What follows belongs to an exercise in optimizing a design on an open flow for small area and a short achievable clock period; a production flow would make more cautious choices.
RTL that was checked went through simulation tests only; none was proved equivalent to the original.
Not every run is shown, and edits may drop behaviour that the tests do not exercise.
For run 2, only the layout was checked, not whether the RTL still works.
Power is estimated from default activity; no workload was simulated.

Run 1, metal layers overlaid:
Scale: 1 px per µm.
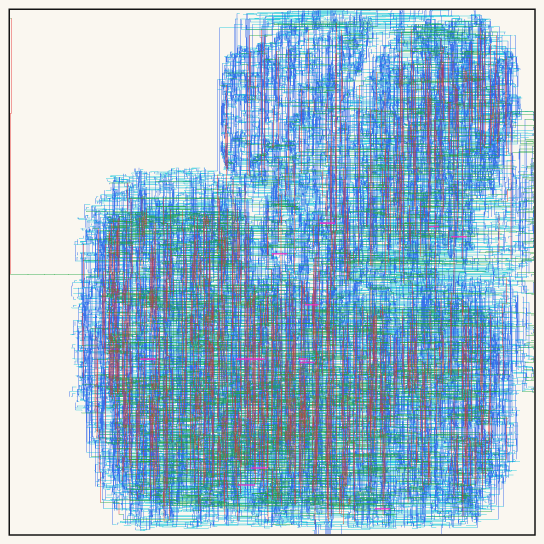
Run 1, full-chip view from the flow's report step:
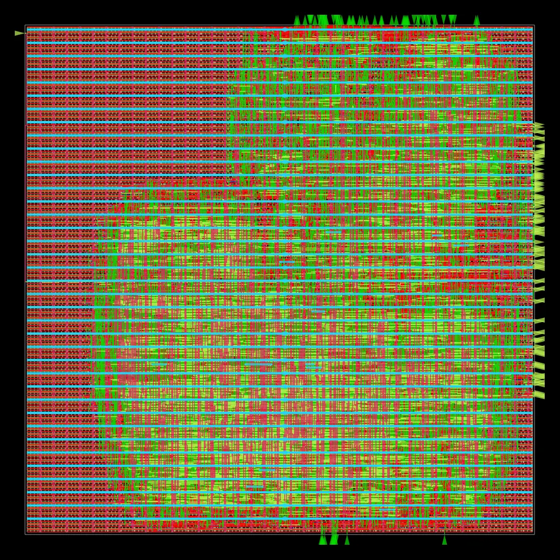
Run 1, power grid:
Scale: 1 px per µm. Pins as bars on the die edge. Tap cells in grey.
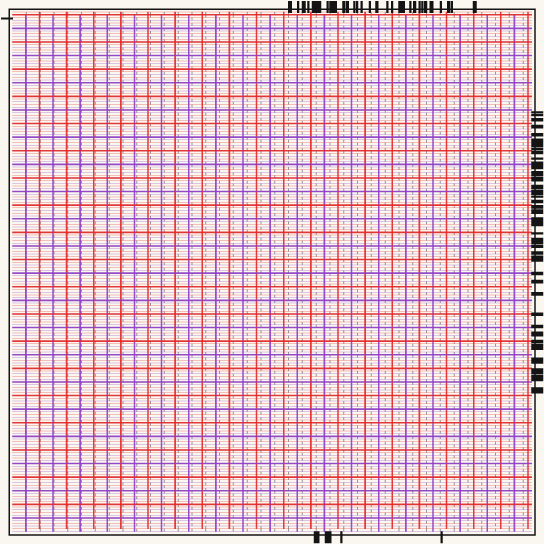
<file path="design/flow/constraint.sdc">
create_clock -name core_clock -period 13.0 [get_ports {clk}]
set_input_delay 2.6000 -clock core_clock [delete_from_list [all_inputs] [get_ports {clk}]]
set_output_delay 2.6000 -clock core_clock [all_outputs]
set_load 0.01 [all_outputs]
</file>
<file path="design/flow/design.v">
module adder #(
    parameter size = 8
) (
    input [size-1:0] a,
    input [size-1:0] b,
    input cin,
    output cout,
    output [size-1:0] sum
);
    assign {cout, sum} = a + b + cin;
endmodule
module mux2to1 #(
    parameter size = 8
) (
    input [size-1:0] i0, 
    input [size-1:0] i1,
    input sel,
    output [size-1:0] y
);
    assign y = (sel == 1'b1) ? i1 : i0;
endmodule
module mux4to1 #(
    parameter size = 8
) (
    input [size-1:0] i0, 
    input [size-1:0] i1,
    input [size-1:0] i2,
    input [size-1:0] i3,
    input [1:0] sel,
    output [size-1:0] y
);
    assign y = (sel == 2'b00) ? i0 :
               (sel == 2'b01) ? i1 :
               (sel == 2'b10) ? i2 :
               i3;
endmodule
module register #(
    parameter size = 8
) (
    input clk,
    input rst,
    input clr,
    input ld,
    input [size-1:0] d_in,
    output reg [size-1:0] d_out
);
    always @(posedge clk, posedge rst) begin
        if (rst)
            d_out <= {{size}{1'b0}};
        else if (clr==1'b1)
            d_out <= {{size}{1'b0}};
        else if (ld)
            d_out <= d_in;
    end
endmodule
module sign_ext (
    input sgn,
    input [15:0] d_in,
    output [31:0] d_out
);
    assign d_out = (sgn == 1'b1) ? {{16{d_in[15]}}, d_in} : {16'b0, d_in};
endmodule
module alu #(
    parameter size=32
) (
    input [size-1:0] a, 
    input [size-1:0] b,
    input [3:0] ctrl,
    output [size-1:0] y,
    output zero
);
    wire [32:0] res;
    wire [32:0] opA;
    wire [32:0] opB;
    wire [63:0] opSRA;
    wire ov;
    assign res = opA + opB;
    assign ov = (opA[32] & opB[32] & (~res[32])) | ((~opA[32]) & (~opB[32]) & res[32]);
    assign y = (ctrl == 4'b0000) ? (a & b) :
               (ctrl == 4'b0001) ? (a | b) :
               (ctrl == 4'b0010) ? (a ^ b) : 
               (ctrl == 4'b0011) ? ~(a | b) : 
               (ctrl == 4'b0100) ? res[31:0] :
               (ctrl == 4'b0101) ? res[31:0] :
               (ctrl == 4'b0110) ? res[31:0] :
               (ctrl == 4'b0111) ? res[31:0] :
               (ctrl == 4'b1000) ? {31'b0, res[32]} :
               (ctrl == 4'b1001) ? {31'b0, res[32]} : 
               (ctrl == 4'b1010) ? b << a[4:0] :
               (ctrl == 4'b1011) ? b >> a[4:0] : 
               (ctrl == 4'b1100) ? opSRA[31:0] :
               (ctrl == 4'b1101) ? {b[15:0], 16'b0} :  
               32'd0;
    assign opA = (ctrl == 4'b0000) ? 33'b0 :
                 (ctrl == 4'b0001) ? 33'b0 : 
                 (ctrl == 4'b0010) ? 33'b0 : 
                 (ctrl == 4'b0011) ? 33'b0 : 
                 (ctrl == 4'b0100) ? {a[31], a} :
                 (ctrl == 4'b0101) ? {1'b0, a} :
                 (ctrl == 4'b0110) ? {a[31], a} :
                 (ctrl == 4'b0111) ? {1'b0, a} :
                 (ctrl == 4'b1000) ? {a[31], a} :
                 (ctrl == 4'b1001) ? {1'b0, a} :
                 33'd0;
    assign opB = (ctrl == 4'b0000) ? 33'b0 :
                 (ctrl == 4'b0001) ? 33'b0 : 
                 (ctrl == 4'b0010) ? 33'b0 : 
                 (ctrl == 4'b0011) ? 33'b0 : 
                 (ctrl == 4'b0100) ? {b[31], b} :
                 (ctrl == 4'b0101) ? {1'b0, b} :
                 (ctrl == 4'b0110) ? (~{b[31], b} + 1'b1):
                 (ctrl == 4'b0111) ? (~{1'b0, b} + 1'b1) :
                 (ctrl == 4'b1000) ? (~{b[31], b} + 1'b1) :
                 (ctrl == 4'b1001) ? (~{1'b0, b} + 1'b1) :
                 33'd0;
    assign opSRA = (ctrl == 4'b1100) ? ({{32{b[31]}},b} >> a[4:0]) : 64'b0;
    assign zero = (y == 32'd0) ? 1'b1 : 1'b0;
endmodule
module reg_file (
    input clk,
    input rst,
    input reg_write,  
    input [4:0] rd_reg1, 
    input [4:0] rd_reg2, 
    input [4:0] wr_reg,
    input [31:0] wr_data,
    output [31:0] rd_data1, 
    output [31:0] rd_data2  
);
    reg [31:0] register_file [0:31];
    integer i;
    assign rd_data1 = register_file[rd_reg1];
    assign rd_data2 = register_file[rd_reg2];    
    always @(negedge clk, posedge rst)begin
        if (rst == 1'b1)
            for (i=0; i<32; i=i+1 )
                register_file[i] <= 32'd0;
        else if (reg_write == 1'b1)
            if(wr_reg != 5'd0)begin
                register_file[wr_reg] <= wr_data;
            end
    end
endmodule
module datapath (
    input clk,
    input rst,
    input PC_stall,
    input NOP,
    input IF_ID_en,
    input IF_flush,
    input ID_flush,
    input PC_src,
    input immSgn,
    input [1:0] jal_en,
    input[1:0] jump,
    input[1:0] forwardSrc1, 
    input[1:0] forwardSrc2,
    input[10:0] control_signals,
    input[31:0] inst, 
    input[31:0] data_in,
    output are_equal, 
    output zero, 
    output ID_EX_memread, 
    output ID_EX_reg_write, 
    output EX_MEM_reg_write, 
    output MEM_WB_reg_write, 
    output mem_read, 
    output mem_write,
    output[5:0] opcode, 
    output[5:0] func,
    output[4:0] ID_EX_rs,
    output[4:0] ID_EX_rt,
    output[4:0] ID_EX_rw,
    output[4:0] IF_ID_rs,
    output[4:0] IF_ID_rt,
    output[4:0] EX_MEM_rd,
    output[4:0] MEM_WB_rd,
    output[31:0] inst_adr, 
    output[31:0] data_adr, 
    output[31:0] data_out
);
    wire MEM_WB_rf_write_en;
    wire ALU_src_OP2;
    wire ID_EX_rd_src;
    wire EX_MEM_mem_to_reg;
    wire shft;
    wire link;
    wire [4:0] ID_rd_link;
    wire [31:0] ID_ALU_Src1_S;
    wire [31:0] ID_ALU_Src2_S;
    wire [3:0] ID_EX_memory_signals;
    wire [3:0] ALU_OPERATION;
    wire [4:0] ID_rf_src1;
    wire [4:0] ID_rf_src2;
    wire [4:0] ID_rf_rd;
    wire [4:0] shamnt;
    wire [4:0] EX_WrReg4RF;
    wire [4:0] ID_EX_rd;
    wire [4:0] RF_WR_Src;
    wire [4:0] MEM_WB_rf_rw;
    wire [10:0] control_signals_nop;
    wire [15:0] Inst4SgnExt;
    wire [25:0] jump_immediate;
    wire [27:0] jump_immediate_00;
    wire [31:0] IF_PC_In;
    wire [31:0] IF_PC_Out;
    wire [31:0] ID_PCplus4;
    wire [31:0] ID_EX_rf_src2_data;
    wire [31:0] MEM_WB_rf_data;
    wire [31:0] jump_address;
    wire [31:0] ALU_OP1;
    wire [31:0] ALU_OP2;
    wire [31:0] ID_ALU_Src1_L1;
    wire [31:0] ID_ALU_Src2_L1;
    wire [31:0] ID_ALU_Src1;
    wire [31:0] ID_ALU_Src2;
    wire [31:0] RF_src1_data;
    wire [31:0] RF_src2_data;
    wire [31:0] PCplus4;
    wire [31:0] BEQ_address;
    wire [31:0] alu_out;
    wire [31:0] sgn_ext_out;
    wire [31:0] sgn_ext_out_00;
    wire [31:0] EX_MEM_ALU_Out;
    wire [31:0] RF_WR_Data;
    wire [31:0] MEM_rf_data;
    wire [63:0] IF_ID_out; 
    wire [37:0] MEM_WB_out; 
    wire [73:0] EX_MEM_out;
    wire [121:0] ID_EX_out;
    register #(
        .size(32)
    ) PC (
        .clk(clk),
        .rst(rst),
        .clr(1'b0),
        .ld(PC_stall),
        .d_in(IF_PC_In),
        .d_out(IF_PC_Out)
    );
    adder #(
        .size(32)
    ) PCC_ADDER (
        .a(IF_PC_Out),
        .b(32'd4),
        .cin(1'b0),
        .cout(),
        .sum(PCplus4)
    );
    mux2to1 #(
        .size(32)
    ) PC_Input_Src_MUX (
        .i0(PCplus4), 
        .i1(jump_address),
        .sel(PC_src),
        .y(IF_PC_In)
    );
    mux4to1 #(
        .size(32)
    ) JUMP_ADDRESS_MUX (
        .i0(BEQ_address), 
        .i1({IF_ID_out[63:60], jump_immediate_00}),
        .i2(ID_ALU_Src1_L1),
        .i3(sgn_ext_out_00),
        .sel(jump),
        .y(jump_address)
    );
    register #(
        .size(64)
    ) IF_ID_reg (
        .clk(clk),
        .rst(rst),
        .clr(IF_flush),
        .ld(IF_ID_en),
        .d_in({PCplus4, inst}),
        .d_out(IF_ID_out)
    );
    assign func = IF_ID_out[5:0];
    assign Inst4SgnExt = IF_ID_out[15:0];
    assign jump_immediate = IF_ID_out[25:0];
    assign shamnt = IF_ID_out[10:6];
    assign ID_rf_rd = IF_ID_out[15:11];
    assign ID_rf_src2 = IF_ID_out[20:16];
    assign ID_rf_src1 = IF_ID_out[25:21];
    assign opcode = IF_ID_out[31:26];
    assign ID_PCplus4 = IF_ID_out[63:32];
    assign IF_ID_rs = ID_rf_src1;
    assign IF_ID_rt = ID_rf_src2;
    assign ID_EX_rw = EX_WrReg4RF;
    assign shft = control_signals_nop[10];
    assign inst_adr = IF_PC_Out;
    assign ALU_src_OP2 = control_signals_nop[5];
    assign are_equal = (ID_ALU_Src1_L1 == ID_ALU_Src2_L1) ? 1'b1 : 1'b0;
    reg_file RF (
        .clk(clk),
        .rst(rst),
        .reg_write(MEM_WB_rf_write_en),  
        .rd_reg1(ID_rf_src1), 
        .rd_reg2(ID_rf_src2), 
        .wr_reg(RF_WR_Src),
        .wr_data(RF_WR_Data),
        .rd_data1(RF_src1_data), 
        .rd_data2(RF_src2_data)
    );
    assign RF_WR_Data = MEM_WB_rf_data;
    assign RF_WR_Src = MEM_WB_rf_rw;
    assign link = jal_en[1] | jal_en[0];
    assign ID_rd_link = jal_en[0] ? 5'b11111 : ID_rf_rd;
    sign_ext SGN_EXT (
        .sgn(immSgn),
        .d_in(Inst4SgnExt),
        .d_out(sgn_ext_out)
    );
    assign sgn_ext_out_00 = {sgn_ext_out[29:0], 2'b00};
    assign jump_immediate_00 = {jump_immediate, 2'b00};
    adder #(
        .size(32)
    ) BEQ_ADDRESS_ADDER (
        .a(ID_PCplus4),
        .b(sgn_ext_out_00),
        .cin(1'b0),
        .cout(),
        .sum(BEQ_address)
    );
    mux2to1 #(
        .size(11)
    ) STALL_MUX (
        .i0(control_signals), 
        .i1(11'b0),
        .sel(NOP),
        .y(control_signals_nop)
    );
    mux4to1 #(
        .size(32)
    ) MUX_ALU_Src1_L1 (
        .i0(RF_src1_data), 
        .i1(alu_out),
        .i2(MEM_rf_data),
        .i3(MEM_WB_rf_data),
        .sel(forwardSrc1),
        .y(ID_ALU_Src1_L1)
    );
    mux2to1 #(
        .size(32)
    ) MUX_ALU_Src1 (
        .i0(ID_ALU_Src1_L1), 
        .i1({27'b0, shamnt}),
        .sel(shft),
        .y(ID_ALU_Src1_S)
    );
    mux4to1 #(
        .size(32)
    ) MUX_ALU_Src2_L1 (
        .i0(RF_src2_data), 
        .i1(alu_out),
        .i2(MEM_rf_data),
        .i3(MEM_WB_rf_data),
        .sel(forwardSrc2),
        .y(ID_ALU_Src2_L1)
    );
    mux2to1 #(
        .size(32)
    ) MUX_ALU_Src2 (
        .i0(ID_ALU_Src2_L1), 
        .i1(sgn_ext_out),
        .sel(ALU_src_OP2),
        .y(ID_ALU_Src2_S)
    );
    assign ID_ALU_Src1 = link ? ID_PCplus4 : ID_ALU_Src1_S;
    assign ID_ALU_Src2 = link ? 32'd0 : ID_ALU_Src2_S;
    register #(
        .size(122)
    ) ID_EX_reg (
        .clk(clk),
        .rst(rst),
        .clr(ID_flush),
        .ld(1'b1),
        .d_in({ID_rf_src1, ID_rf_src2, ID_rd_link, ID_ALU_Src2_L1, control_signals_nop, ID_ALU_Src2, ID_ALU_Src1}),
        .d_out(ID_EX_out)
    );
    assign ALU_OP1 = ID_EX_out[31:0];
    assign ALU_OP2 = ID_EX_out[63:32];
    assign ALU_OPERATION = ID_EX_out[68:65];
    assign ID_EX_memread = ID_EX_out[70];
    assign ID_EX_rs = ID_EX_out[121:117];
    assign ID_EX_rt = ID_EX_out[116:112];
    assign ID_EX_rd = ID_EX_out[111:107];
    assign ID_EX_reg_write = ID_EX_out[72];
    assign ID_EX_rf_src2_data = ID_EX_out[106:75];
    assign ID_EX_rd_src = ID_EX_out[64];
    assign ID_EX_memory_signals = ID_EX_out[73:70];
    alu #(
        .size(32)
    ) ALU (
        .a(ALU_OP1), 
        .b(ALU_OP2),
        .ctrl(ALU_OPERATION),
        .y(alu_out),
        .zero(zero)
    );
    mux2to1 #(
        .size(5)
    ) MUX6 (
        .i0(ID_EX_rt), 
        .i1(ID_EX_rd),
        .sel(ID_EX_rd_src),
        .y(EX_WrReg4RF)
    );       
    register #(
        .size(74)
    ) EX_MEM_reg (
        .clk(clk),
        .rst(rst),
        .clr(1'b0),
        .ld(1'b1),
        .d_in({ID_EX_memory_signals, zero, alu_out, ID_EX_rf_src2_data, EX_WrReg4RF}),
        .d_out(EX_MEM_out)
    );
    assign EX_MEM_ALU_Out = EX_MEM_out[68:37];
    assign EX_MEM_mem_to_reg = EX_MEM_out[73];
    assign EX_MEM_reg_write = EX_MEM_out[72];
    assign EX_MEM_rd = EX_MEM_out[4:0];
    assign mem_read = EX_MEM_out[70];
    assign mem_write = EX_MEM_out[71];
    assign data_adr = EX_MEM_ALU_Out;
    assign data_out = EX_MEM_out[36:5];
    mux2to1 #(
        .size(32)
    ) MUX7 (
        .i0(data_in), 
        .i1(EX_MEM_ALU_Out),
        .sel(EX_MEM_mem_to_reg),
        .y(MEM_rf_data)
    );
    register #(
        .size(38)
    ) MEM_WB_reg (
        .clk(clk),
        .rst(rst),
        .clr(1'b0),
        .ld(1'b1),
        .d_in({EX_MEM_reg_write, MEM_rf_data, EX_MEM_rd}),
        .d_out(MEM_WB_out)
    );
    assign MEM_WB_rf_rw = MEM_WB_out[4:0];
    assign MEM_WB_rf_data = MEM_WB_out[36:5];
    assign MEM_WB_rf_write_en = MEM_WB_out[37];
    assign MEM_WB_reg_write = MEM_WB_rf_write_en;
    assign MEM_WB_rd = MEM_WB_rf_rw; 
endmodule
module alu_controller (
    input [3:0] alu_op,
    input [5:0] func,
    output [3:0] operation
);
    wire [3:0] op;
    assign operation = (alu_op == 4'b0000) ? 4'b0100  :  
                       (alu_op == 4'b0001) ? 4'b0110 :   
                       (alu_op == 4'b0010) ? op :        
                       (alu_op == 4'b0011) ? 4'b1000 :   
                       (alu_op == 4'b0110) ? 4'b1001 :   
                       (alu_op == 4'b0100) ? 4'b0100 :   
                       (alu_op == 4'b0101) ? 4'b0101 :   
                       (alu_op == 4'b0111) ? 4'b0000 :   
                       (alu_op == 4'b1000) ? 4'b0001 :   
                       (alu_op == 4'b1001) ? 4'b0010 :   
                       (alu_op == 4'b1010) ? 4'b1101 :   
                       4'b0000;                          
    assign op = (func == 6'b100100) ? 4'b0000 :  
                (func == 6'b100101) ? 4'b0001 :  
                (func == 6'b100110) ? 4'b0010 :  
                (func == 6'b100111) ? 4'b0011 :  
                (func == 6'b100000) ? 4'b0100 :  
                (func == 6'b100001) ? 4'b0101 :  
                (func == 6'b100010) ? 4'b0110 :  
                (func == 6'b100011) ? 4'b0111 :  
                (func == 6'b101010) ? 4'b1000 :  
                (func == 6'b101011) ? 4'b1001 :  
                (func == 6'b000100) ? 4'b1010 :  
                (func == 6'b000110) ? 4'b1011 :  
                (func == 6'b000111) ? 4'b1100 :  
                (func == 6'b000000) ? 4'b1010 :  
                (func == 6'b000011) ? 4'b1100 :  
                (func == 6'b000010) ? 4'b1011 :  
                4'b0000;                         
endmodule
module hazard_unit (
    input ID_EX_memread,
    input[4:0] ID_EX_rt, 
    input[4:0] IF_ID_rs, 
    input[4:0] IF_ID_rt,
    output pc_en, 
    output IF_ID_en, 
    output c_or_nop
);
    assign {pc_en, IF_ID_en, c_or_nop} = (ID_EX_memread == 1 && (ID_EX_rt == IF_ID_rs || ID_EX_rt == IF_ID_rt)) ? 3'b001 : 3'b110;
endmodule
module forwarding_unit (
    input ID_EX_reg_write, 
    input EX_MEM_reg_write, 
    input MEM_WB_reg_write,
    input[4:0] IF_ID_rs, 
    input[4:0] IF_ID_rt, 
    input[4:0] ID_EX_rw, 
    input[4:0] EX_MEM_rd, 
    input[4:0] MEM_WB_rd,
    output [1:0] forwardSrc1,
    output [1:0] forwardSrc2
);
    assign forwardSrc1 = (ID_EX_reg_write == 1'b1 && IF_ID_rs == ID_EX_rw && ID_EX_rw != 5'b0)    ? 2'b01 :
                      (EX_MEM_reg_write == 1'b1 && IF_ID_rs == EX_MEM_rd && EX_MEM_rd != 5'b0) ? 2'b10 :
                      (MEM_WB_reg_write == 1'b1 && IF_ID_rs == MEM_WB_rd && MEM_WB_rd != 5'b0) ? 2'b11 : 
                      2'b00;
    assign forwardSrc2 = (ID_EX_reg_write == 1'b1 && IF_ID_rt == ID_EX_rw && ID_EX_rw != 5'b0)    ? 2'b01 :
                      (EX_MEM_reg_write == 1'b1 && IF_ID_rt == EX_MEM_rd && EX_MEM_rd != 5'b0) ? 2'b10 :
                      (MEM_WB_reg_write == 1'b1 && IF_ID_rt == MEM_WB_rd && MEM_WB_rd != 5'b0) ? 2'b11 : 
                      2'b00;
endmodule
module controller ( 
    input are_equal,
    input zero,
    input ID_EX_memread,
    input ID_EX_reg_write,
    input EX_MEM_reg_write,
    input MEM_WB_reg_write,
    input [4:0] ID_EX_rs, 
    input [4:0] ID_EX_rt, 
    input [4:0] ID_EX_rw, 
    input [4:0] IF_ID_rs, 
    input [4:0] IF_ID_rt, 
    input [4:0] EX_MEM_rd, 
    input [4:0] MEM_WB_rd,
    input [5:0] opcode,
    input [5:0] func,
    output PC_stall,
    output NOP,
    output IF_ID_en,
    output ID_flush,
    output IF_flush, 
    output PC_src,
    output immSgn,
    output [1:0] jal_en,
    output [1:0] jump,
    output [1:0] forwardSrc1,
    output [1:0] forwardSrc2,
    output [10:0] control_signals
);
    wire alu_src_b;
    wire mem_read;
    wire mem_write;
    wire reg_write;
    wire reg_dst;
    wire mem_to_reg;
    wire ID_flush_taken;
    wire IF_flush_dec;
    wire h1_pce;
    wire h1_ie;
    wire beq_taken;
    wire bne_taken;
    wire [3:0] alu_op;       
    wire [3:0] operation;
    alu_controller ALU_CTRL (
            .alu_op(alu_op),
            .func(func),
            .operation(operation)
    );
    hazard_unit MEMORY_HU (
        .ID_EX_memread(ID_EX_memread),
        .ID_EX_rt(ID_EX_rt), 
        .IF_ID_rs(IF_ID_rs), 
        .IF_ID_rt(IF_ID_rt),
        .pc_en(h1_pce), 
        .IF_ID_en(h1_ie), 
        .c_or_nop(NOP)
    );
    forwarding_unit ID_FU (
        .ID_EX_reg_write(ID_EX_reg_write), 
        .EX_MEM_reg_write(EX_MEM_reg_write), 
        .MEM_WB_reg_write(MEM_WB_reg_write),
        .IF_ID_rs(IF_ID_rs), 
        .IF_ID_rt(IF_ID_rt), 
        .ID_EX_rw(ID_EX_rw), 
        .EX_MEM_rd(EX_MEM_rd), 
        .MEM_WB_rd(MEM_WB_rd),
        .forwardSrc1(forwardSrc1),
        .forwardSrc2(forwardSrc2)
    );
    assign {IF_flush_dec, ID_flush_taken, immSgn, mem_to_reg, reg_write, mem_write, mem_read, alu_src_b, reg_dst, alu_op, PC_src, jump, jal_en, shft} =
        (opcode == 6'b000000 && func == 6'b001000) ? 19'b1_1_0_0_0_0_0_0_0_0000_1_10_00_0 :  
        (opcode == 6'b000000 && func == 6'b001001) ? 19'b1_0_0_1_1_0_0_0_1_0101_1_10_10_0 : 
        (opcode == 6'b000000 && func == 6'b000000) ? 19'b0_0_0_1_1_0_0_0_1_0010_0_00_00_1 :
        (opcode == 6'b000000 && func == 6'b000011) ? 19'b0_0_0_1_1_0_0_0_1_0010_0_00_00_1 :
        (opcode == 6'b000000 && func == 6'b000010) ? 19'b0_0_0_1_1_0_0_0_1_0010_0_00_00_1 : 
        (opcode == 6'b000011) ? 19'b1_0_0_1_1_0_0_0_1_0101_1_01_01_0 :
        (opcode == 6'b000000) ? 19'b0_0_0_1_1_0_0_0_1_0010_0_00_00_0 : 
        (opcode == 6'b100011) ? 19'b0_0_0_0_1_0_1_1_0_0000_0_00_00_0 : 
        (opcode == 6'b101011) ? 19'b0_0_0_1_0_1_0_1_0_0000_0_00_00_0 : 
        (opcode == 6'b000100) ? {beq_taken, beq_taken, 11'b1_0_0_0_0_0_0_0000, beq_taken, 2'b00, 2'b00, 1'b0} : 
        (opcode == 6'b000101) ? {bne_taken, bne_taken, 11'b1_0_0_0_0_0_0_0000, bne_taken, 2'b00, 2'b00, 1'b0} : 
        (opcode == 6'b001000) ? 19'b0_0_1_1_1_0_0_1_0_0100_0_00_00_0 : 
        (opcode == 6'b001001) ? 19'b0_0_0_1_1_0_0_1_0_0101_0_00_00_0 : 
        (opcode == 6'b001010) ? 19'b0_0_1_1_1_0_0_1_0_0011_0_00_00_0 : 
        (opcode == 6'b001011) ? 19'b0_0_0_1_1_0_0_1_0_0110_0_00_00_0 : 
        (opcode == 6'b000010) ? 19'b1_1_0_0_0_0_0_0_0_0000_1_01_00_0 : 
        (opcode == 6'b001100) ? 19'b0_0_1_1_1_0_0_1_0_0111_0_00_00_0 : 
        (opcode == 6'b001101) ? 19'b0_0_1_1_1_0_0_1_0_1000_0_00_00_0 : 
        (opcode == 6'b001110) ? 19'b0_0_1_1_1_0_0_1_0_1001_0_00_00_0 : 
        (opcode == 6'b001111) ? 19'b0_0_1_1_1_0_0_1_0_1010_0_00_00_0 : 
                                19'b0_0_0_0_0_0_0_0_0_1010_0_00_00_0;
    assign beq_taken = are_equal;
    assign bne_taken = ~are_equal;
    assign control_signals = {shft, mem_to_reg, reg_write, mem_write, mem_read, alu_src_b, operation, reg_dst}; 
    assign IF_flush = IF_flush_dec & ~NOP;
    assign PC_stall = h1_pce;
    assign IF_ID_en = h1_ie;
    assign ID_flush = ID_flush_taken;
endmodule
module mips_pipeline (
    input clk,
    input rst,
    input [31:0] inst,
    input  [31:0] data_in,
    output mem_read,
    output mem_write,       
    output [31:0] inst_adr,
    output [31:0] data_adr,
    output [31:0] data_out
);
    wire PC_stall;
    wire NOP;
    wire IF_ID_en;
    wire IF_flush;
    wire ID_flush;
    wire PC_src;
    wire ID_EX_memread;
    wire ID_EX_reg_write;
    wire EX_MEM_reg_write;
    wire MEM_WB_reg_write;
    wire are_equal;
    wire zero;
    wire immSgn;
    wire [1:0] jump; 
    wire [1:0] forwardSrc1;
    wire [1:0] forwardSrc2;
    wire [1:0] jal_en;
    wire [2:0] alu_ctrl;
    wire [4:0] ID_EX_rw;
    wire [4:0] IF_ID_rs;
    wire [4:0] IF_ID_rt;
    wire [4:0] ID_EX_rs;
    wire [4:0] ID_EX_rt;
    wire [4:0] EX_MEM_rd;
    wire [4:0] MEM_WB_rd;
    wire [5:0] opcode;
    wire [5:0] func;
    wire [10:0] control_signals; 
    datapath DP (
        .clk(clk),
        .rst(rst),
        .control_signals(control_signals),
        .PC_stall(PC_stall),
        .NOP(NOP),
        .IF_ID_en(IF_ID_en),
        .IF_flush(IF_flush),
        .ID_flush(ID_flush),
        .PC_src(PC_src),
        .immSgn(immSgn),
        .jal_en(jal_en),
        .jump(jump),
        .ID_EX_memread(ID_EX_memread),
        .ID_EX_rw(ID_EX_rw),
        .IF_ID_rs(IF_ID_rs),
        .IF_ID_rt(IF_ID_rt),
        .ID_EX_rs(ID_EX_rs),
        .ID_EX_rt(ID_EX_rt),
        .EX_MEM_rd(EX_MEM_rd),
        .ID_EX_reg_write(ID_EX_reg_write),
        .EX_MEM_reg_write(EX_MEM_reg_write),
        .MEM_WB_reg_write(MEM_WB_reg_write),
        .MEM_WB_rd(MEM_WB_rd),
        .forwardSrc1(forwardSrc1),
        .forwardSrc2(forwardSrc2),
        .mem_read(mem_read),
        .mem_write(mem_write),
        .are_equal(are_equal),
        .zero(zero),
        .inst_adr(inst_adr),
        .data_adr(data_adr),
        .data_out(data_out),
        .inst(inst),
        .data_in(data_in),
        .opcode(opcode),
        .func(func)
    );
    controller CU ( 
        .PC_stall(PC_stall),
        .NOP(NOP),
        .IF_ID_en(IF_ID_en),
        .IF_flush(IF_flush),
        .ID_flush(ID_flush),
        .PC_src(PC_src),
        .immSgn(immSgn),
        .jal_en(jal_en),
        .forwardSrc1(forwardSrc1),
        .forwardSrc2(forwardSrc2),
        .jump(jump),
        .control_signals(control_signals),
        .are_equal(are_equal),
        .zero(zero),
        .ID_EX_memread(ID_EX_memread),
        .ID_EX_reg_write(ID_EX_reg_write),
        .EX_MEM_reg_write(EX_MEM_reg_write),
        .MEM_WB_reg_write(MEM_WB_reg_write),
        .ID_EX_rs(ID_EX_rs),
        .ID_EX_rt(ID_EX_rt),
        .ID_EX_rw(ID_EX_rw),
        .IF_ID_rs(IF_ID_rs),
        .IF_ID_rt(IF_ID_rt),
        .EX_MEM_rd(EX_MEM_rd),
        .MEM_WB_rd(MEM_WB_rd),
        .opcode(opcode),
        .func(func)
    );
endmodule
</file>
<file path="design/flow/run.sh">
#!/bin/bash
# synth_recipe.tcl (not shown) runs the flow's synth.tcl, then flattens the netlist and writes it again
# the make line also repeats each setting of config.mk as NAME=value (left out here)
make -C /OpenROAD-flow-scripts/flow DESIGN_CONFIG=/design/flow/config.mk WORK_HOME=/design/flow/orfs CLKGATE_MAP_FILE= SYNTH_SCRIPT=/design/flow/synth_recipe.tcl finish
</file>
<file path="design/flow/config.mk">
export PLATFORM = sky130hd
export DESIGN_NAME = mips_pipeline
export DESIGN_NICKNAME = mips_pipeline
export VERILOG_FILES = /design/flow/design.v
export SDC_FILE = /design/flow/constraint.sdc
export NUM_CORES = 4
export LEC_CHECK = 0
export CAP_MARGIN = 20
export CORE_MARGIN = 2
export CORE_UTILIZATION = 30
export PLACE_DENSITY = 0.45
export SETUP_SLACK_MARGIN = 0.1
export SLEW_MARGIN = 20
</file>
==> reports/metrics.cfg, run 1 <==
[die]
rows=191
die_area_um2=275000

[route]
ant_nets=0
num_vias=80239
totalWireLength_mm=502
dr_wl_met3_mm=67.3

[clock_network]
cts_buffers=164
cts_tree=yes
clkLatencyLatePin_ns=0.90
clkTransAtPathRegs_ns=0.06

[worst_setup_path]
r2r_cells=15
rr_startpoint=DP.RF.register_file[19][13]
r2r_slack_ns=0.44
cp.arrival_ns=13.19
critPathCaptureType=flop
crit_start=DP.RF.register_file[19][13]
cp_top_family=compound AO/OA/AOI/OAI gates
worstSetupEndpoint=DP.PC.d_out[15]
path_common_cell=nand4_1

[synth]
netlist_area_um2=81200
ys.flop_type=dfrtn_1
ys_seq_area_share_pct=41.5
netlist_top_cells_count=1059 x mux2_2, 1024 x dfrtn_1, 606 x a22oi_1
yosysTopAreaCellShare_pct=31.6
syn_avg_cell_area_um2=10.0

[grt]
grt_antenna_before_repair=57
overflow=0

[placed_design]
dpl-instance-area_um2=87500

[timing]
tns_ns=0
slew_viol_final=0
rsz0062_at_grt=false
finClkSkew_ns=0.126

[final_layout]
reg_top3=DP.RF.register_file x1024, DP.ID_EX_reg.d_out x115, DP.EX_MEM_reg.d_out x73
fin_area_um2=93100
final_cell_mix=1059 x mux2_2, 1024 x dfrtn_1, 606 x a22oi_1, 465 x nor2_1, 404 x nand2_1
drive_gt1_share_pct=24.4
largest_reg_flops=1024

[run_status]
run_status=no timing/DRC/antenna violations

[power]
switching_share_pct=39.3
peakVddDrop_mv=0.124
total_power_mw=16.0
pwr-share-comb_pct=31.9
p_clk_share_pct=30.2

[min_path]
hold_class=flop to flop

-- 'metal layers overlaid' (at the start) --
colour	layer	wire length
blue	met2	204 mm
cyan	met1	193 mm
green	met3	67.3 mm
magenta	met5	167 µm
red	met4	38.0 mm

-- 'full-chip view from the flow's report step' (at the start) --
I/O Pins: 164
Layout Utilization: 34.5%

-- 'power grid' (at the start) --
colour	net
red	VDD
purple	VSS
met5 straps	38
signal pins	164
tap cells	3570
met1 rails	192
met4 straps	38

run 1: area by class of cell:
cell class	count	area, µm²
Fill cell	27234	177000
Multi-Input combinational cell	5782	44300
Sequential cell	1346	33700
Clock buffer	229	4710
Tap cell	3570	4470
Timing Repair Buffer	514	4450
Clock inverter	51	708
Inverter	165	623
Antenna cell	43	108
run 1: stage by stage:
stage	cells	hold slack, ns
2_1_floorplan	8093	0.331
3_3_place_gp	11375	0.337
3_5_place_dp	11377	0.335
4_1_cts	11657	0.292
5_1_grt	11658	0.304
6_report	11700	0.296
run 1: cell families (layout without fill, tap and decap cells):
family | after synthesis | in the layout | share of synthesized area [%]
buffers and inverters | 965 | 959 | 5.02
other | 0 | 43 | 0
flip-flops | 1346 | 1346 | 41.5
AO/OA/AOI/OAI | 1981 | 1981 | 17.6
adder cells (fa/ha/maj) | 130 | 130 | 2.02
XOR/XNOR | 157 | 157 | 1.70
multiplexers | 1242 | 1242 | 17.9
AND/OR/NAND/NOR | 2272 | 2272 | 14.3
## Run 2: files that changed since run 1, shown whole
removed: design/flow/run.sh
==> design/flow/design.v <==
module reg_file (
    input clk,
    input rst,
    input we,
    input [4:0] wa,
    input [31:0] wd,
    input [4:0] ra1,
    input [4:0] ra2,
    output [31:0] rd1,
    output [31:0] rd2
);
    reg [31:0] r [1:31];
    reg [31:1] valid;
    genvar i;
    generate
        for (i = 1; i < 32; i = i + 1) begin : g_reg
            always @(posedge clk)
                if (we && wa == i)
                    r[i] <= wd;
        end
    endgenerate
    always @(posedge clk or posedge rst)
        if (rst)
            valid <= 31'b0;
        else if (we)
            valid[wa] <= 1'b1;
    reg [31:0] o1, o2;
    integer k;
    always @(*) begin
        o1 = 32'b0;
        o2 = 32'b0;
        for (k = 1; k < 32; k = k + 1) begin
            o1 = o1 | ({32{(ra1 == k) & valid[k]}} & r[k]);
            o2 = o2 | ({32{(ra2 == k) & valid[k]}} & r[k]);
        end
    end
    assign rd1 = o1;
    assign rd2 = o2;
endmodule
module mips_pipeline (
    input clk,
    input rst,
    input [31:0] inst,
    input  [31:0] data_in,
    output mem_read,
    output mem_write,
    output [31:0] inst_adr,
    output [31:0] data_adr,
    output [31:0] data_out
);
    reg [31:0] pc;
    reg [31:0] ifid_inst;
    reg        ifid_v;           
    reg [31:0] idex_a, idex_b, idex_sd;
    reg [4:0]  idex_rw;
    reg        idex_rwe, idex_mr, idex_mw;
    reg        idex_cin, idex_add, idex_slt, idex_sgn, idex_sr, idex_sl, idex_sra;
    reg [1:0]  idex_lop;
    reg [31:0] exmem_y, exmem_sd;
    reg [4:0]  exmem_rw;
    reg        exmem_rwe, exmem_mr, exmem_mw;
    wire [5:0]  op  = ifid_inst[31:26];
    wire [4:0]  rs  = ifid_inst[25:21];
    wire [4:0]  rt  = ifid_inst[20:16];
    wire [4:0]  rd  = ifid_inst[15:11];
    wire [4:0]  sh  = ifid_inst[10:6];
    wire [5:0]  fn  = ifid_inst[5:0];
    wire [15:0] imm = ifid_inst[15:0];
    wire rtype  = (op == 6'h00);
    wire i_jr   = rtype & (fn == 6'h08);
    wire i_jalr = rtype & (fn == 6'h09);
    wire i_j    = (op == 6'h02);
    wire i_jal  = (op == 6'h03);
    wire i_beq  = (op == 6'h04);
    wire i_bne  = (op == 6'h05);
    wire i_lw   = (op == 6'h23);
    wire i_sw   = (op == 6'h2b);
    wire i_addi = (op == 6'h08);
    wire i_addiu= (op == 6'h09);
    wire i_slti = (op == 6'h0a);
    wire i_sltiu= (op == 6'h0b);
    wire i_andi = (op == 6'h0c);
    wire i_ori  = (op == 6'h0d);
    wire i_xori = (op == 6'h0e);
    wire i_lui  = (op == 6'h0f);
    wire r_and  = rtype & (fn == 6'h24);
    wire r_or   = rtype & (fn == 6'h25);
    wire r_xor  = rtype & (fn == 6'h26);
    wire r_nor  = rtype & (fn == 6'h27);
    wire r_add  = rtype & (fn[5:1] == 5'b10000);    
    wire r_sub  = rtype & (fn[5:1] == 5'b10001);    
    wire r_slt  = rtype & (fn == 6'h2a);
    wire r_sltu = rtype & (fn == 6'h2b);
    wire r_sll  = rtype & ((fn == 6'h00) | (fn == 6'h04));
    wire r_srl  = rtype & ((fn == 6'h02) | (fn == 6'h06));
    wire r_sra  = rtype & ((fn == 6'h03) | (fn == 6'h07));
    wire r_shim = rtype & ((fn == 6'h00) | (fn == 6'h02) | (fn == 6'h03));
    wire link   = i_jal | i_jalr;
    wire imm_b  = i_lw | i_sw | i_addi | i_addiu | i_slti | i_sltiu | i_andi | i_ori | i_xori;
    wire sgn_imm= i_addi | i_slti | i_andi | i_ori | i_xori;
    wire inv_b  = r_sub | r_slt | r_sltu | i_slti | i_sltiu;
    wire d_rwe_raw = (rtype & ~i_jr) | i_jal | i_lw | i_addi | i_addiu | i_slti |
                     i_sltiu | i_andi | i_ori | i_xori | i_lui;
    wire [4:0] d_rw = i_jal ? 5'd31 : (rtype ? rd : rt);
    wire [31:0] rf1, rf2;
    wire [31:0] mval = exmem_mr ? data_in : exmem_y;
    reg_file RF (
        .clk(clk), .rst(rst),
        .we(exmem_rwe), .wa(exmem_rw), .wd(mval),
        .ra1(rs), .ra2(rt),
        .rd1(rf1), .rd2(rf2)
    );
    wire [31:0] alu_y;
    wire f1ex  = idex_rwe  & (idex_rw  == rs);
    wire f1mem = exmem_rwe & (exmem_rw == rs);
    wire f2ex  = idex_rwe  & (idex_rw  == rt);
    wire f2mem = exmem_rwe & (exmem_rw == rt);
    wire s1d = ~f1ex & f1mem & exmem_mr;            
    wire s2d = ~f2ex & f2mem & exmem_mr;
    wire [31:0] v1n = f1ex ? alu_y : f1mem ? exmem_y : rf1;    
    wire [31:0] v2n = f2ex ? alu_y : f2mem ? exmem_y : rf2;
    wire [31:0] v1 = s1d ? data_in : v1n;
    wire [31:0] v2 = s2d ? data_in : v2n;
    wire stall = idex_mr & ((idex_rw == rs) | (idex_rw == rt));
    wire [31:0] kd = s1d ? v2n : v1n;
    wire eq_d  = (data_in == kd);
    wire eq_n  = (v1n == v2n);
    wire eq    = (s1d & s2d) | ((s1d | s2d) ? eq_d : eq_n);
    wire jmp   = ifid_v & (i_j | i_jal | i_jr | i_jalr);
    wire isbeq = ifid_v & i_beq;
    wire isbne = ifid_v & i_bne;
    wire [31:0] pc4   = pc + 32'd4;                        
    wire [31:0] sext  = {{16{imm[15]}}, imm};
    wire [31:0] bt    = pc + {sext[29:0], 2'b00};
    wire [31:0] jt    = (i_jr | i_jalr) ? v1 : {pc[31:28], ifid_inst[25:0], 2'b00};
    wire [31:0] pc_jn = jmp ? jt : pc4;
    wire [31:0] pc_e1 = stall ? pc : isbeq ? bt : pc_jn;
    wire [31:0] pc_e0 = stall ? pc : isbne ? bt : pc_jn;
    wire v_e1 = stall ? ifid_v : ~(jmp | isbeq);
    wire v_e0 = stall ? ifid_v : ~(jmp | isbne);
    wire [31:0] ext = sgn_imm ? sext : {16'b0, imm};
    wire [31:0] d_a = link  ? pc :
                      i_lui ? {imm, 16'b0} :
                      r_shim ? {27'b0, sh} : v1;
    wire [31:0] bsel = imm_b ? ext : v2;
    wire [31:0] v2r, slr, srr;
    genvar gi;
    generate
        for (gi = 0; gi < 32; gi = gi + 1) begin : g_rev
            assign v2r[gi] = v2[31-gi];
            assign slr[gi] = srr[31-gi];
        end
    endgenerate
    wire [31:0] d_b = (link | i_lui) ? 32'b0 :
                      r_sll ? v2r :
                      inv_b ? ~bsel : bsel;
    wire d_add = r_add | r_sub | i_lw | i_sw | i_addi | i_addiu;
    wire d_slt = r_slt | r_sltu | i_slti | i_sltiu;
    wire d_sgn = r_slt | i_slti;
    wire [1:0] d_lop = (r_or | i_ori | i_lui | link) ? 2'b01 :
                       (r_xor | i_xori) ? 2'b10 :
                       r_nor ? 2'b11 : 2'b00;
    wire ctl_ok = ifid_v & ~stall;
    wire [33:0] sum34 = {1'b0, idex_a, idex_cin} + {1'b0, idex_b, idex_cin};
    wire [31:0] sum = sum34[32:1];
    wire c32 = sum34[33];
    wire lt = idex_sgn ? (idex_a[31] ^ idex_b[31] ^ c32) : ~c32;
    wire [31:0] lres = (idex_lop == 2'b00) ? (idex_a & idex_b) :
                       (idex_lop == 2'b01) ? (idex_a | idex_b) :
                       (idex_lop == 2'b10) ? (idex_a ^ idex_b) : ~(idex_a | idex_b);
    wire [63:0] sr64 = {{32{idex_sra & idex_b[31]}}, idex_b} >> idex_a[4:0];
    assign srr = sr64[31:0];
    assign alu_y = idex_add ? sum :
                   idex_slt ? {31'b0, lt} :
                   idex_sr  ? srr :
                   idex_sl  ? slr : lres;
    always @(posedge clk or posedge rst) begin
        if (rst) begin
            pc <= 32'b0;
            ifid_v <= 1'b0;
            idex_rwe <= 1'b0; idex_mr <= 1'b0; idex_mw <= 1'b0;
            exmem_rwe <= 1'b0; exmem_mr <= 1'b0; exmem_mw <= 1'b0;
        end else begin
            pc <= eq ? pc_e1 : pc_e0;
            ifid_v <= eq ? v_e1 : v_e0;
            idex_rwe <= ctl_ok & d_rwe_raw & (d_rw != 5'd0);
            idex_mr  <= ctl_ok & i_lw;
            idex_mw  <= ctl_ok & i_sw;
            exmem_rwe <= idex_rwe;
            exmem_mr  <= idex_mr;
            exmem_mw  <= idex_mw;
        end
    end
    always @(posedge clk) begin
        if (!stall)
            ifid_inst <= inst;
        idex_a   <= d_a;
        idex_b   <= d_b;
        idex_sd  <= v2;
        idex_rw  <= d_rw;
        idex_add <= d_add;
        idex_slt <= d_slt;
        idex_cin <= inv_b;
        idex_sgn <= d_sgn;
        idex_sr  <= r_srl | r_sra;
        idex_sl  <= r_sll;
        idex_sra <= r_sra;
        idex_lop <= d_lop;
        exmem_y  <= alu_y;
        exmem_sd <= idex_sd;
        exmem_rw <= idex_rw;
    end
    assign inst_adr = pc;
    assign mem_read = exmem_mr;
    assign mem_write = exmem_mw;
    assign data_adr = exmem_y;
    assign data_out = exmem_sd;
endmodule
==> design/flow/flow/run.sh <==
#!/bin/bash
set -euo pipefail
bash standard.sh SETUP_SLACK_MARGIN=9 CORE_UTILIZATION=55 PLACE_DENSITY=0.65 finish > flow_make.log 2>&1
==> design/flow/standard.sh <==
#!/bin/bash
# synth_recipe.tcl (not shown) runs the flow's synth.tcl, then flattens the netlist and writes it again
# the make line also repeats each setting of config.mk as NAME=value (left out here)
make -C /OpenROAD-flow-scripts/flow DESIGN_CONFIG=/design/flow/config.mk WORK_HOME=/design/flow/orfs CLKGATE_MAP_FILE= SYNTH_SCRIPT=/design/flow/synth_recipe.tcl "${@:-finish}"
==> reports/metrics.cfg, run 2 <==
[run_status]
run_status=aborted with a tool error  ; was no timing/DRC/antenna violations
lastStage=5_1_grt
firstError=[ERROR GRT-0232] Routing congestion too high. Check the congestion heatmap in the GUI.

[clock_network]
htreeDepth=4  ; unchanged
clock-sinks=1273  ; was 1346
cts_buffers=135  ; was 164
clock_path_buffers=3  ; was 4
hold_buffers=0  ; unchanged
clock-root-buffer=clkbuf_16  ; unchanged

[synth]
syn_avg_cell_area_um2=10.7  ; was 10.0 µm²
syn-instance-count=6473  ; was 8093
synthTopCellsByArea=edfxtp_1 45%, dfxtp_1 5.2%, a22oi_1 3.5%  ; was dfrtn_1 32%, mux2_2 15%, dfrtp_1 9.9%
netlist_top_cells_count=1024 x edfxtp_1, 588 x nand2_1, 421 x nor2_1  ; was 1059 x mux2_2, 1024 x dfrtn_1, 606 x a22oi_1
yosys_warnings=3  ; was 8
async_reset_ff_share_pct=5.50  ; was 100%
postSynthRegisterBits=1273  ; was 1346
ys_types=96  ; was 119
netlist_area_um2=69000  ; was 81200 µm²
synth_edf_count=1024  ; was 0
yosysTopAreaCellShare_pct=44.6  ; was 31.6%
syn_nets=6647  ; was 8289
synth_top_area_cell=edfxtp_1  ; was dfrtn_1
synth_most_common_cell=edfxtp_1  ; was mux2_2
ys_seq_area_share_pct=52.3  ; was 41.5%
ys.flop_type=edfxtp_1  ; was dfrtn_1

[die]
ios=164  ; unchanged
rows=129  ; was 191
dieHeight_um=358  ; was 524 µm
initial_core_util_pct=55.6  ; was 30.1%
die_width_um=358  ; was 524 µm

[placed_design]
finalWeightedCongestion=1.21  ; was 0.993
dpl-instance-area_um2=73400  ; was 87500 µm²
hpwlAfterDp_mm=289  ; was 327 mm
placed_cells=8058  ; was 11.4k
io_buffers=163  ; unchanged

[grt]
overflow=9
track_usage_pct=79.3
grt_max_degree=83

## run 2: worst max path at each step
stage | start | slack (ns) | to
floorplan | data_in[7] | 7.73 | pc[22]
global placement | idex_a[3] | 5.69 | pc[13]
detailed placement | idex_a[1] | 5.66 | pc[13]
CTS | ifid_inst[22] | 7.19 | pc[31]
## run 2: cell families after synthesis
| family | count (synthesis) | share of synthesized area, % |
|---|---|---|
| AO/OA/AOI/OAI | 1617 | 17.4 |
| XOR/XNOR | 176 | 2.23 |
| adder cells (fa/ha/maj) | 108 | 1.98 |
| buffers and inverters | 664 | 3.80 |
| flip-flops | 1273 | 52.3 |
| multiplexers | 228 | 4.31 |
| AND/OR/NAND/NOR | 2407 | 17.9 |
## run 2: metal layers
metal / track usage (%) / GRT overflow
met1: 79.5 / 0
met2: 91.7 / 0
met3: 67.5 / 0
met4: 79.5 / 9
met5: 44.9 / 0
## run 2: repair_timing
action	in CTS
gates resized for setup	1203
endpoints found under the setup margin	269
setup buffers	228
gates cloned	25
pin swaps	115
## run 2: metrics by stage
stage | power (mW) | worst slack, ns
after floorplan | 6.27 | 7.73
after global placement | 7.51 | 5.69
after detailed placement | 7.55 | 5.66
after CTS | 11.9 | 7.19
--- run 3 (diff from run 2) ---
--- a/design/flow/design.v
+++ b/design/flow/design.v
@@ -115,29 +115,18 @@
     wire f1mem = exmem_rwe & (exmem_rw == rs);
     wire f2ex  = idex_rwe  & (idex_rw  == rt);
     wire f2mem = exmem_rwe & (exmem_rw == rt);
-    wire s1d = ~f1ex & f1mem & exmem_mr;            
-    wire s2d = ~f2ex & f2mem & exmem_mr;
-    wire [31:0] v1n = f1ex ? alu_y : f1mem ? exmem_y : rf1;    
-    wire [31:0] v2n = f2ex ? alu_y : f2mem ? exmem_y : rf2;
-    wire [31:0] v1 = s1d ? data_in : v1n;
-    wire [31:0] v2 = s2d ? data_in : v2n;
+    wire [31:0] v1 = f1ex ? alu_y : f1mem ? mval : rf1;
+    wire [31:0] v2 = f2ex ? alu_y : f2mem ? mval : rf2;
     wire stall = idex_mr & ((idex_rw == rs) | (idex_rw == rt));
-    wire [31:0] kd = s1d ? v2n : v1n;
-    wire eq_d  = (data_in == kd);
-    wire eq_n  = (v1n == v2n);
-    wire eq    = (s1d & s2d) | ((s1d | s2d) ? eq_d : eq_n);
+    wire eq    = (v1 == v2);
     wire jmp   = ifid_v & (i_j | i_jal | i_jr | i_jalr);
-    wire isbeq = ifid_v & i_beq;
-    wire isbne = ifid_v & i_bne;
+    wire br    = ifid_v & ((i_beq & eq) | (i_bne & ~eq));
+    wire taken = jmp | br;
     wire [31:0] pc4   = pc + 32'd4;                        
     wire [31:0] sext  = {{16{imm[15]}}, imm};
     wire [31:0] bt    = pc + {sext[29:0], 2'b00};
     wire [31:0] jt    = (i_jr | i_jalr) ? v1 : {pc[31:28], ifid_inst[25:0], 2'b00};
-    wire [31:0] pc_jn = jmp ? jt : pc4;
-    wire [31:0] pc_e1 = stall ? pc : isbeq ? bt : pc_jn;
-    wire [31:0] pc_e0 = stall ? pc : isbne ? bt : pc_jn;
-    wire v_e1 = stall ? ifid_v : ~(jmp | isbeq);
-    wire v_e0 = stall ? ifid_v : ~(jmp | isbne);
+    wire [31:0] pc_nx = br ? bt : (jmp ? jt : pc4);
     wire [31:0] ext = sgn_imm ? sext : {16'b0, imm};
     wire [31:0] d_a = link  ? pc :
                       i_lui ? {imm, 16'b0} :
@@ -181,8 +170,10 @@
             idex_rwe <= 1'b0; idex_mr <= 1'b0; idex_mw <= 1'b0;
             exmem_rwe <= 1'b0; exmem_mr <= 1'b0; exmem_mw <= 1'b0;
         end else begin
-            pc <= eq ? pc_e1 : pc_e0;
-            ifid_v <= eq ? v_e1 : v_e0;
+            if (!stall) begin
+                pc <= pc_nx;
+                ifid_v <= ~taken;
+            end
             idex_rwe <= ctl_ok & d_rwe_raw & (d_rw != 5'd0);
             idex_mr  <= ctl_ok & i_lw;
             idex_mw  <= ctl_ok & i_sw;
==> design/flow/run.sh (new file) <==
#!/bin/bash
# synth_recipe.tcl (not shown) runs the flow's synth.tcl, then flattens the netlist and writes it again
# the make line also repeats each setting of config.mk as NAME=value (left out here)
make -C /OpenROAD-flow-scripts/flow DESIGN_CONFIG=/design/flow/config.mk WORK_HOME=/design/flow/orfs CLKGATE_MAP_FILE= SYNTH_SCRIPT=/design/flow/synth_recipe.tcl finish
removed: design/flow/flow/run.sh
removed: design/flow/standard.sh
==> reports/metrics.cfg, run 3 <==
[placed_design]
placed_cells=9145  ; was 8058
io_buffers=163  ; unchanged
hpwlAfterDp_mm=335  ; was 289 mm
finalWeightedCongestion=1.11  ; was 1.21
dp_slack_ns=4.62  ; was 5.66 ns
dpl-instance-area_um2=73900  ; was 73400 µm²

[clock_network]
cts_tree=yes
clock-sinks=1273  ; unchanged
htreeDepth=4  ; unchanged
clock_path_buffers=3  ; unchanged
clkTransAtPathRegs_ns=0.06
hold_buffers=0  ; unchanged

[worst_setup_path]
path_common_cell=o2111ai_1
r2r_cells=18
r2r_slack_ns=4.57
critPathCaptureType=flop
rr_startpoint=ifid_inst[16]

[final_layout]
diodes=96
n_all_buffers=536
nFlopsAndLatches=1273
regArea_um2=36100
finalNonFillerCells=9532
final_core_util_pct=35.7
drive_gt1_share_pct=14.4
layout.comb_gates.multi_input=4214
fin_area_um2=79500
multi_input_area_share_pct=36.5
fillerInstances=22010

[synth]
yosysTopAreaCellShare_pct=45.8  ; was 44.6%
postSynthRegisterBits=1273  ; unchanged
ys.flop_type=edfxtp_1  ; unchanged
synthTopCellsByArea=edfxtp_1 46%, dfxtp_1 5.3%, a22oi_1 4.1%  ; was edfxtp_1 45%, dfxtp_1 5.2%, a22oi_1 3.5%
async_reset_ff_share_pct=5.50  ; unchanged
ys_types=110  ; was 96
syn_avg_cell_area_um2=10.9  ; was 10.7 µm²
yosys_warnings=3  ; unchanged

[power]
pwr-share-comb_pct=22.4
p_clk_share_pct=37.9
switching_share_pct=34.4

[timing]
slew_viol_final=0
rsz0062_at_grt=false

[grt]
track_usage_pct=42.3
grt_max_degree=59
grt_util_met1_pct=52.6
use_met3_pct=19.9
overflow=0

[die]
initial_core_util_pct=30.2  ; was 55.6%
ios=164  ; unchanged
nWellTaps=2975

[run_status]
violatedChecks=antenna violations
run_status=finished with violations  ; was aborted with a tool error

[route]
totalWireLength_mm=500
num_vias=69874
ant_nets=1

[min_path]
hold_class=flop to flop

run 3: cell count changes after synthesis, moves of 25 or more:
cell	previous run	this run
a21o_1	42	15
a22oi_1	319	366
clkbuf_1	411	368
mux2i_1	107	54
nand2_1	588	514
nand3_1	307	333
nand4_1	311	368
nor2_1	421	325
o21ai_0	208	177
o21bai_1	16	41
o22ai_1	53	25
or3_1	96	58
xor2_1	78	53
run 3: logic make-up (layout without fill, tap and decap cells):
kind of cell	Yosys count	in the layout	share of synthesized area, %
flip-flops	1273	1273	53.8
AND/OR/NAND/NOR	2268	2268	17.8
XOR/XNOR	148	148	1.93
AO/OA/AOI/OAI	1529	1529	17.2
multiplexers	161	161	3.33
buffers and inverters	649	974	3.97
adder cells (fa/ha/maj)	108	108	2.04
other	0	96	0
run 3: worst max path at each step:
stage / to / cells past startpoint / slack (ns) / start
3_3_place_gp: pc[12] / 14 / 4.34 / data_in[6]
3_5_place_dp: pc[12] / 13 / 4.62 / data_in[19]
4_1_cts: pc[23] / 19 / 4.68 / idex_a[3]
6_report: pc[23] / 18 / 4.57 / ifid_inst[16]
5_1_grt: pc[3] / 19 / 4.63 / idex_a[3]
2_1_floorplan: pc[11] / 14 / 7.23 / data_in[3]
Run 3, power grid:
Scale: 1 px per µm. Pins as bars on the die edge. Tap cells in grey.
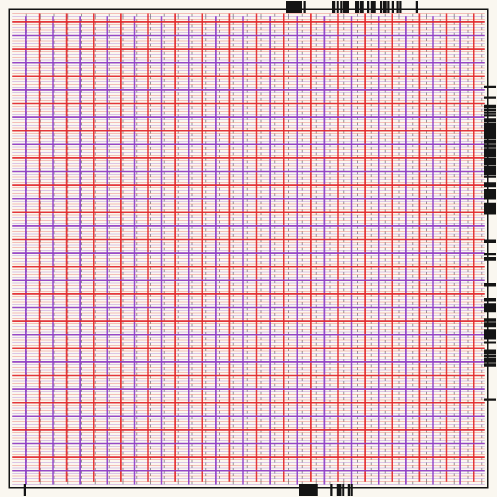
Worst VDD drop: 0.138 mV
chip height: 477 µm
core box area: 222000 µm²
Die X: 477 µm

Run 3, metal layers overlaid:
Scale: 1 px per µm.
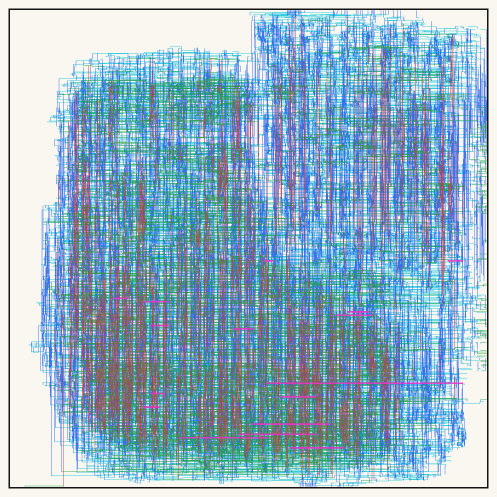
colour	layer	wire length
blue	met2	194 mm
red	met4	44.5 mm
magenta	met5	706 µm
green	met3	75.5 mm
cyan	met1	185 mm

Run 3, M3 wires:
Scale: 1 px per µm.
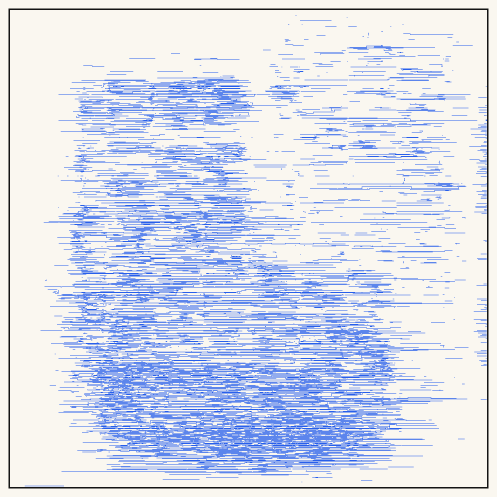
share of all routed wire	15%
nets with wire on the layer	1457
main direction	horizontal
longest straight run	236 µm
wire length on this layer	75.5 mm

--- run 4 (changed files replaced; the others as in run 3) ---
removed: design/flow/run.sh
==> design/flow/design.v <==
module alu (
    input [31:0] a,
    input [31:0] b,
    input [4:0] sa,          
    input cin,
    input add,               
    input slt,               
    input sgn,               
    input sr,                
    input sl,                
    input sra,               
    input [1:0] lop,         
    output [31:0] y,
    output [31:0] yn,        
    output lt
);
    wire [33:0] sum34 = {1'b0, a, cin} + {1'b0, b, cin};
    wire [31:0] sum = sum34[32:1];
    wire c32 = sum34[33];
    assign lt = sgn ? (a[31] ^ b[31] ^ c32) : ~c32;
    wire [31:0] lres = (lop == 2'b00) ? (a & b) :
                       (lop == 2'b01) ? (a | b) :
                       (lop == 2'b10) ? (a ^ b) : ~(a | b);
    wire [63:0] sr64 = {{32{sra & b[31]}}, b} >> sa;
    wire [31:0] srr = sr64[31:0];
    wire [31:0] slr;
    genvar i;
    generate
        for (i = 0; i < 32; i = i + 1) begin : g_rev
            assign slr[i] = srr[31-i];
        end
    endgenerate
    assign yn = sr ? srr : sl ? slr : lres;
    assign y = add ? sum : slt ? {31'b0, lt} : yn;
endmodule
module reg_file (
    input clk,
    input rst,
    input we,
    input [4:0] wa,
    input [31:0] wd,
    input [31:1] sel1,       
    input [31:1] sel2,
    output [31:0] rd1,
    output [31:0] rd2
);
    reg [31:0] r [1:31];
    reg [31:1] valid;
    genvar i;
    generate
        for (i = 1; i < 32; i = i + 1) begin : g_reg
            always @(posedge clk)
                if (we && wa == i)
                    r[i] <= wd;
        end
    endgenerate
    always @(posedge clk or posedge rst)
        if (rst)
            valid <= 31'b0;
        else if (we)
            valid[wa] <= 1'b1;
    reg [31:0] o1, o2;
    integer k;
    always @(*) begin
        o1 = 32'b0;
        o2 = 32'b0;
        for (k = 1; k < 32; k = k + 1) begin
            o1 = o1 | ({32{sel1[k] & valid[k]}} & r[k]);
            o2 = o2 | ({32{sel2[k] & valid[k]}} & r[k]);
        end
    end
    assign rd1 = o1;
    assign rd2 = o2;
endmodule
module branch_unit (
    input [31:0] qa,         
    input [31:0] qb,
    input add,
    input slt,
    input [31:0] yn,         
    input lt,                
    input [31:0] din,
    input [31:0] v1f,
    input [31:0] v2f,
    input s1e,
    input s2e,
    input s1d,
    input s2d,
    output eq
);
    wire kd = s1e ? s2d : s1d;
    wire [31:0] k = kd ? din : (s1e ? v2f : v1f);
    wire [31:0] kp = {k[30:0], 1'b0};
    wire eq_add = &(k ^ ((kp & qa) | (~kp & qb)));
    wire eq_slt = ~|k[31:1] & (k[0] == lt);
    wire eq_oth = (yn == k);
    wire eq_e = add ? eq_add : slt ? eq_slt : eq_oth;
    wire eq_d = (din == (s1d ? v2f : v1f));
    wire eq_f = (v1f == v2f);
    wire eq_x = (s1d & s2d) | ((s1d | s2d) ? eq_d : eq_f);
    assign eq = (s1e & s2e) | ((s1e | s2e) ? eq_e : eq_x);
endmodule
module cmp_pre (
    input [31:0] a,
    input [31:0] b,
    input cin,
    output [31:0] qa,
    output [31:0] qb
);
    wire [31:0] p = a ^ b;
    wire [31:0] g = a & b;
    assign qa = ~(p ^ {g[30:0], cin});
    assign qb = ~(p ^ {g[30:0] | p[30:0], cin});
endmodule
module mips_pipeline (
    input clk,
    input rst,
    input [31:0] inst,
    input  [31:0] data_in,
    output mem_read,
    output mem_write,
    output [31:0] inst_adr,
    output [31:0] data_adr,
    output [31:0] data_out
);
    reg [31:0] pc_a, pc_b;
    reg        pc_eq;
    reg        ifv_a, ifv_b;
    wire [31:0] pc = pc_eq ? pc_a : pc_b;
    reg [31:0] ifid_inst;
    wire       ifid_v = pc_eq ? ifv_a : ifv_b;    
    reg [31:1] ifid_s1, ifid_s2;   
    reg [31:0] idex_a, idex_b, idex_sd;
    reg [4:0]  idex_rw;
    reg        idex_rwe, idex_mr, idex_mw;
    reg [4:0]  idex_sa;
    reg        idex_cin, idex_add, idex_slt, idex_sgn, idex_sr, idex_sl, idex_sra;
    reg [1:0]  idex_lop;
    reg [31:0] exmem_y, exmem_sd;
    reg [4:0]  exmem_rw;
    reg        exmem_rwe, exmem_mr, exmem_mw;
    reg        exmem_ld;         
    wire [5:0]  op  = ifid_inst[31:26];
    wire [4:0]  rs  = ifid_inst[25:21];
    wire [4:0]  rt  = ifid_inst[20:16];
    wire [4:0]  rd  = ifid_inst[15:11];
    wire [4:0]  sh  = ifid_inst[10:6];
    wire [5:0]  fn  = ifid_inst[5:0];
    wire [15:0] imm = ifid_inst[15:0];
    wire rtype  = (op == 6'h00);
    wire i_jr   = rtype & (fn == 6'h08);
    wire i_jalr = rtype & (fn == 6'h09);
    wire i_j    = (op == 6'h02);
    wire i_jal  = (op == 6'h03);
    wire i_beq  = (op == 6'h04);
    wire i_bne  = (op == 6'h05);
    wire i_lw   = (op == 6'h23);
    wire i_sw   = (op == 6'h2b);
    wire i_addi = (op == 6'h08);
    wire i_addiu= (op == 6'h09);
    wire i_slti = (op == 6'h0a);
    wire i_sltiu= (op == 6'h0b);
    wire i_andi = (op == 6'h0c);
    wire i_ori  = (op == 6'h0d);
    wire i_xori = (op == 6'h0e);
    wire i_lui  = (op == 6'h0f);
    wire r_and  = rtype & (fn == 6'h24);
    wire r_or   = rtype & (fn == 6'h25);
    wire r_xor  = rtype & (fn == 6'h26);
    wire r_nor  = rtype & (fn == 6'h27);
    wire r_add  = rtype & (fn[5:1] == 5'b10000);    
    wire r_sub  = rtype & (fn[5:1] == 5'b10001);    
    wire r_slt  = rtype & (fn == 6'h2a);
    wire r_sltu = rtype & (fn == 6'h2b);
    wire r_sll  = rtype & ((fn == 6'h00) | (fn == 6'h04));
    wire r_srl  = rtype & ((fn == 6'h02) | (fn == 6'h06));
    wire r_sra  = rtype & ((fn == 6'h03) | (fn == 6'h07));
    wire r_shim = rtype & ((fn == 6'h00) | (fn == 6'h02) | (fn == 6'h03));
    wire link   = i_jal | i_jalr;
    wire imm_b  = i_lw | i_sw | i_addi | i_addiu | i_slti | i_sltiu | i_andi | i_ori | i_xori;
    wire sgn_imm= i_addi | i_slti | i_andi | i_ori | i_xori;
    wire inv_b  = r_sub | r_slt | r_sltu | i_slti | i_sltiu;
    wire d_rwe_raw = (rtype & ~i_jr) | i_jal | i_lw | i_addi | i_addiu | i_slti |
                     i_sltiu | i_andi | i_ori | i_xori | i_lui;
    wire [4:0] d_rw = i_jal ? 5'd31 : (rtype ? rd : rt);
    reg [31:1] dec_rs, dec_rt;
    integer di;
    always @(*)
        for (di = 1; di < 32; di = di + 1) begin
            dec_rs[di] = (inst[25:21] == di);
            dec_rt[di] = (inst[20:16] == di);
        end
    wire [31:0] rf1, rf2;
    wire [31:0] mval = exmem_ld ? data_in : exmem_y;
    reg_file RF (
        .clk(clk), .rst(rst),
        .we(exmem_rwe), .wa(exmem_rw), .wd(mval),
        .sel1(ifid_s1), .sel2(ifid_s2),
        .rd1(rf1), .rd2(rf2)
    );
    wire [31:0] alu_y, alu_yn;
    wire alu_lt;
    wire f1ex  = idex_rwe  & (idex_rw  == rs);
    wire f1mem = exmem_rwe & (exmem_rw == rs);
    wire f2ex  = idex_rwe  & (idex_rw  == rt);
    wire f2mem = exmem_rwe & (exmem_rw == rt);
    wire s1d = ~f1ex & f1mem & exmem_ld;            
    wire s2d = ~f2ex & f2mem & exmem_ld;
    wire [31:0] v1f = f1mem ? exmem_y : rf1;
    wire [31:0] v2f = f2mem ? exmem_y : rf2;
    wire [31:0] o1 = s1d ? data_in : v1f;           
    wire [31:0] o2 = s2d ? data_in : v2f;
    wire [31:0] v1 = f1ex ? alu_y : o1;
    wire [31:0] v2 = f2ex ? alu_y : o2;
    wire stall = idex_mr & ((idex_rw == rs) | (idex_rw == rt));
    wire i_jx  = i_jr | i_jalr;
    wire jmp   = ifid_v & (i_j | i_jal | i_jx);
    wire isbeq = ifid_v & i_beq;
    wire isbne = ifid_v & i_bne;
    wire jr_go = ~stall & ifid_v & i_jx;
    wire [31:0] pc4   = pc + 32'd4;                        
    wire [31:0] sext  = {{16{imm[15]}}, imm};
    wire [31:0] bt    = pc + {sext[29:0], 2'b00};
    wire [31:0] pc_jn = (ifid_v & (i_j | i_jal)) ? {pc[31:28], ifid_inst[25:0], 2'b00} : pc4;
    wire [31:0] pc_e1 = stall ? pc : isbeq ? bt : pc_jn;
    wire [31:0] pc_e0 = stall ? pc : isbne ? bt : pc_jn;
    wire v_e1 = stall ? ifid_v : ~(jmp | isbeq);
    wire v_e0 = stall ? ifid_v : ~(jmp | isbne);
    wire eq;
    wire [31:0] cmp_qa, cmp_qb;
    cmp_pre CP (.a(idex_a), .b(idex_b), .cin(idex_cin), .qa(cmp_qa), .qb(cmp_qb));
    branch_unit BU (
        .qa(cmp_qa), .qb(cmp_qb), .add(idex_add), .slt(idex_slt),
        .yn(alu_yn), .lt(alu_lt),
        .din(data_in), .v1f(v1f), .v2f(v2f),
        .s1e(f1ex), .s2e(f2ex), .s1d(s1d), .s2d(s2d),
        .eq(eq)
    );
    wire [31:0] ext = sgn_imm ? sext : {16'b0, imm};
    wire [31:0] d_a = link  ? pc :
                      i_lui ? {imm, 16'b0} :
                      r_shim ? {27'b0, sh} : v1;
    wire [31:0] bsel = imm_b ? ext : v2;
    wire [31:0] v2r;
    genvar gi;
    generate
        for (gi = 0; gi < 32; gi = gi + 1) begin : g_rev
            assign v2r[gi] = v2[31-gi];
        end
    endgenerate
    wire [31:0] d_b = (link | i_lui) ? 32'b0 :
                      r_sll ? v2r :
                      inv_b ? ~bsel : bsel;
    wire d_add = r_add | r_sub | i_lw | i_sw | i_addi | i_addiu;
    wire d_slt = r_slt | r_sltu | i_slti | i_sltiu;
    wire d_sgn = r_slt | i_slti;
    wire [1:0] d_lop = (r_or | i_ori | i_lui | link) ? 2'b01 :
                       (r_xor | i_xori) ? 2'b10 :
                       r_nor ? 2'b11 : 2'b00;
    wire ctl_ok = ifid_v & ~stall;
    alu ALU (
        .a(idex_a), .b(idex_b), .sa(idex_sa), .cin(idex_cin),
        .add(idex_add), .slt(idex_slt), .sgn(idex_sgn),
        .sr(idex_sr), .sl(idex_sl), .sra(idex_sra), .lop(idex_lop),
        .y(alu_y), .yn(alu_yn), .lt(alu_lt)
    );
    always @(posedge clk or posedge rst) begin
        if (rst) begin
            pc_a <= 32'b0;
            pc_b <= 32'b0;
            pc_eq <= 1'b0;
            ifv_a <= 1'b0;
            ifv_b <= 1'b0;
            idex_rwe <= 1'b0; idex_mr <= 1'b0; idex_mw <= 1'b0;
            exmem_rwe <= 1'b0; exmem_mr <= 1'b0; exmem_mw <= 1'b0; exmem_ld <= 1'b0;
        end else begin
            pc_a <= jr_go ? v1 : pc_e1;
            pc_b <= jr_go ? v1 : pc_e0;
            pc_eq <= eq;
            ifv_a <= v_e1;
            ifv_b <= v_e0;
            idex_rwe <= ctl_ok & d_rwe_raw & (d_rw != 5'd0);
            idex_mr  <= ctl_ok & i_lw;
            idex_mw  <= ctl_ok & i_sw;
            exmem_rwe <= idex_rwe;
            exmem_mr  <= idex_mr;
            exmem_ld  <= idex_mr & idex_rwe;
            exmem_mw  <= idex_mw;
        end
    end
    always @(posedge clk) begin
        if (!stall) begin
            ifid_inst <= inst;
            ifid_s1 <= dec_rs;
            ifid_s2 <= dec_rt;
        end
        idex_a   <= d_a;
        idex_sa  <= (r_sll | r_srl | r_sra) ? d_a[4:0] : 5'b0;    
        idex_b   <= d_b;
        idex_sd  <= v2;
        idex_rw  <= d_rw;
        idex_add <= d_add;
        idex_slt <= d_slt;
        idex_cin <= inv_b;
        idex_sgn <= d_sgn;
        idex_sr  <= r_srl | r_sra;
        idex_sl  <= r_sll;
        idex_sra <= r_sra;
        idex_lop <= d_lop;
        exmem_y  <= alu_y;
        exmem_sd <= idex_sd;
        exmem_rw <= idex_rw;
    end
    assign inst_adr = pc;
    assign mem_read = exmem_mr;
    assign mem_write = exmem_mw;
    assign data_adr = exmem_y;
    assign data_out = exmem_sd;
endmodule
==> design/flow/flow/run.sh <==
#!/bin/bash
# Standard ORFS layout (standard.sh; its synthesis unchanged, with
# config.mk's settings) with:
#  - port buffers of a plain buffer cell (buffer_ports otherwise picks a
#    delay cell), and sizing not limited to the same footprint,
#  - clock tree sink clusters of up to 30 flip-flops within 80 um,
#  - repair_timing aiming at a larger setup slack than config.mk asks for,
set -euo pipefail
bash standard.sh SETUP_SLACK_MARGIN=8.5 \
    BUFFER_PORTS_ARGS="-buffer_cell sky130_fd_sc_hd__buf_4" MATCH_CELL_FOOTPRINT=0 \
    CTS_CLUSTER_SIZE=30 CTS_CLUSTER_DIAMETER=80 CTS_BUF_LIST=sky130_fd_sc_hd__clkbuf_16 \
    MAX_REPAIR_ANTENNAS_ITER_DRT=10 \
    finish > flow_make.log 2>&1
==> design/flow/standard.sh <==
#!/bin/bash
# synth_recipe.tcl (not shown) runs the flow's synth.tcl, then flattens the netlist and writes it again
# the make line also repeats each setting of config.mk as NAME=value (left out here)
make -C /OpenROAD-flow-scripts/flow DESIGN_CONFIG=/design/flow/config.mk WORK_HOME=/design/flow/orfs CLKGATE_MAP_FILE= SYNTH_SCRIPT=/design/flow/synth_recipe.tcl "${@:-finish}"
==> design/flow/config.mk <==
export PLATFORM = sky130hd
export DESIGN_NAME = mips_pipeline
export DESIGN_NICKNAME = mips_pipeline
export VERILOG_FILES = /design/flow/design.v
export SDC_FILE = /design/flow/constraint.sdc
export NUM_CORES = 4
export LEC_CHECK = 0
export CAP_MARGIN = 20
export CORE_MARGIN = 2
export CORE_UTILIZATION = 50
export PLACE_DENSITY = 0.62
export SETUP_SLACK_MARGIN = 0.1
export SLEW_MARGIN = 20
export SYNTH_HIERARCHICAL = 1
export SYNTH_MINIMUM_KEEP_SIZE = 0
==> reports/metrics.cfg, run 4 <==
[timing]
whs_ns=0.334  ; was 0.325 ns
setup_viol=0  ; unchanged
finClkSkew_ns=0.0969  ; was 0.0441 ns
fin_crit_ns=4.73  ; was 8.43 ns
slew_viol_final=0  ; unchanged
rsz0062_at_grt=true  ; was false
worstMarginPinSlew_ns=1.23  ; was 1.36 ns
slew_headroom_pct=18.2  ; was 9.58%
hold_viol_final=0  ; unchanged
min_period_over_period_pct=36.4  ; was 64.9%
tns_ns=0  ; unchanged

[grt]
grt_antenna_before_repair=21  ; was 82
grt.busiest_layer=met2  ; unchanged
overflow=0  ; unchanged
use_met3_pct=16.5  ; was 19.9%
grt_util_met1_pct=56.8  ; was 52.6%
grt_pass1_wl_mm=473  ; was 639 mm
grtUsageMet2_pct=68.9  ; was 56.9%
first_global_vias=57361  ; was 62.7k
grt_max_degree=71  ; was 59
track_usage_pct=46.9  ; was 42.3%

[power]
pwr-share-comb_pct=28.5  ; was 22.4%
powerDensity_nw_per_um2=144  ; was 155 nW/µm²
pg_seq_mw=5.25  ; was 4.90 mW
power_leakage_nw=28.2  ; was 27.2 nW
total_power_mw=11.5  ; was 12.3 mW
p_clk_share_pct=25.9  ; was 37.9%
peakVddDrop_mv=0.166  ; was 0.138 mV
p_sw_mw=3.98  ; was 4.25 mW
switching_share_pct=34.6  ; was 34.4%

[clock_network]
htreeDepth=3  ; was 4
clock_path_buffers=3  ; unchanged
clkLatencyLatePin_ns=0.79  ; was 0.88 ns
hold_buffers=0  ; unchanged
cts_tree=yes  ; unchanged
clock-root-buffer=clkbuf_16  ; unchanged
cts_buffers=75  ; was 155
clock-sinks=1375  ; was 1273
clkTransAtPathRegs_ns=0.11  ; was 0.06 ns

[worst_setup_path]
r2r_slack_ns=8.27  ; was 4.57 ns
crit_cells=15  ; was 18
path_cells=and2_2 -> buf_6 -> a22o_1 -> a221oi_1 -> nand4_1 -> or3_1 -> mux2_2 -> mux2i_2 -> mux2i_4 -> a21o_1 -> mux2i_1 -> o221ai_1 -> a31oi_2 -> nand4_1 -> a22oi_1  ; was buf_4 -> and3b_1 -> buf_4 -> nand2_1 -> o2111ai_1 -> or4_1 -> nor3_1 -> o22ai_1 -> nor3b_1 -> a2111oi_0 -> o2111ai_1 -> nor4_2 -> o2111ai_1 -> nor3_2 -> nand4_1 -> mux2_4 -> nand2b_4 -> o221a_2
crit_start=RF.valid[4]  ; was ifid_inst[16]
path_common_cell=nand4_1  ; was o2111ai_1
rr_startpoint=RF.valid[4]  ; was ifid_inst[16]
path_class=flop to flop  ; unchanged
r2r_end=pc_eq  ; was pc[23]
cp_slowest_cell=dfrtp_1  ; was nor3_1
critPathCaptureType=flop  ; unchanged
start_kind=flop  ; unchanged
cp.arrival_ns=5.34  ; was 9.17 ns
path_buf_inv=1  ; was 2
r2r_cells=15  ; was 18
worstSetupEndpoint=pc_eq  ; was pc[23]
cp_data_required_time_ns=13.61  ; was 13.73 ns
cp_top_family=compound AO/OA/AOI/OAI gates  ; was simple AND/OR/NAND/NOR gates

[min_path]
hold_end=exmem_sd[30]  ; was exmem_sd[12]
hold_class=flop to flop  ; unchanged
min_from=idex_sd[30]  ; was idex_sd[12]

[final_layout]
final_cell_mix=1086 x edfxtp_1, 473 x a22oi_1, 296 x buf_4, 283 x nand2_1  ; was 1024 x edfxtp_1, 512 x nand2_1, 368 x nand4_1, 366 x a22oi_1, 366 x buf_4
fin_nets=6328  ; was 6504
fin_area_um2=79800  ; was 79500 µm²
mostFrequentLayoutCell=edfxtp_1  ; unchanged
drive_gt1_share_pct=16.2  ; was 14.4%
largest_reg_flops=992  ; unchanged
area_delta_synth_final_pct=11.2  ; was 18.4%
fillerInstances=12015  ; was 22.0k

[placed_design]
dpl-instance-area_um2=74900  ; was 73900 µm²
io_buffers=163  ; unchanged
hpwlAfterDp_mm=217  ; was 335 mm
finalWeightedCongestion=1.01  ; was 1.11

[run_status]
run_status=no timing/DRC/antenna violations  ; was finished with violations

[route]
ant_nets=0  ; was 1
drt_first_pass_iters=9  ; was 10
drc=0  ; unchanged
avgRoutedWirePerCell_um=43.8  ; was 52.4 µm
num_vias=61967  ; was 69.9k
top_layer=met5  ; unchanged
wl_met2_mm=147  ; was 194 mm
first_iter_violations=11789  ; was 15.0k
dr_wl_met3_mm=52.1  ; was 75.5 mm
vias_per_cell=7.68  ; was 7.33

[synth]
synthTopCellsByArea=edfxtp_1 45%, dfxtp_1 5.1%, a22oi_1 5.0%  ; was edfxtp_1 46%, dfxtp_1 5.3%, a22oi_1 4.1%
yosys.area_share.simple_pct=9.22  ; was 17.8%
ys.flop_type=edfxtp_1  ; unchanged
syn_avg_cell_area_um2=11.8  ; was 10.9 µm²
synth_mux_area_share_pct=6.23  ; was 3.33%
synth_fa_ha_area_share_pct=2.99  ; was 2.04%
synth_most_common_cell=edfxtp_1  ; unchanged
synth_top_area_cell=edfxtp_1  ; unchanged
netlist_top_cells_count=1086 x edfxtp_1, 473 x a22oi_1, 318 x clkbuf_1  ; was 1024 x edfxtp_1, 514 x nand2_1, 368 x clkbuf_1, 368 x nand4_1, 366 x a22oi_1
ys_types=124  ; was 110
yosys_warnings=9  ; was 3
ys_seq_area_share_pct=54.3  ; was 53.8%
synth_edf_count=1086  ; was 1024
synthXorXnorAreaFrac_pct=4.21  ; was 1.93%
syn_nets=6298  ; was 6310
syn-instance-count=6062  ; was 6136
synth_top_family_by_area=compound AO/OA/AOI/OAI gates  ; was simple AND/OR/NAND/NOR gates
postSynthRegisterBits=1375  ; was 1273
netlist_area_um2=71700  ; was 67100 µm²
yosysTopAreaCellShare_pct=45.5  ; was 45.8%
async_reset_ff_share_pct=7.64  ; was 5.50%
synth_compound_area_share_pct=19.3  ; was 17.2%

[die]
core-area_um2=142000  ; was 222000 µm²
initial_core_util_pct=50.5  ; was 30.2%
rows=138  ; was 173
ios=164  ; unchanged

[flow_run]
cap_violations=0  ; unchanged

run 4: changes by cell type after synthesis, moves of 106 or more:
cell / delta
a22o_1: +170
and3_1: -133
nand4_1: -220
nand3_1: -178
a221oi_1: +178
a22oi_1: +107
mux2i_1: +202
xnor2_1: +106
nand2_1: -228
run 4: layout make-up:
cell class	instances	area, µm²	area share (%)
inverter	219	832	1.04
sequential	1375	38900	48.8
clock inverter	58	838	1.05
clock buffer	77	1930	2.42
timing repair buffer	395	3510	4.40
multi-input combinational	4026	31300	39.2
antenna	26	65.1	0.0816
tap	1890	2360	2.96
run 4: timing repair:
| item | in CTS | in global routing |
|---|---|---|
| cloned | 5 | 1 |
| gates resized for setup | 144 | 195 |
| setup endpoints to repair | 52 | 73 |
| setup buffers | 43 | 33 |
| pin swaps | 3 | 5 |
run 4: per-stage QoR:
stage                     setup slack [ns]  instances
after floorplan                       8.52       6062
after global placement                7.37       7823
after detailed placement              7.35       7823
after CTS                             8.28       8006
after global routing                  8.30       8044
final                                 8.27       8066
Run 4, full-chip view from the flow's report step:
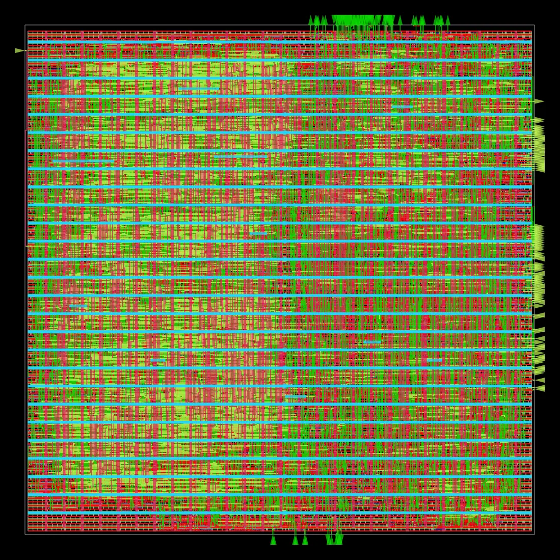
die area: 146000 µm²
final WL: 354 mm
Die X: 383 µm
Layout Utilization: 56.2%
fin cells: 8066

Run 4, M1 wires:
Scale: 1 px per µm. Supply wires on this layer in grey.
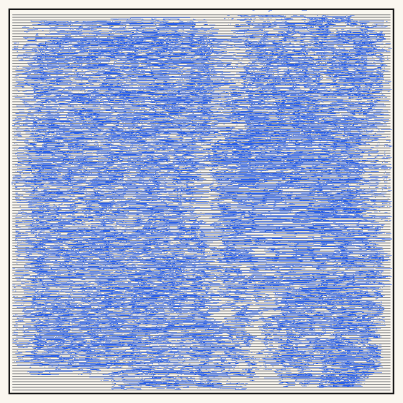
wire length on this layer	118 mm
share of all routed wire	33%
longest straight run	151 µm

Run 4, metal layers overlaid:
Scale: 1.5 px per µm.
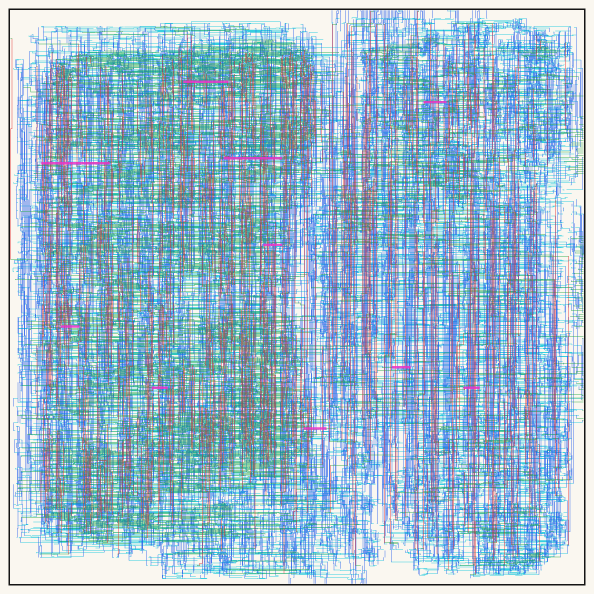
colour	layer	wire length
magenta	met5	190 µm
blue	met2	147 mm
green	met3	52.1 mm
red	met4	35.9 mm
cyan	met1	118 mm

--- run 5 (diff from run 4) ---
--- a/design/flow/design.v
+++ b/design/flow/design.v
@@ -1,3 +1,21 @@
+module pc_sel #(
+    parameter size = 8
+) (
+    input clk,
+    input rst,
+    input eq,
+    input [size-1:0] a,
+    input [size-1:0] b,
+    output [size-1:0] y
+);
+    reg eqr;
+    always @(posedge clk, posedge rst)
+        if (rst)
+            eqr <= 1'b0;
+        else
+            eqr <= eq;
+    assign y = eqr ? a : b;
+endmodule
 module alu (
     input [31:0] a,
     input [31:0] b,
@@ -124,11 +142,21 @@
     output [31:0] data_out
 );
     reg [31:0] pc_a, pc_b;
-    reg        pc_eq;
     reg        ifv_a, ifv_b;
-    wire [31:0] pc = pc_eq ? pc_a : pc_b;
+    wire [31:0] pc;              
+    wire       ifid_v;           
+    wire [31:0] pc_o;            
+    wire eq;
     reg [31:0] ifid_inst;
-    wire       ifid_v = pc_eq ? ifv_a : ifv_b;    
+    pc_sel #(.size(33)) PCS (.clk(clk), .rst(rst), .eq(eq),
+        .a({ifv_a, pc_a}), .b({ifv_b, pc_b}), .y({ifid_v, pc}));
+    genvar po;
+    generate
+        for (po = 0; po < 4; po = po + 1) begin : g_pco
+            pc_sel #(.size(8)) PCO (.clk(clk), .rst(rst), .eq(eq),
+                .a(pc_a[po*8 +: 8]), .b(pc_b[po*8 +: 8]), .y(pc_o[po*8 +: 8]));
+        end
+    endgenerate
     reg [31:1] ifid_s1, ifid_s2;   
     reg [31:0] idex_a, idex_b, idex_sd;
     reg [4:0]  idex_rw;
@@ -226,7 +254,6 @@
     wire [31:0] pc_e0 = stall ? pc : isbne ? bt : pc_jn;
     wire v_e1 = stall ? ifid_v : ~(jmp | isbeq);
     wire v_e0 = stall ? ifid_v : ~(jmp | isbne);
-    wire eq;
     wire [31:0] cmp_qa, cmp_qb;
     cmp_pre CP (.a(idex_a), .b(idex_b), .cin(idex_cin), .qa(cmp_qa), .qb(cmp_qb));
     branch_unit BU (
@@ -268,7 +295,6 @@
         if (rst) begin
             pc_a <= 32'b0;
             pc_b <= 32'b0;
-            pc_eq <= 1'b0;
             ifv_a <= 1'b0;
             ifv_b <= 1'b0;
             idex_rwe <= 1'b0; idex_mr <= 1'b0; idex_mw <= 1'b0;
@@ -276,7 +302,6 @@
         end else begin
             pc_a <= jr_go ? v1 : pc_e1;
             pc_b <= jr_go ? v1 : pc_e0;
-            pc_eq <= eq;
             ifv_a <= v_e1;
             ifv_b <= v_e0;
             idex_rwe <= ctl_ok & d_rwe_raw & (d_rw != 5'd0);
@@ -311,7 +336,7 @@
         exmem_sd <= idex_sd;
         exmem_rw <= idex_rw;
     end
-    assign inst_adr = pc;
+    assign inst_adr = pc_o;
     assign mem_read = exmem_mr;
     assign mem_write = exmem_mw;
     assign data_adr = exmem_y;
==> reports/metrics.cfg, run 5 <==
[final_layout]
regArea_um2=39100  ; was 38900 µm²
nFlopsAndLatches=1379  ; was 1375
layout.comb_gates.multi_input=4143  ; was 4026
inv_count=195  ; was 219
finalNonFillerCells=8151  ; was 8066
mostFrequentLayoutCell=edfxtp_1  ; unchanged
final_cell_mix=1086 x edfxtp_1, 481 x a22oi_1, 310 x nand2_1, 288 x buf_4, 226 x a22o_1  ; was 1086 x edfxtp_1, 473 x a22oi_1, 296 x buf_4, 283 x nand2_1
drive_gt1_share_pct=16.0  ; was 16.2%
n_all_buffers=365  ; was 395
diodes=23  ; was 26
fillerInstances=12075  ; was 12.0k
seq_share_pct=48.4  ; was 48.8%
area_delta_synth_final_pct=10.8  ; was 11.2%
largest_reg_flops=992  ; unchanged
biggestCellCategory=registers  ; unchanged

[synth]
synth_mux_area_share_pct=6.67  ; was 6.23%
netlist_area_um2=72800  ; was 71700 µm²
yosysTopAreaCellShare_pct=44.8  ; was 45.5%
synth_top_family_by_area=compound AO/OA/AOI/OAI gates  ; unchanged
syn-instance-count=6194  ; was 6062
synthXorXnorAreaFrac_pct=3.78  ; was 4.21%
yosys.area_share.simple_pct=9.65  ; was 9.22%
synth_top_area_cell=edfxtp_1  ; unchanged
async_reset_ff_share_pct=7.90  ; was 7.64%
ys.flop_type=edfxtp_1  ; unchanged
syn_avg_cell_area_um2=11.7  ; was 11.8 µm²
syn_nets=6430  ; was 6298

[grt]
grt_max_degree=71  ; unchanged
track_usage_pct=48.3  ; was 46.9%
overflow=0  ; unchanged

[route]
ant_nets=0  ; unchanged
drt_first_pass_iters=15  ; was 9
first_iter_violations=12299  ; was 11.8k

[timing]
fin_crit_ns=4.68  ; was 4.73 ns
whs_ns=0.332  ; was 0.334 ns
min_period_over_period_pct=36.0  ; was 36.4%
slew_headroom_pct=15.8  ; was 18.2%
hold_viol_final=0  ; unchanged
setup_slack_ns=8.32  ; was 8.27 ns
tns_ns=0  ; unchanged
setup_viol=0  ; unchanged
finClkSkew_ns=0.120  ; was 0.0969 ns

[clock_network]
hold_buffers=0  ; unchanged
cts_setup_buffers=5  ; was 43
clkLatencyLatePin_ns=0.80  ; was 0.79 ns
clock-sinks=1379  ; was 1375
cts_resized=176  ; was 144

[worst_setup_path]
r2r_cells=11  ; was 15
crit_cells=11  ; was 15
cp_slowest_cell=nor2b_1  ; was dfrtp_1
r2r_end=idex_sa[2]  ; was pc_eq
worstSetupEndpoint=idex_sa[2]  ; was pc_eq
r2r_slack_ns=8.32  ; was 8.27 ns
critPathCaptureType=flop  ; unchanged
cp_data_required_time_ns=13.51  ; was 13.61 ns
cp_top_family=compound AO/OA/AOI/OAI gates  ; unchanged
path_class=flop to flop  ; unchanged
start_kind=flop  ; unchanged
cp.arrival_ns=5.19  ; was 5.34 ns

[die]
core-area_um2=144000  ; was 142000 µm²
nWellTaps=1903  ; was 1890
initial_core_util_pct=50.5  ; about the same

[placed_design]
io_buffers=163  ; unchanged
finalWeightedCongestion=1.04  ; was 1.01
dp_slack_ns=7.51  ; was 7.35 ns
placed_cells=7938  ; was 7823

[min_path]
hold_class=flop to flop  ; unchanged
hold_end=exmem_sd[1]  ; was exmem_sd[30]

[run_status]
run_status=no timing/DRC/antenna violations  ; unchanged

run 5: changes by cell type in the layout (fill, tap and decap cells not counted), moves of 18 or more:
cell      before  now
nand2_1      283  310
a221oi_1     231  213
o21ai_0      131  179
nand3_1      155  203
mux2_4        19   68
buf_6         76   25
a311oi_1       8   39
xnor2_1      198  152
nor2_1       231  210
a21oi_1      219  197
a21o_1        25   73
o22ai_1       47   25
nor4_1        18   48
run 5: report_power, final:
part | leakage [nW] | switching (mW) | total, mW | internal, mW
logic | 14.3 | 1.99 | 3.20 | 1.21
clock network | 1.42 | 1.75 | 3.04 | 1.29
registers | 13.1 | 0.268 | 5.26 | 4.99
total | 28.9 | 4.01 | 11.5 | 7.49
run 5: Yosys stat by module, one instance, submodules excluded, a selection:
module | copies in the design | cells inside | flip-flops and latches
reg_file | 1 | 2716 | 1023
cmp_pre | 1 | 188 | 0
alu | 1 | 898 | 0
branch_unit | 1 | 412 | 0
mips_pipeline | 1 | 1897 | 351
run 5: metal layers:
layer / up-vias / wire, µm / global-route usage (%)
li1: 24343 / - / -
met1: 30808 / 126000 / 59.2
met2: 6524 / 153000 / 70.1
met3: 2036 / 57400 / 20.2
met4: 28 / 33900 / 30.9
met5: - / 517 / 0.877
Run 5, M1 wires:
Scale: 1 px per µm. Supply wires on this layer in grey.
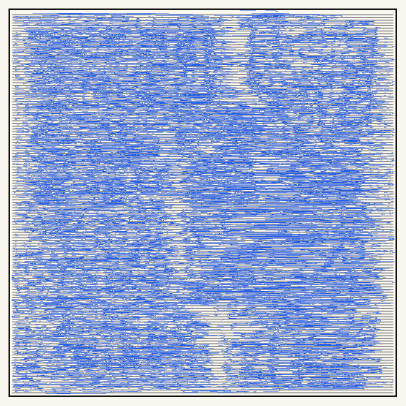
main direction	horizontal
longest straight run	119 µm
nets with wire on the layer	6069
share of all routed wire	34%
wire length on this layer	126 mm

Run 5, full-chip view from the flow's report step:
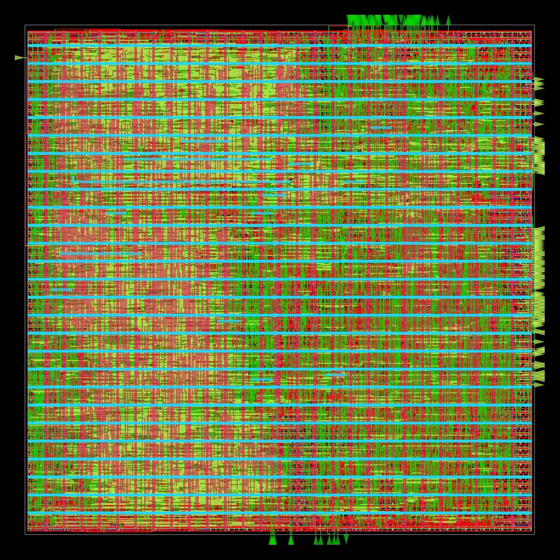
Die X: 386 µm
die area: 149000 µm²
num rows: 139

Run 5, M3 wires:
Scale: 1 px per µm.
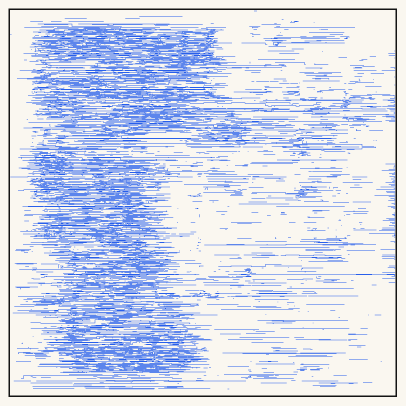
via count: 63.7k
final WL: 371 mm
met3 GRT Util: 20.2%

--- run 6 (diff from run 5) ---
--- a/design/flow/design.v
+++ b/design/flow/design.v
@@ -30,8 +30,14 @@
     input [1:0] lop,         
     output [31:0] y,
     output [31:0] yn,        
-    output lt
+    output lt,
+    output [31:0] qa,        
+    output [31:0] qb         
 );
+    wire [31:0] p = a ^ b;
+    wire [31:0] g = a & b;
+    assign qa = ~(p ^ {g[30:0], cin});
+    assign qb = ~(p ^ {g[30:0] | p[30:0], cin});
     wire [33:0] sum34 = {1'b0, a, cin} + {1'b0, b, cin};
     wire [31:0] sum = sum34[32:1];
     wire c32 = sum34[33];
@@ -58,7 +64,8 @@
     input [4:0] wa,
     input [31:0] wd,
     input [31:1] sel1,       
-    input [31:1] sel2,
+    input [31:1] sel2,       
+    output [31:1] vnext,     
     output [31:0] rd1,
     output [31:0] rd2
 );
@@ -77,14 +84,20 @@
             valid <= 31'b0;
         else if (we)
             valid[wa] <= 1'b1;
+    genvar j;
+    generate
+        for (j = 1; j < 32; j = j + 1) begin : g_vn
+            assign vnext[j] = valid[j] | (we && wa == j);
+        end
+    endgenerate
     reg [31:0] o1, o2;
     integer k;
     always @(*) begin
         o1 = 32'b0;
         o2 = 32'b0;
         for (k = 1; k < 32; k = k + 1) begin
-            o1 = o1 | ({32{sel1[k] & valid[k]}} & r[k]);
-            o2 = o2 | ({32{sel2[k] & valid[k]}} & r[k]);
+            o1 = o1 | ({32{sel1[k]}} & r[k]);
+            o2 = o2 | ({32{sel2[k]}} & r[k]);
         end
     end
     assign rd1 = o1;
@@ -118,18 +131,6 @@
     wire eq_x = (s1d & s2d) | ((s1d | s2d) ? eq_d : eq_f);
     assign eq = (s1e & s2e) | ((s1e | s2e) ? eq_e : eq_x);
 endmodule
-module cmp_pre (
-    input [31:0] a,
-    input [31:0] b,
-    input cin,
-    output [31:0] qa,
-    output [31:0] qb
-);
-    wire [31:0] p = a ^ b;
-    wire [31:0] g = a & b;
-    assign qa = ~(p ^ {g[30:0], cin});
-    assign qb = ~(p ^ {g[30:0] | p[30:0], cin});
-endmodule
 module mips_pipeline (
     input clk,
     input rst,
@@ -211,29 +212,19 @@
     wire d_rwe_raw = (rtype & ~i_jr) | i_jal | i_lw | i_addi | i_addiu | i_slti |
                      i_sltiu | i_andi | i_ori | i_xori | i_lui;
     wire [4:0] d_rw = i_jal ? 5'd31 : (rtype ? rd : rt);
-    reg [31:1] dec_rs, dec_rt;
-    integer di;
-    always @(*)
-        for (di = 1; di < 32; di = di + 1) begin
-            dec_rs[di] = (inst[25:21] == di);
-            dec_rt[di] = (inst[20:16] == di);
-        end
     wire [31:0] rf1, rf2;
+    wire [31:1] rf_vnext;
     wire [31:0] mval = exmem_ld ? data_in : exmem_y;
     reg_file RF (
         .clk(clk), .rst(rst),
         .we(exmem_rwe), .wa(exmem_rw), .wd(mval),
-        .sel1(ifid_s1), .sel2(ifid_s2),
+        .sel1(ifid_s1), .sel2(ifid_s2), .vnext(rf_vnext),
         .rd1(rf1), .rd2(rf2)
     );
     wire [31:0] alu_y, alu_yn;
     wire alu_lt;
-    wire f1ex  = idex_rwe  & (idex_rw  == rs);
-    wire f1mem = exmem_rwe & (exmem_rw == rs);
-    wire f2ex  = idex_rwe  & (idex_rw  == rt);
-    wire f2mem = exmem_rwe & (exmem_rw == rt);
-    wire s1d = ~f1ex & f1mem & exmem_ld;            
-    wire s2d = ~f2ex & f2mem & exmem_ld;
+    reg f1ex, f1mem, f2ex, f2mem;
+    reg s1d, s2d;                                    
     wire [31:0] v1f = f1mem ? exmem_y : rf1;
     wire [31:0] v2f = f2mem ? exmem_y : rf2;
     wire [31:0] o1 = s1d ? data_in : v1f;           
@@ -246,6 +237,15 @@
     wire isbeq = ifid_v & i_beq;
     wire isbne = ifid_v & i_bne;
     wire jr_go = ~stall & ifid_v & i_jx;
+    wire [4:0] nx_rs = stall ? ifid_inst[25:21] : inst[25:21];
+    wire [4:0] nx_rt = stall ? ifid_inst[20:16] : inst[20:16];
+    reg [31:1] dec_rs, dec_rt;
+    integer di;
+    always @(*)
+        for (di = 1; di < 32; di = di + 1) begin
+            dec_rs[di] = (nx_rs == di);
+            dec_rt[di] = (nx_rt == di);
+        end
     wire [31:0] pc4   = pc + 32'd4;                        
     wire [31:0] sext  = {{16{imm[15]}}, imm};
     wire [31:0] bt    = pc + {sext[29:0], 2'b00};
@@ -255,7 +255,6 @@
     wire v_e1 = stall ? ifid_v : ~(jmp | isbeq);
     wire v_e0 = stall ? ifid_v : ~(jmp | isbne);
     wire [31:0] cmp_qa, cmp_qb;
-    cmp_pre CP (.a(idex_a), .b(idex_b), .cin(idex_cin), .qa(cmp_qa), .qb(cmp_qb));
     branch_unit BU (
         .qa(cmp_qa), .qb(cmp_qb), .add(idex_add), .slt(idex_slt),
         .yn(alu_yn), .lt(alu_lt),
@@ -285,11 +284,16 @@
                        (r_xor | i_xori) ? 2'b10 :
                        r_nor ? 2'b11 : 2'b00;
     wire ctl_ok = ifid_v & ~stall;
+    wire n_idex_rwe = ctl_ok & d_rwe_raw & (d_rw != 5'd0);
+    wire n_f1ex  = n_idex_rwe & (d_rw == nx_rs);
+    wire n_f2ex  = n_idex_rwe & (d_rw == nx_rt);
+    wire n_f1mem = idex_rwe & (idex_rw == nx_rs);
+    wire n_f2mem = idex_rwe & (idex_rw == nx_rt);
     alu ALU (
         .a(idex_a), .b(idex_b), .sa(idex_sa), .cin(idex_cin),
         .add(idex_add), .slt(idex_slt), .sgn(idex_sgn),
         .sr(idex_sr), .sl(idex_sl), .sra(idex_sra), .lop(idex_lop),
-        .y(alu_y), .yn(alu_yn), .lt(alu_lt)
+        .y(alu_y), .yn(alu_yn), .lt(alu_lt), .qa(cmp_qa), .qb(cmp_qb)
     );
     always @(posedge clk or posedge rst) begin
         if (rst) begin
@@ -298,13 +302,21 @@
             ifv_a <= 1'b0;
             ifv_b <= 1'b0;
             idex_rwe <= 1'b0; idex_mr <= 1'b0; idex_mw <= 1'b0;
+            f1ex <= 1'b0; f1mem <= 1'b0; f2ex <= 1'b0; f2mem <= 1'b0;
+            s1d <= 1'b0; s2d <= 1'b0;
             exmem_rwe <= 1'b0; exmem_mr <= 1'b0; exmem_mw <= 1'b0; exmem_ld <= 1'b0;
         end else begin
             pc_a <= jr_go ? v1 : pc_e1;
             pc_b <= jr_go ? v1 : pc_e0;
             ifv_a <= v_e1;
             ifv_b <= v_e0;
-            idex_rwe <= ctl_ok & d_rwe_raw & (d_rw != 5'd0);
+            idex_rwe <= n_idex_rwe;
+            f1ex  <= n_f1ex;
+            f2ex  <= n_f2ex;
+            f1mem <= n_f1mem;
+            f2mem <= n_f2mem;
+            s1d   <= ~n_f1ex & n_f1mem & idex_mr;       
+            s2d   <= ~n_f2ex & n_f2mem & idex_mr;
             idex_mr  <= ctl_ok & i_lw;
             idex_mw  <= ctl_ok & i_sw;
             exmem_rwe <= idex_rwe;
@@ -314,11 +326,10 @@
         end
     end
     always @(posedge clk) begin
-        if (!stall) begin
+        if (!stall)
             ifid_inst <= inst;
-            ifid_s1 <= dec_rs;
-            ifid_s2 <= dec_rt;
-        end
+        ifid_s1 <= dec_rs & rf_vnext;
+        ifid_s2 <= dec_rt & rf_vnext;
         idex_a   <= d_a;
         idex_sa  <= (r_sll | r_srl | r_sra) ? d_a[4:0] : 5'b0;    
         idex_b   <= d_b;
Run 6, power grid:
Scale: 1 px per µm. Pins as bars on the die edge. Tap cells in grey.
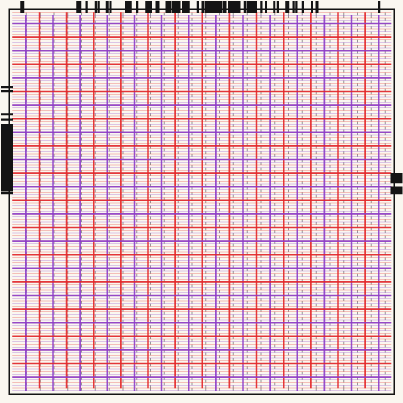
chip height: 383 µm
core box area: 143000 µm²
Worst VDD drop: 0.145 mV
Die X: 383 µm

Run 6, full-chip view from the flow's report step:
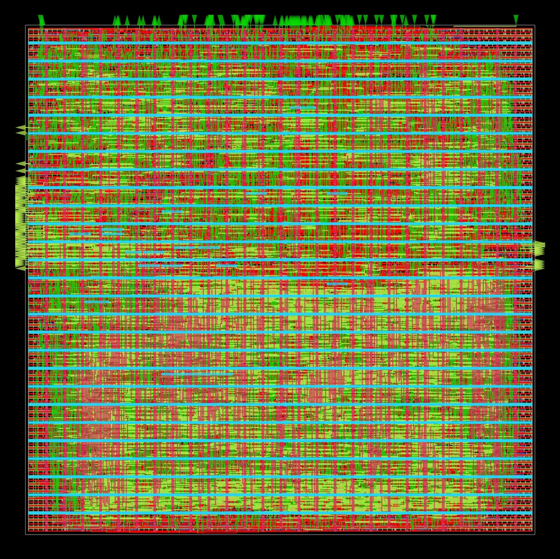
Layout Utilization: 55.1%
Final Cell Area: 78900 µm²
die area: 147000 µm²
final WL: 348 mm

==> reports/metrics.cfg, run 6 <==
[final_layout]
seq_share_pct=49.1  ; was 48.4%
nFlopsAndLatches=1385  ; was 1379
final-clk-cell-share_pct=3.73  ; was 3.61%
multi_input_area_share_pct=39.9  ; was 39.8%
regArea_um2=38700  ; was 39100 µm²
drive_gt1_share_pct=15.6  ; was 16.0%
buf_share_pct=3.41  ; was 4.21%
biggestCellCategory=registers  ; unchanged
final_cell_mix=1024 x edfxtp_1, 734 x a22oi_1, 297 x buf_4, 283 x nand2_1, 254 x nor2_1  ; was 1086 x edfxtp_1, 481 x a22oi_1, 310 x nand2_1, 288 x buf_4, 226 x a22o_1
finalNonFillerCells=8063  ; was 8151
fin_nets=6319  ; was 6399
n_all_buffers=336  ; was 365
fillerInstances=12104  ; about the same
inv_count=181  ; was 195
largest_reg_flops=992  ; unchanged
layout.comb_gates.multi_input=4100  ; was 4143

[timing]
whs_ns=0.333  ; was 0.332 ns
tns_ns=0  ; unchanged
rsz0062_at_grt=false  ; was true
slew_headroom_pct=16.5  ; was 15.8%
setup_slack_ns=8.40  ; was 8.32 ns
hold_viol_final=0  ; unchanged
fin_crit_ns=4.60  ; was 4.68 ns
worstMarginPinSlew_ns=1.24  ; was 1.26 ns
setup_viol=0  ; unchanged
finClkSkew_ns=0.103  ; was 0.120 ns

[min_path]
hold_end=exmem_sd[20]  ; was exmem_sd[1]
min_from=idex_sd[20]  ; was idex_sd[1]

[synth]
netlist_area_um2=72000  ; was 72800 µm²
postSynthRegisterBits=1385  ; was 1379
async_reset_ff_share_pct=8.30  ; was 7.90%
synthTopCellsByArea=edfxtp_1 43%, a22oi_1 7.7%, dfxtp_1 6.8%  ; was edfxtp_1 45%, dfxtp_1 5.1%, a22oi_1 5.0%
syn_avg_cell_area_um2=11.8  ; was 11.7 µm²
yosys_warnings=11  ; unchanged
ys_seq_area_share_pct=53.6  ; about the same
ys.flop_type=edfxtp_1  ; unchanged
synth_edf_count=1024  ; was 1086
syn-instance-count=6090  ; was 6194
ys_types=109  ; was 112
syn_nets=6324  ; was 6430
synth_top_area_cell=edfxtp_1  ; unchanged
netlist_top_cells_count=1024 x edfxtp_1, 735 x a22oi_1, 308 x clkbuf_1  ; was 1086 x edfxtp_1, 482 x a22oi_1, 347 x clkbuf_1
yosysTopAreaCellShare_pct=42.7  ; was 44.8%

[power]
total_power_mw=11.0  ; was 11.5 mW
p_sw_mw=3.65  ; was 4.01 mW
switching_share_pct=33.4  ; was 34.9%
power.group.top=registers  ; unchanged
p_comb_mw=2.76  ; was 3.20 mW
power.share.sequential_pct=46.9  ; was 45.8%
power_leakage_nw=27.4  ; was 28.9 nW
pg_clk_mw=3.06  ; was 3.04 mW

[clock_network]
cts_buffers=81  ; was 79
cts_tree=yes  ; unchanged
clkTransAtPathRegs_ns=0.10  ; about the same
clock-sinks=1385  ; was 1379
clock_path_buffers=3  ; unchanged

[die]
ios=164  ; unchanged
rows=139  ; unchanged
nWellTaps=1903  ; unchanged

[worst_setup_path]
cp_slowest_cell=dfxtp_2  ; was nor2b_1
rr_startpoint=ifid_s1[25]  ; was idex_sa[1]
path_buf_inv=2  ; was 1
cp.arrival_ns=5.25  ; was 5.19 ns
cp_top_family=compound AO/OA/AOI/OAI gates  ; unchanged
start_kind=flop  ; unchanged
r2r_cells=14  ; was 11
critPathCaptureType=flop  ; unchanged
path_cells=buf_4 -> a221oi_1 -> nand4_1 -> or3_1 -> mux2_2 -> nor2b_1 -> a211oi_1 -> a21oi_1 -> xnor2_1 -> nand4_1 -> nor4_4 -> a31oi_1 -> a22oi_2 -> buf_4  ; was buf_6 -> mux2i_1 -> mux2_2 -> mux4_2 -> o21ai_1 -> a2bb2oi_1 -> a22o_1 -> nor2_1 -> a21o_1 -> a21oi_1 -> nor2b_1

[route]
first_iter_violations=12104  ; was 12.3k
dr_wl_met3_mm=59.8  ; was 57.4 mm
top_layer=met5  ; unchanged
avgRoutedWirePerCell_um=43.2  ; was 45.5 µm
vias_per_cell=7.68  ; was 7.82
ant_nets=0  ; unchanged
drt_first_pass_iters=8  ; was 15

[run_status]
run_status=no timing/DRC/antenna violations  ; unchanged

[placed_design]
dp_slack_ns=7.64  ; was 7.51 ns
io_buffers=163  ; unchanged
finalWeightedCongestion=1.05  ; was 1.04
dpl-instance-area_um2=75300  ; was 75800 µm²
placed_cells=7893  ; was 7938

[grt]
grtUsageMet2_pct=61.0  ; was 70.1%
grt.busiest_layer=met1  ; was met2
first_global_vias=56743  ; was 58.5k
track_usage_pct=46.2  ; was 48.3%
grt_util_met1_pct=64.8  ; was 59.2%

Run 6, M3 wires:
Scale: 1 px per µm.
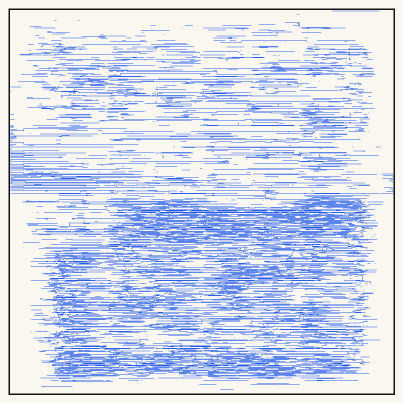
met3 GRT Util: 18.6%
via count: 61.9k

==> run 6: how the worst max path moves through the flow <==
stage,to,slack (ns),start,cells past startpoint
floorplan,PCS.eqr,8.82,data_in[0],8
global placement,PCS.eqr,7.70,data_in[30],8
detailed placement,PCS.eqr,7.64,data_in[17],9
CTS,inst_adr[12],8.50,g_pco[1].PCO.eqr,2
global route,PCS.eqr,8.50,ifid_s2[5],15
finish,g_pco[0].PCO.eqr,8.40,ifid_s1[25],14
==> run 6: repair_timing <==
action | 4_1_cts | 5_1_grt
pin swaps | 2 | 9
setup buffers | 1 | 9
endpoints found under the setup margin | 99 | 73
hold endpoints to repair | 0 | 0
hold buffers | 0 | 0
gates resized for setup | 48 | 116
==> run 6: kinds of logic (layout without fill, tap and decap cells) <==
kind of cell,Yosys count,count (layout),share of synthesized area (%)
buf+inv,605,661,3.62
compound gates,1830,1830,18.2
other cells,0,14,0
simple gates,1331,1331,9.54
fa+ha+maj,169,169,3.28
flops,1385,1385,53.6
xor+xnor,317,317,3.96
mux,453,453,7.85
--- run 7 (diff from run 6) ---
--- a/design/flow/design.v
+++ b/design/flow/design.v
@@ -297,18 +297,14 @@
     );
     always @(posedge clk or posedge rst) begin
         if (rst) begin
-            pc_a <= 32'b0;
             pc_b <= 32'b0;
-            ifv_a <= 1'b0;
             ifv_b <= 1'b0;
             idex_rwe <= 1'b0; idex_mr <= 1'b0; idex_mw <= 1'b0;
             f1ex <= 1'b0; f1mem <= 1'b0; f2ex <= 1'b0; f2mem <= 1'b0;
             s1d <= 1'b0; s2d <= 1'b0;
             exmem_rwe <= 1'b0; exmem_mr <= 1'b0; exmem_mw <= 1'b0; exmem_ld <= 1'b0;
         end else begin
-            pc_a <= jr_go ? v1 : pc_e1;
             pc_b <= jr_go ? v1 : pc_e0;
-            ifv_a <= v_e1;
             ifv_b <= v_e0;
             idex_rwe <= n_idex_rwe;
             f1ex  <= n_f1ex;
@@ -326,6 +322,8 @@
         end
     end
     always @(posedge clk) begin
+        pc_a  <= jr_go ? v1 : pc_e1;
+        ifv_a <= v_e1;
         if (!stall)
             ifid_inst <= inst;
         ifid_s1 <= dec_rs & rf_vnext;
--- a/design/flow/flow/run.sh
+++ b/design/flow/flow/run.sh
@@ -7,7 +7,7 @@
 #  - repair_timing aiming at a larger setup slack than config.mk asks for,
 set -euo pipefail
 bash standard.sh SETUP_SLACK_MARGIN=8.5 \
-    BUFFER_PORTS_ARGS="-buffer_cell sky130_fd_sc_hd__buf_4" MATCH_CELL_FOOTPRINT=0 \
+    BUFFER_PORTS_ARGS="-buffer_cell sky130_fd_sc_hd__buf_2" MATCH_CELL_FOOTPRINT=0 \
     CTS_CLUSTER_SIZE=30 CTS_CLUSTER_DIAMETER=80 CTS_BUF_LIST=sky130_fd_sc_hd__clkbuf_16 \
     MAX_REPAIR_ANTENNAS_ITER_DRT=10 \
     finish > flow_make.log 2>&1
Run 7, M3 wires:
Scale: 1 px per µm.
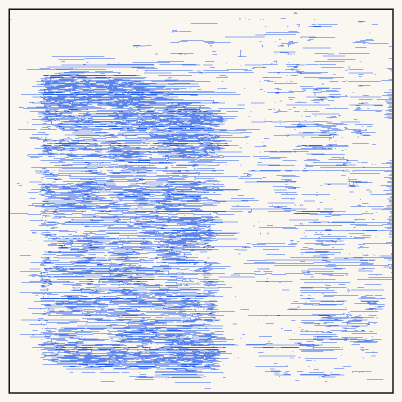
wire length on this layer	50.0 mm
main direction	horizontal
longest straight run	128 µm
share of all routed wire	15%

Run 7, M1 wires:
Scale: 1 px per µm. Supply wires on this layer in grey.
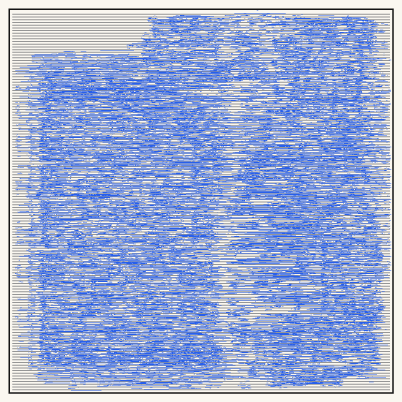
final WL: 337 mm
via count: 60.9k

Run 7, metal layers overlaid:
Scale: 1.5 px per µm.
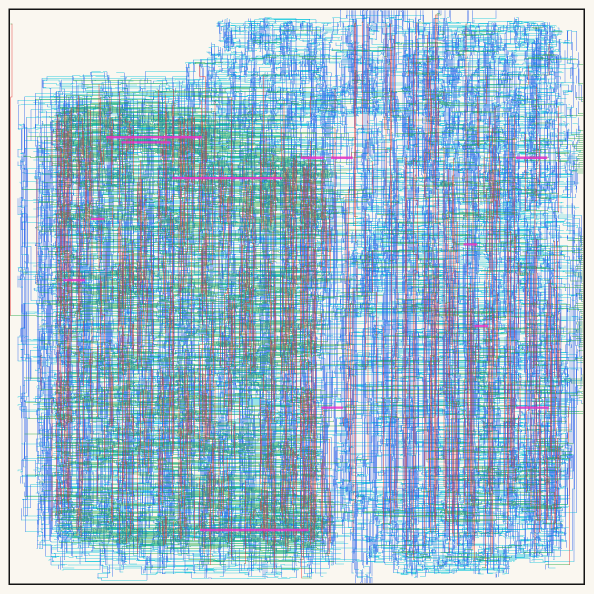
Tot GR Track Use: 44.8%
drt wl/cell: 42.2 µm

==> reports/metrics.cfg, run 7 <==
[synth]
synth_most_common_cell=edfxtp_1  ; unchanged
async_reset_ff_share_pct=5.92  ; was 8.30%
synth_top_area_cell=edfxtp_1  ; unchanged
ys.flop_type=edfxtp_1  ; unchanged
synth_mux_area_share_pct=7.97  ; was 7.85%
syn_nets=6275  ; was 6324
syn-instance-count=6041  ; was 6090
yosysTopAreaCellShare_pct=43.0  ; was 42.7%
ys_types=105  ; was 109
netlist_area_um2=71600  ; was 72000 µm²
postSynthRegisterBits=1385  ; unchanged
ys_seq_area_share_pct=53.6  ; about the same
synth_compound_area_share_pct=18.2  ; about the same
yosys_warnings=11  ; unchanged
yosys.area_share.simple_pct=9.39  ; was 9.54%
syn_avg_cell_area_um2=11.8  ; about the same
netlist_top_cells_count=1024 x edfxtp_1, 736 x a22oi_1, 353 x nand2_1  ; was 1024 x edfxtp_1, 735 x a22oi_1, 308 x clkbuf_1
synth_fa_ha_area_share_pct=3.30  ; was 3.28%

[placed_design]
finalWeightedCongestion=1.05  ; about the same
io_buffers=163  ; unchanged
dp_slack_ns=7.66  ; was 7.64 ns
hpwlAfterDp_mm=204  ; was 218 mm
dpl-instance-area_um2=74300  ; was 75300 µm²

[clock_network]
cts_resized=36  ; was 48
htreeDepth=3  ; unchanged
clock-sinks=1385  ; unchanged
hold_buffers=0  ; unchanged
cts_tree=yes  ; unchanged
cts_setup_buffers=1  ; unchanged
clock-root-buffer=clkbuf_16  ; unchanged
clock_path_buffers=3  ; unchanged
cts_buffers=77  ; was 81

[grt]
grt.busiest_layer=met2  ; was met1
first_global_vias=56054  ; was 56.7k
grt_antenna_before_repair=37  ; was 33
use_met3_pct=16.1  ; was 18.6%
grt_max_degree=107  ; was 80
grt_pass1_wl_mm=455  ; was 469 mm
overflow=0  ; unchanged

[timing]
setup_viol=0  ; unchanged
slew_viol_final=0  ; unchanged
slew_headroom_pct=16.5  ; about the same
setup_slack_ns=8.38  ; was 8.40 ns
fin_crit_ns=4.62  ; was 4.60 ns
rsz0062_at_grt=true  ; was false
finClkSkew_ns=0.0729  ; was 0.103 ns
tns_ns=0  ; unchanged
min_period_over_period_pct=35.5  ; was 35.4%
whs_ns=0.329  ; was 0.333 ns
worstMarginPinSlew_ns=1.25  ; was 1.24 ns

[final_layout]
inv_count=186  ; was 181
layout.comb_gates.multi_input=4054  ; was 4100
n_clock_buffer=80  ; was 83
final_cell_mix=1024 x edfxtp_1, 735 x a22oi_1, 353 x nand2_1, 237 x o21ai_0, 213 x mux2i_1  ; was 1024 x edfxtp_1, 734 x a22oi_1, 297 x buf_4, 283 x nand2_1, 254 x nor2_1
buf_share_pct=2.58  ; was 3.41%
seq_share_pct=49.6  ; was 49.1%
fillerInstances=11926  ; was 12.1k
final_core_util_pct=54.8  ; was 55.1%
fin_area_um2=77700  ; was 78900 µm²
drive_gt1_share_pct=14.6  ; was 15.6%
biggestCellCategory=registers  ; unchanged
final-clk-cell-share_pct=3.60  ; was 3.73%
n_all_buffers=305  ; was 336
multiInputGateArea_um2=31200  ; was 31500 µm²
diodes=28  ; was 14
fin_nets=6243  ; was 6319
mostFrequentLayoutCell=edfxtp_1  ; unchanged
multi_input_area_share_pct=40.2  ; was 39.9%
nFlopsAndLatches=1385  ; unchanged
area_delta_synth_final_pct=8.56  ; was 9.65%

[worst_setup_path]
critPathCaptureType=flop  ; unchanged
rr_startpoint=ifid_s1[9]  ; was ifid_s1[25]
cp.arrival_ns=5.27  ; was 5.25 ns
worstSetupEndpoint=g_pco[1].PCO.eqr  ; was g_pco[0].PCO.eqr
r2r_cells=15  ; was 14
r2r_end=g_pco[1].PCO.eqr  ; was g_pco[0].PCO.eqr
crit_start=ifid_s1[9]  ; was ifid_s1[25]
cp_data_required_time_ns=13.66  ; was 13.65 ns
start_kind=flop  ; unchanged

[route]
first_iter_violations=11679  ; was 12.1k
drt_first_pass_iters=14  ; was 8
met1_length_mm=114  ; was 130 mm
vias_per_cell=7.63  ; was 7.68
top_layer=met5  ; unchanged
ant_nets=0  ; unchanged
dr_wl_met3_mm=50.0  ; was 59.8 mm
wl_met2_mm=140  ; was 134 mm

[power]
peakVddDrop_mv=0.188  ; was 0.145 mV
power_leakage_nw=26.7  ; was 27.4 nW
power.group.top=registers  ; unchanged
pwr-share-comb_pct=24.1  ; was 25.2%
pg_clk_mw=2.98  ; was 3.06 mW
total_power_mw=10.7  ; was 11.0 mW
p_comb_mw=2.57  ; was 2.76 mW
powerDensity_nw_per_um2=137  ; was 139 nW/µm²
pg_seq_mw=5.12  ; was 5.14 mW
switching_share_pct=32.8  ; was 33.4%
power.share.sequential_pct=48.0  ; was 46.9%
p_clk_share_pct=27.9  ; about the same

[flow_run]
cap_violations=0  ; unchanged

[die]
initial_core_util_pct=50.5  ; was 50.2%
die_area_um2=146000  ; was 147000 µm²
core-area_um2=142000  ; was 143000 µm²
nWellTaps=1890  ; was 1903
die_width_um=382  ; was 383 µm

[run_status]
run_status=no timing/DRC/antenna violations  ; unchanged

[min_path]
hold_class=flop to flop  ; unchanged
min_from=idex_sd[23]  ; was idex_sd[20]
hold_end=exmem_sd[23]  ; was exmem_sd[20]

==> run 7: changes by cell type in the layout (fill, tap and decap cells not counted), moves of 15 or more <==
cell      previous run  this run
a21oi_1            216       169
a221oi_1            90       107
buf_2                2       163
buf_4              297       113
dfrtp_1            103        70
dfxtp_1            160       198
nand2_1            283       353
nor2_1             254       179
nor3_1              47        32
xnor2_1            166       183
==> run 7: worst max-delay path, cell delays in order (launching register included) <==
cell	delay (ns)
dfxtp_2	0.33
buf_4	0.35
a22o_1	0.39
a221oi_1	0.25
nand3_1	0.13
or4_1	0.78
mux2_2	0.42
mux2i_1	0.20
mux2i_2	0.22
mux2i_1	0.32
and4b_1	0.25
nor3_2	0.07
nor3_1	0.16
nand4_1	0.18
a22oi_2	0.16
buf_4	0.17
==> run 7: Yosys stat by module, one instance, submodules excluded, a selection <==
module | flops+latches | times used
mips_pipeline | 357 | 1
alu | 0 | 1
branch_unit | 0 | 1
reg_file | 1023 | 1
==> run 7: cells by family after synthesis <==
| logic type | count (synthesis) |
|---|---|
| compound gates | 1802 |
| simple gates | 1307 |
| flops | 1385 |
| xor+xnor | 322 |
| fa+ha+maj | 169 |
| buf+inv | 602 |
| mux | 454 |
Run 7, power grid:
Scale: 1 px per µm. Pins as bars on the die edge. Tap cells in grey.
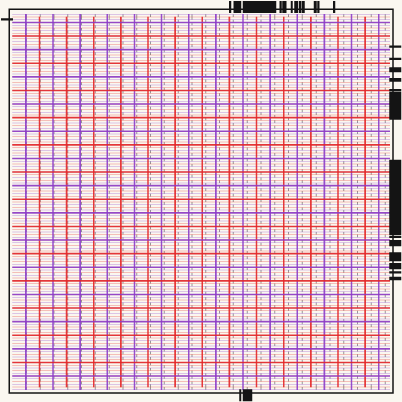

--- run 8 (diff from run 7) ---
--- a/design/flow/config.mk
+++ b/design/flow/config.mk
@@ -7,8 +7,8 @@
 export LEC_CHECK = 0
 export CAP_MARGIN = 20
 export CORE_MARGIN = 2
-export CORE_UTILIZATION = 50
-export PLACE_DENSITY = 0.62
+export CORE_UTILIZATION = 58
+export PLACE_DENSITY = 0.68
 export SETUP_SLACK_MARGIN = 0.1
 export SLEW_MARGIN = 20
 export SYNTH_HIERARCHICAL = 1
Run 8, power grid:
Scale: 1.5 px per µm. Pins as bars on the die edge. Tap cells in grey.
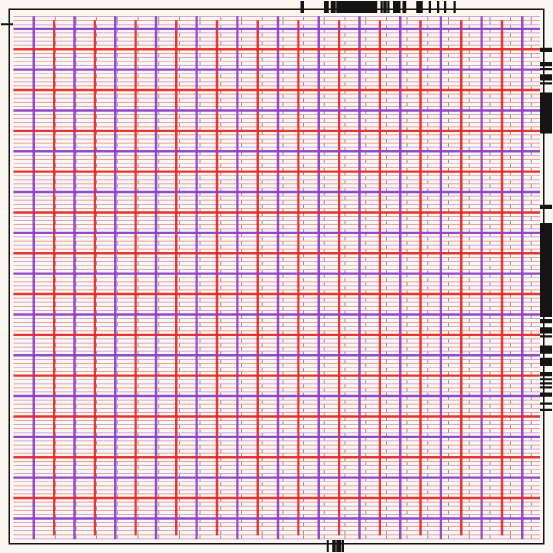
chip height: 355 µm
Die X: 355 µm

Run 8, metal layers overlaid:
Scale: 1.5 px per µm.
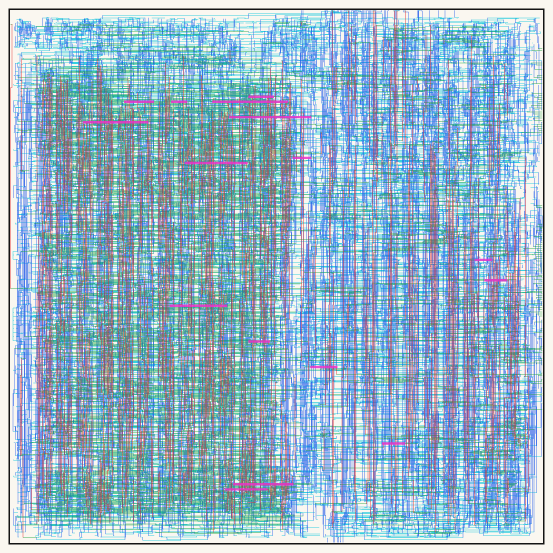
colour	layer	wire length
cyan	met1	107 mm
green	met3	54.6 mm
blue	met2	134 mm
magenta	met5	409 µm
red	met4	35.6 mm

Run 8, full-chip view from the flow's report step:
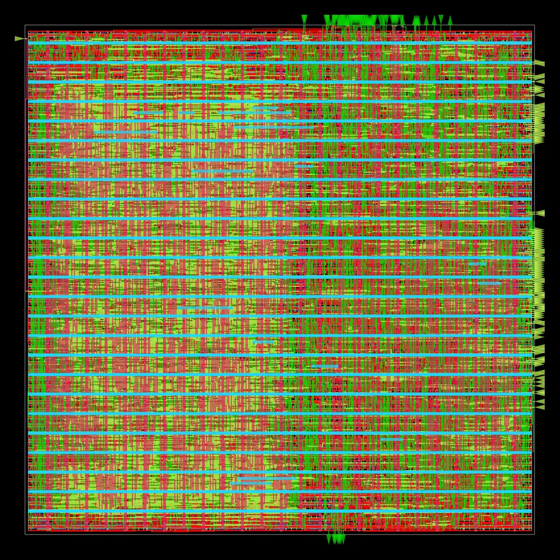
Layout Utilization: 63.0%
die area: 126000 µm²
fin cells: 7700
final WL: 332 mm
Final Cell Area: 77000 µm²

==> reports/metrics.cfg, run 8 <==
[clock_network]
clkLatencyLatePin_ns=0.78  ; about the same
hold_buffers=0  ; unchanged
cts_tree=yes  ; unchanged
cts_buffers=69  ; was 77
clock-root-buffer=clkbuf_16  ; unchanged

[grt]
grt_max_degree=107  ; unchanged
grt_util_met1_pct=62.4  ; was 54.8%
grt.busiest_layer=met2  ; unchanged
overflow=0  ; unchanged
grtUsageMet2_pct=73.5  ; was 66.0%
track_usage_pct=51.2  ; was 44.8%

[worst_setup_path]
path_class=flop to flop  ; unchanged
critPathCaptureType=flop  ; unchanged
path_common_cell=nand2_1
r2r_cells=15  ; unchanged
path_cells=inv_1 -> ha_1 -> nand4_1 -> o221ai_1 -> nand2_1 -> or3_1 -> o221ai_1 -> xor2_1 -> a22o_1 -> nand2_1 -> o21ai_0 -> o21ai_0 -> xnor2_1 -> nand2_1 -> a21oi_1  ; was buf_4 -> a22o_1 -> a221oi_1 -> nand3_1 -> or4_1 -> mux2_2 -> mux2i_1 -> mux2i_2 -> mux2i_1 -> and4b_1 -> nor3_2 -> nor3_1 -> nand4_1 -> a22oi_2 -> buf_4
slowest_delay_ns=0.68  ; was 0.78 ns
r2r_slack_ns=8.39  ; was 8.38 ns

[timing]
fin_crit_ns=4.61  ; was 4.62 ns
rsz0062_at_grt=true  ; unchanged
finClkSkew_ns=0.0673  ; was 0.0729 ns
worstMarginPinSlew_ns=1.22  ; was 1.25 ns

[final_layout]
seq_share_pct=50.1  ; was 49.6%
biggestCellCategory=registers  ; unchanged
regArea_um2=38500  ; about the same
buf_share_pct=2.64  ; was 2.58%
nFlopsAndLatches=1385  ; unchanged
largest_reg_flops=992  ; unchanged
fillerInstances=9499  ; was 11.9k
drive_gt1_share_pct=14.4  ; was 14.6%
area_delta_synth_final_pct=7.53  ; was 8.56%

[power]
p_comb_mw=2.54  ; was 2.57 mW
peakVddDrop_mv=0.177  ; was 0.188 mV
switching_share_pct=32.3  ; was 32.8%
power.internal_mw=7.03  ; was 7.17 mW
powerDensity_nw_per_um2=135  ; was 137 nW/µm²
power.group.top=registers  ; unchanged
pwr-share-comb_pct=24.5  ; was 24.1%

[min_path]
hold_class=flop to flop  ; unchanged
min_from=idex_sd[16]  ; was idex_sd[23]

[placed_design]
io_buffers=163  ; unchanged
finalWeightedCongestion=1.06  ; was 1.05
placed_cells=7553  ; was 7818

[synth]
netlist_top_cells_count=1024 x edfxtp_1, 736 x a22oi_1, 353 x nand2_1  ; unchanged

[route]
drt_first_pass_iters=12  ; was 14
top_layer=met5  ; unchanged
met1_length_mm=107  ; was 114 mm
wl_met2_mm=134  ; was 140 mm

[die]
nWellTaps=1625  ; was 1890
rows=128  ; was 138

[run_status]
run_status=no timing/DRC/antenna violations  ; unchanged

==> run 8: modules after synthesis (local to each module, per instance), a selection <==
module,flip-flops and latches,area (µm²)
alu,0,7340
branch_unit,0,3590
mips_pipeline,357,17300
reg_file,1023,42200
==> run 8: what timing repair did <==
action,4_1_cts,5_1_grt
resized for setup,40,109
buffers inserted,1,1
pin swaps,1,6
endpoints found under the setup margin,94,67
==> run 8: cells by family after synthesis <==
| family | count (synthesis) | share of synthesized area (%) |
|---|---|---|
| and+or+nand+nor | 1307 | 9.39 |
| muxes | 454 | 7.97 |
| adders and majority gates | 169 | 3.30 |
| xor gates and xnor gates | 322 | 3.94 |
| DFF | 1385 | 53.6 |
| AOI/OAI and AO/OA | 1802 | 18.2 |
| buffers and inverters | 602 | 3.59 |
==> run 8: how the worst max path moves through the flow <==
stage	from	to	slack, ns
after global routing	idex_sra	idex_b[23]	8.33
after global placement	data_in[17]	PCS.eqr	7.84
final	idex_a[19]	idex_b[31]	8.39
after CTS	ifid_s1[2]	g_pco[2].PCO.eqr	8.50
after floorplan	data_in[0]	PCS.eqr	8.82
after detailed placement	data_in[17]	PCS.eqr	7.80

==> screenshots <==
M3 wires.
panel A
Scale: 1.5 px per µm.
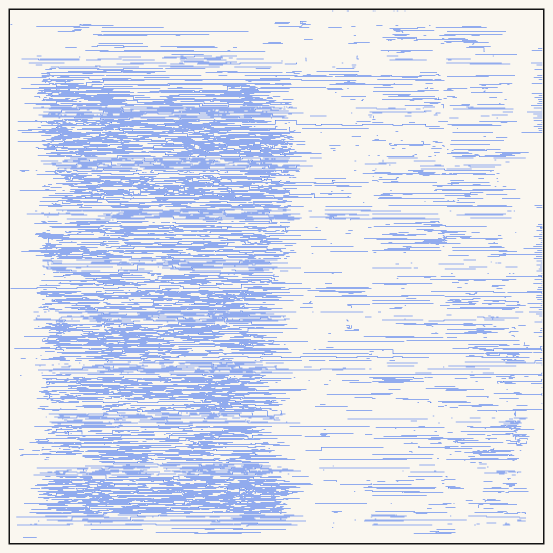
panel B
Scale: 1 px per µm.
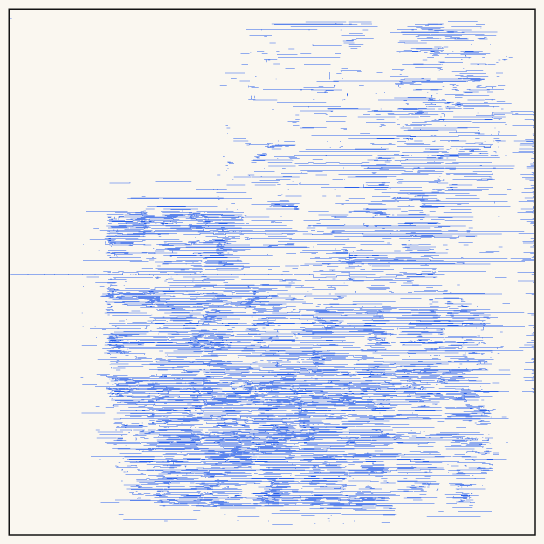
panel C
Scale: 1 px per µm.
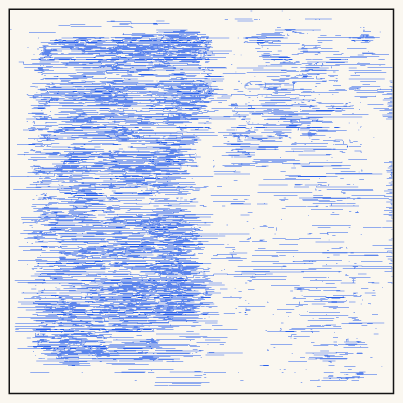
run 8 -> panel A
run 1 -> panel B
run 4 -> panel C
- smallest die: panel A
- largest die: panel B


==> notes/layouts.md <==
Pictures saved along the way, in no particular order.

M1 wires.
shot_01.png
Scale: 1.5 px per µm. Supply wires on this layer in grey.
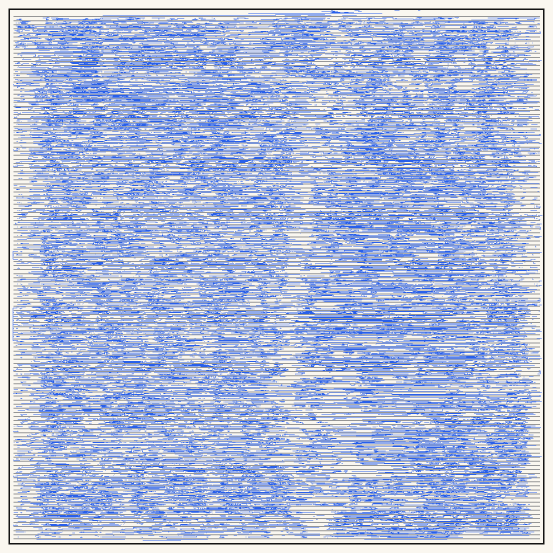
shot_02.png
Scale: 1 px per µm. Supply wires on this layer in grey.
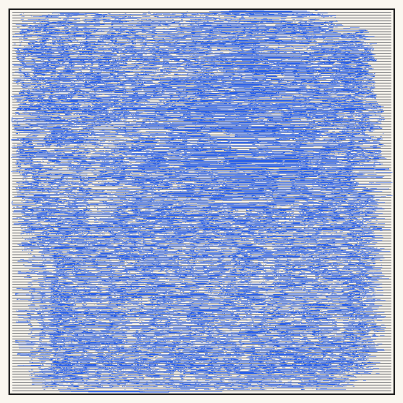
shot_03.png
Scale: 1 px per µm. Supply wires on this layer in grey.
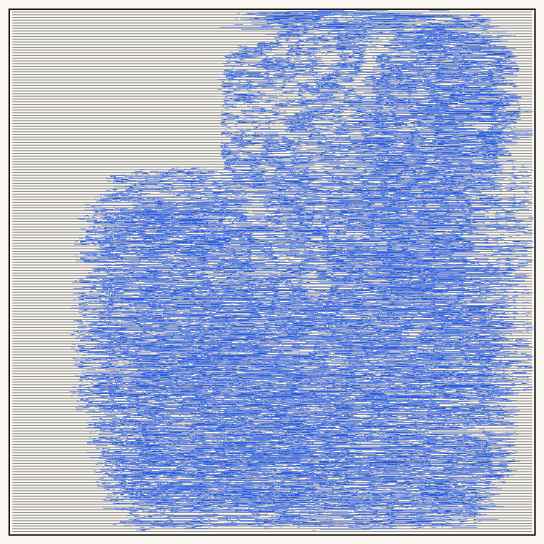
shot_04.png
Scale: 1 px per µm. Supply wires on this layer in grey.
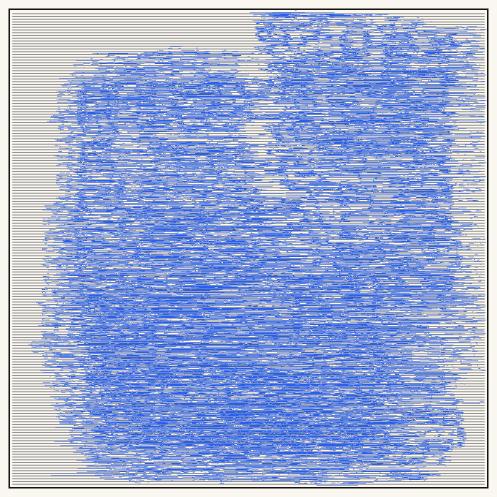
shot_02.png: run 6
shot_01.png: run 8
shot_04.png: run 3
shot_03.png: run 1
The one with the smallest die is shot_01.png.
The one with the largest die is shot_03.png.

## static timing again, ports no longer ideal
The flow's constraints put no driver on any port. The routed layouts listed below were extracted and timed again, unchanged, in two steps.
Step 1 assumes that a clkbuf_16 drives the clock port and a buf_2 every other input.
Step 2 moves the port delays by t, midway between the first and last clock arrival at a register: inputs arrive t later, outputs are due t later. That takes back most of the time a late clock gives input paths.
Three values: ideal, step 1, step 2; two values: the first two.
run	shift t [ns]	setup slack, ns	worst slew at a driven data input, ns	cell pins on the clock port's net
run 3	0.964	4.569 / 4.569 / 4.411	0.09	1
run 4	0.817	8.269 / 8.266 / 8.036	0.20	1
run 5	0.828	8.323 / 8.323 / 7.991	0.19	1
run 6	0.819	8.402 / 8.402 / 7.925	0.20	1
run 7	0.822	8.384 / 8.384 / 7.896	0.20	1
run 8	0.828	8.388 / 8.388 / 7.873	0.20	1
For run 8, which loses most, drivers alone change the setup slack by 0.000 ns; drivers and shift together by -0.515 ns.
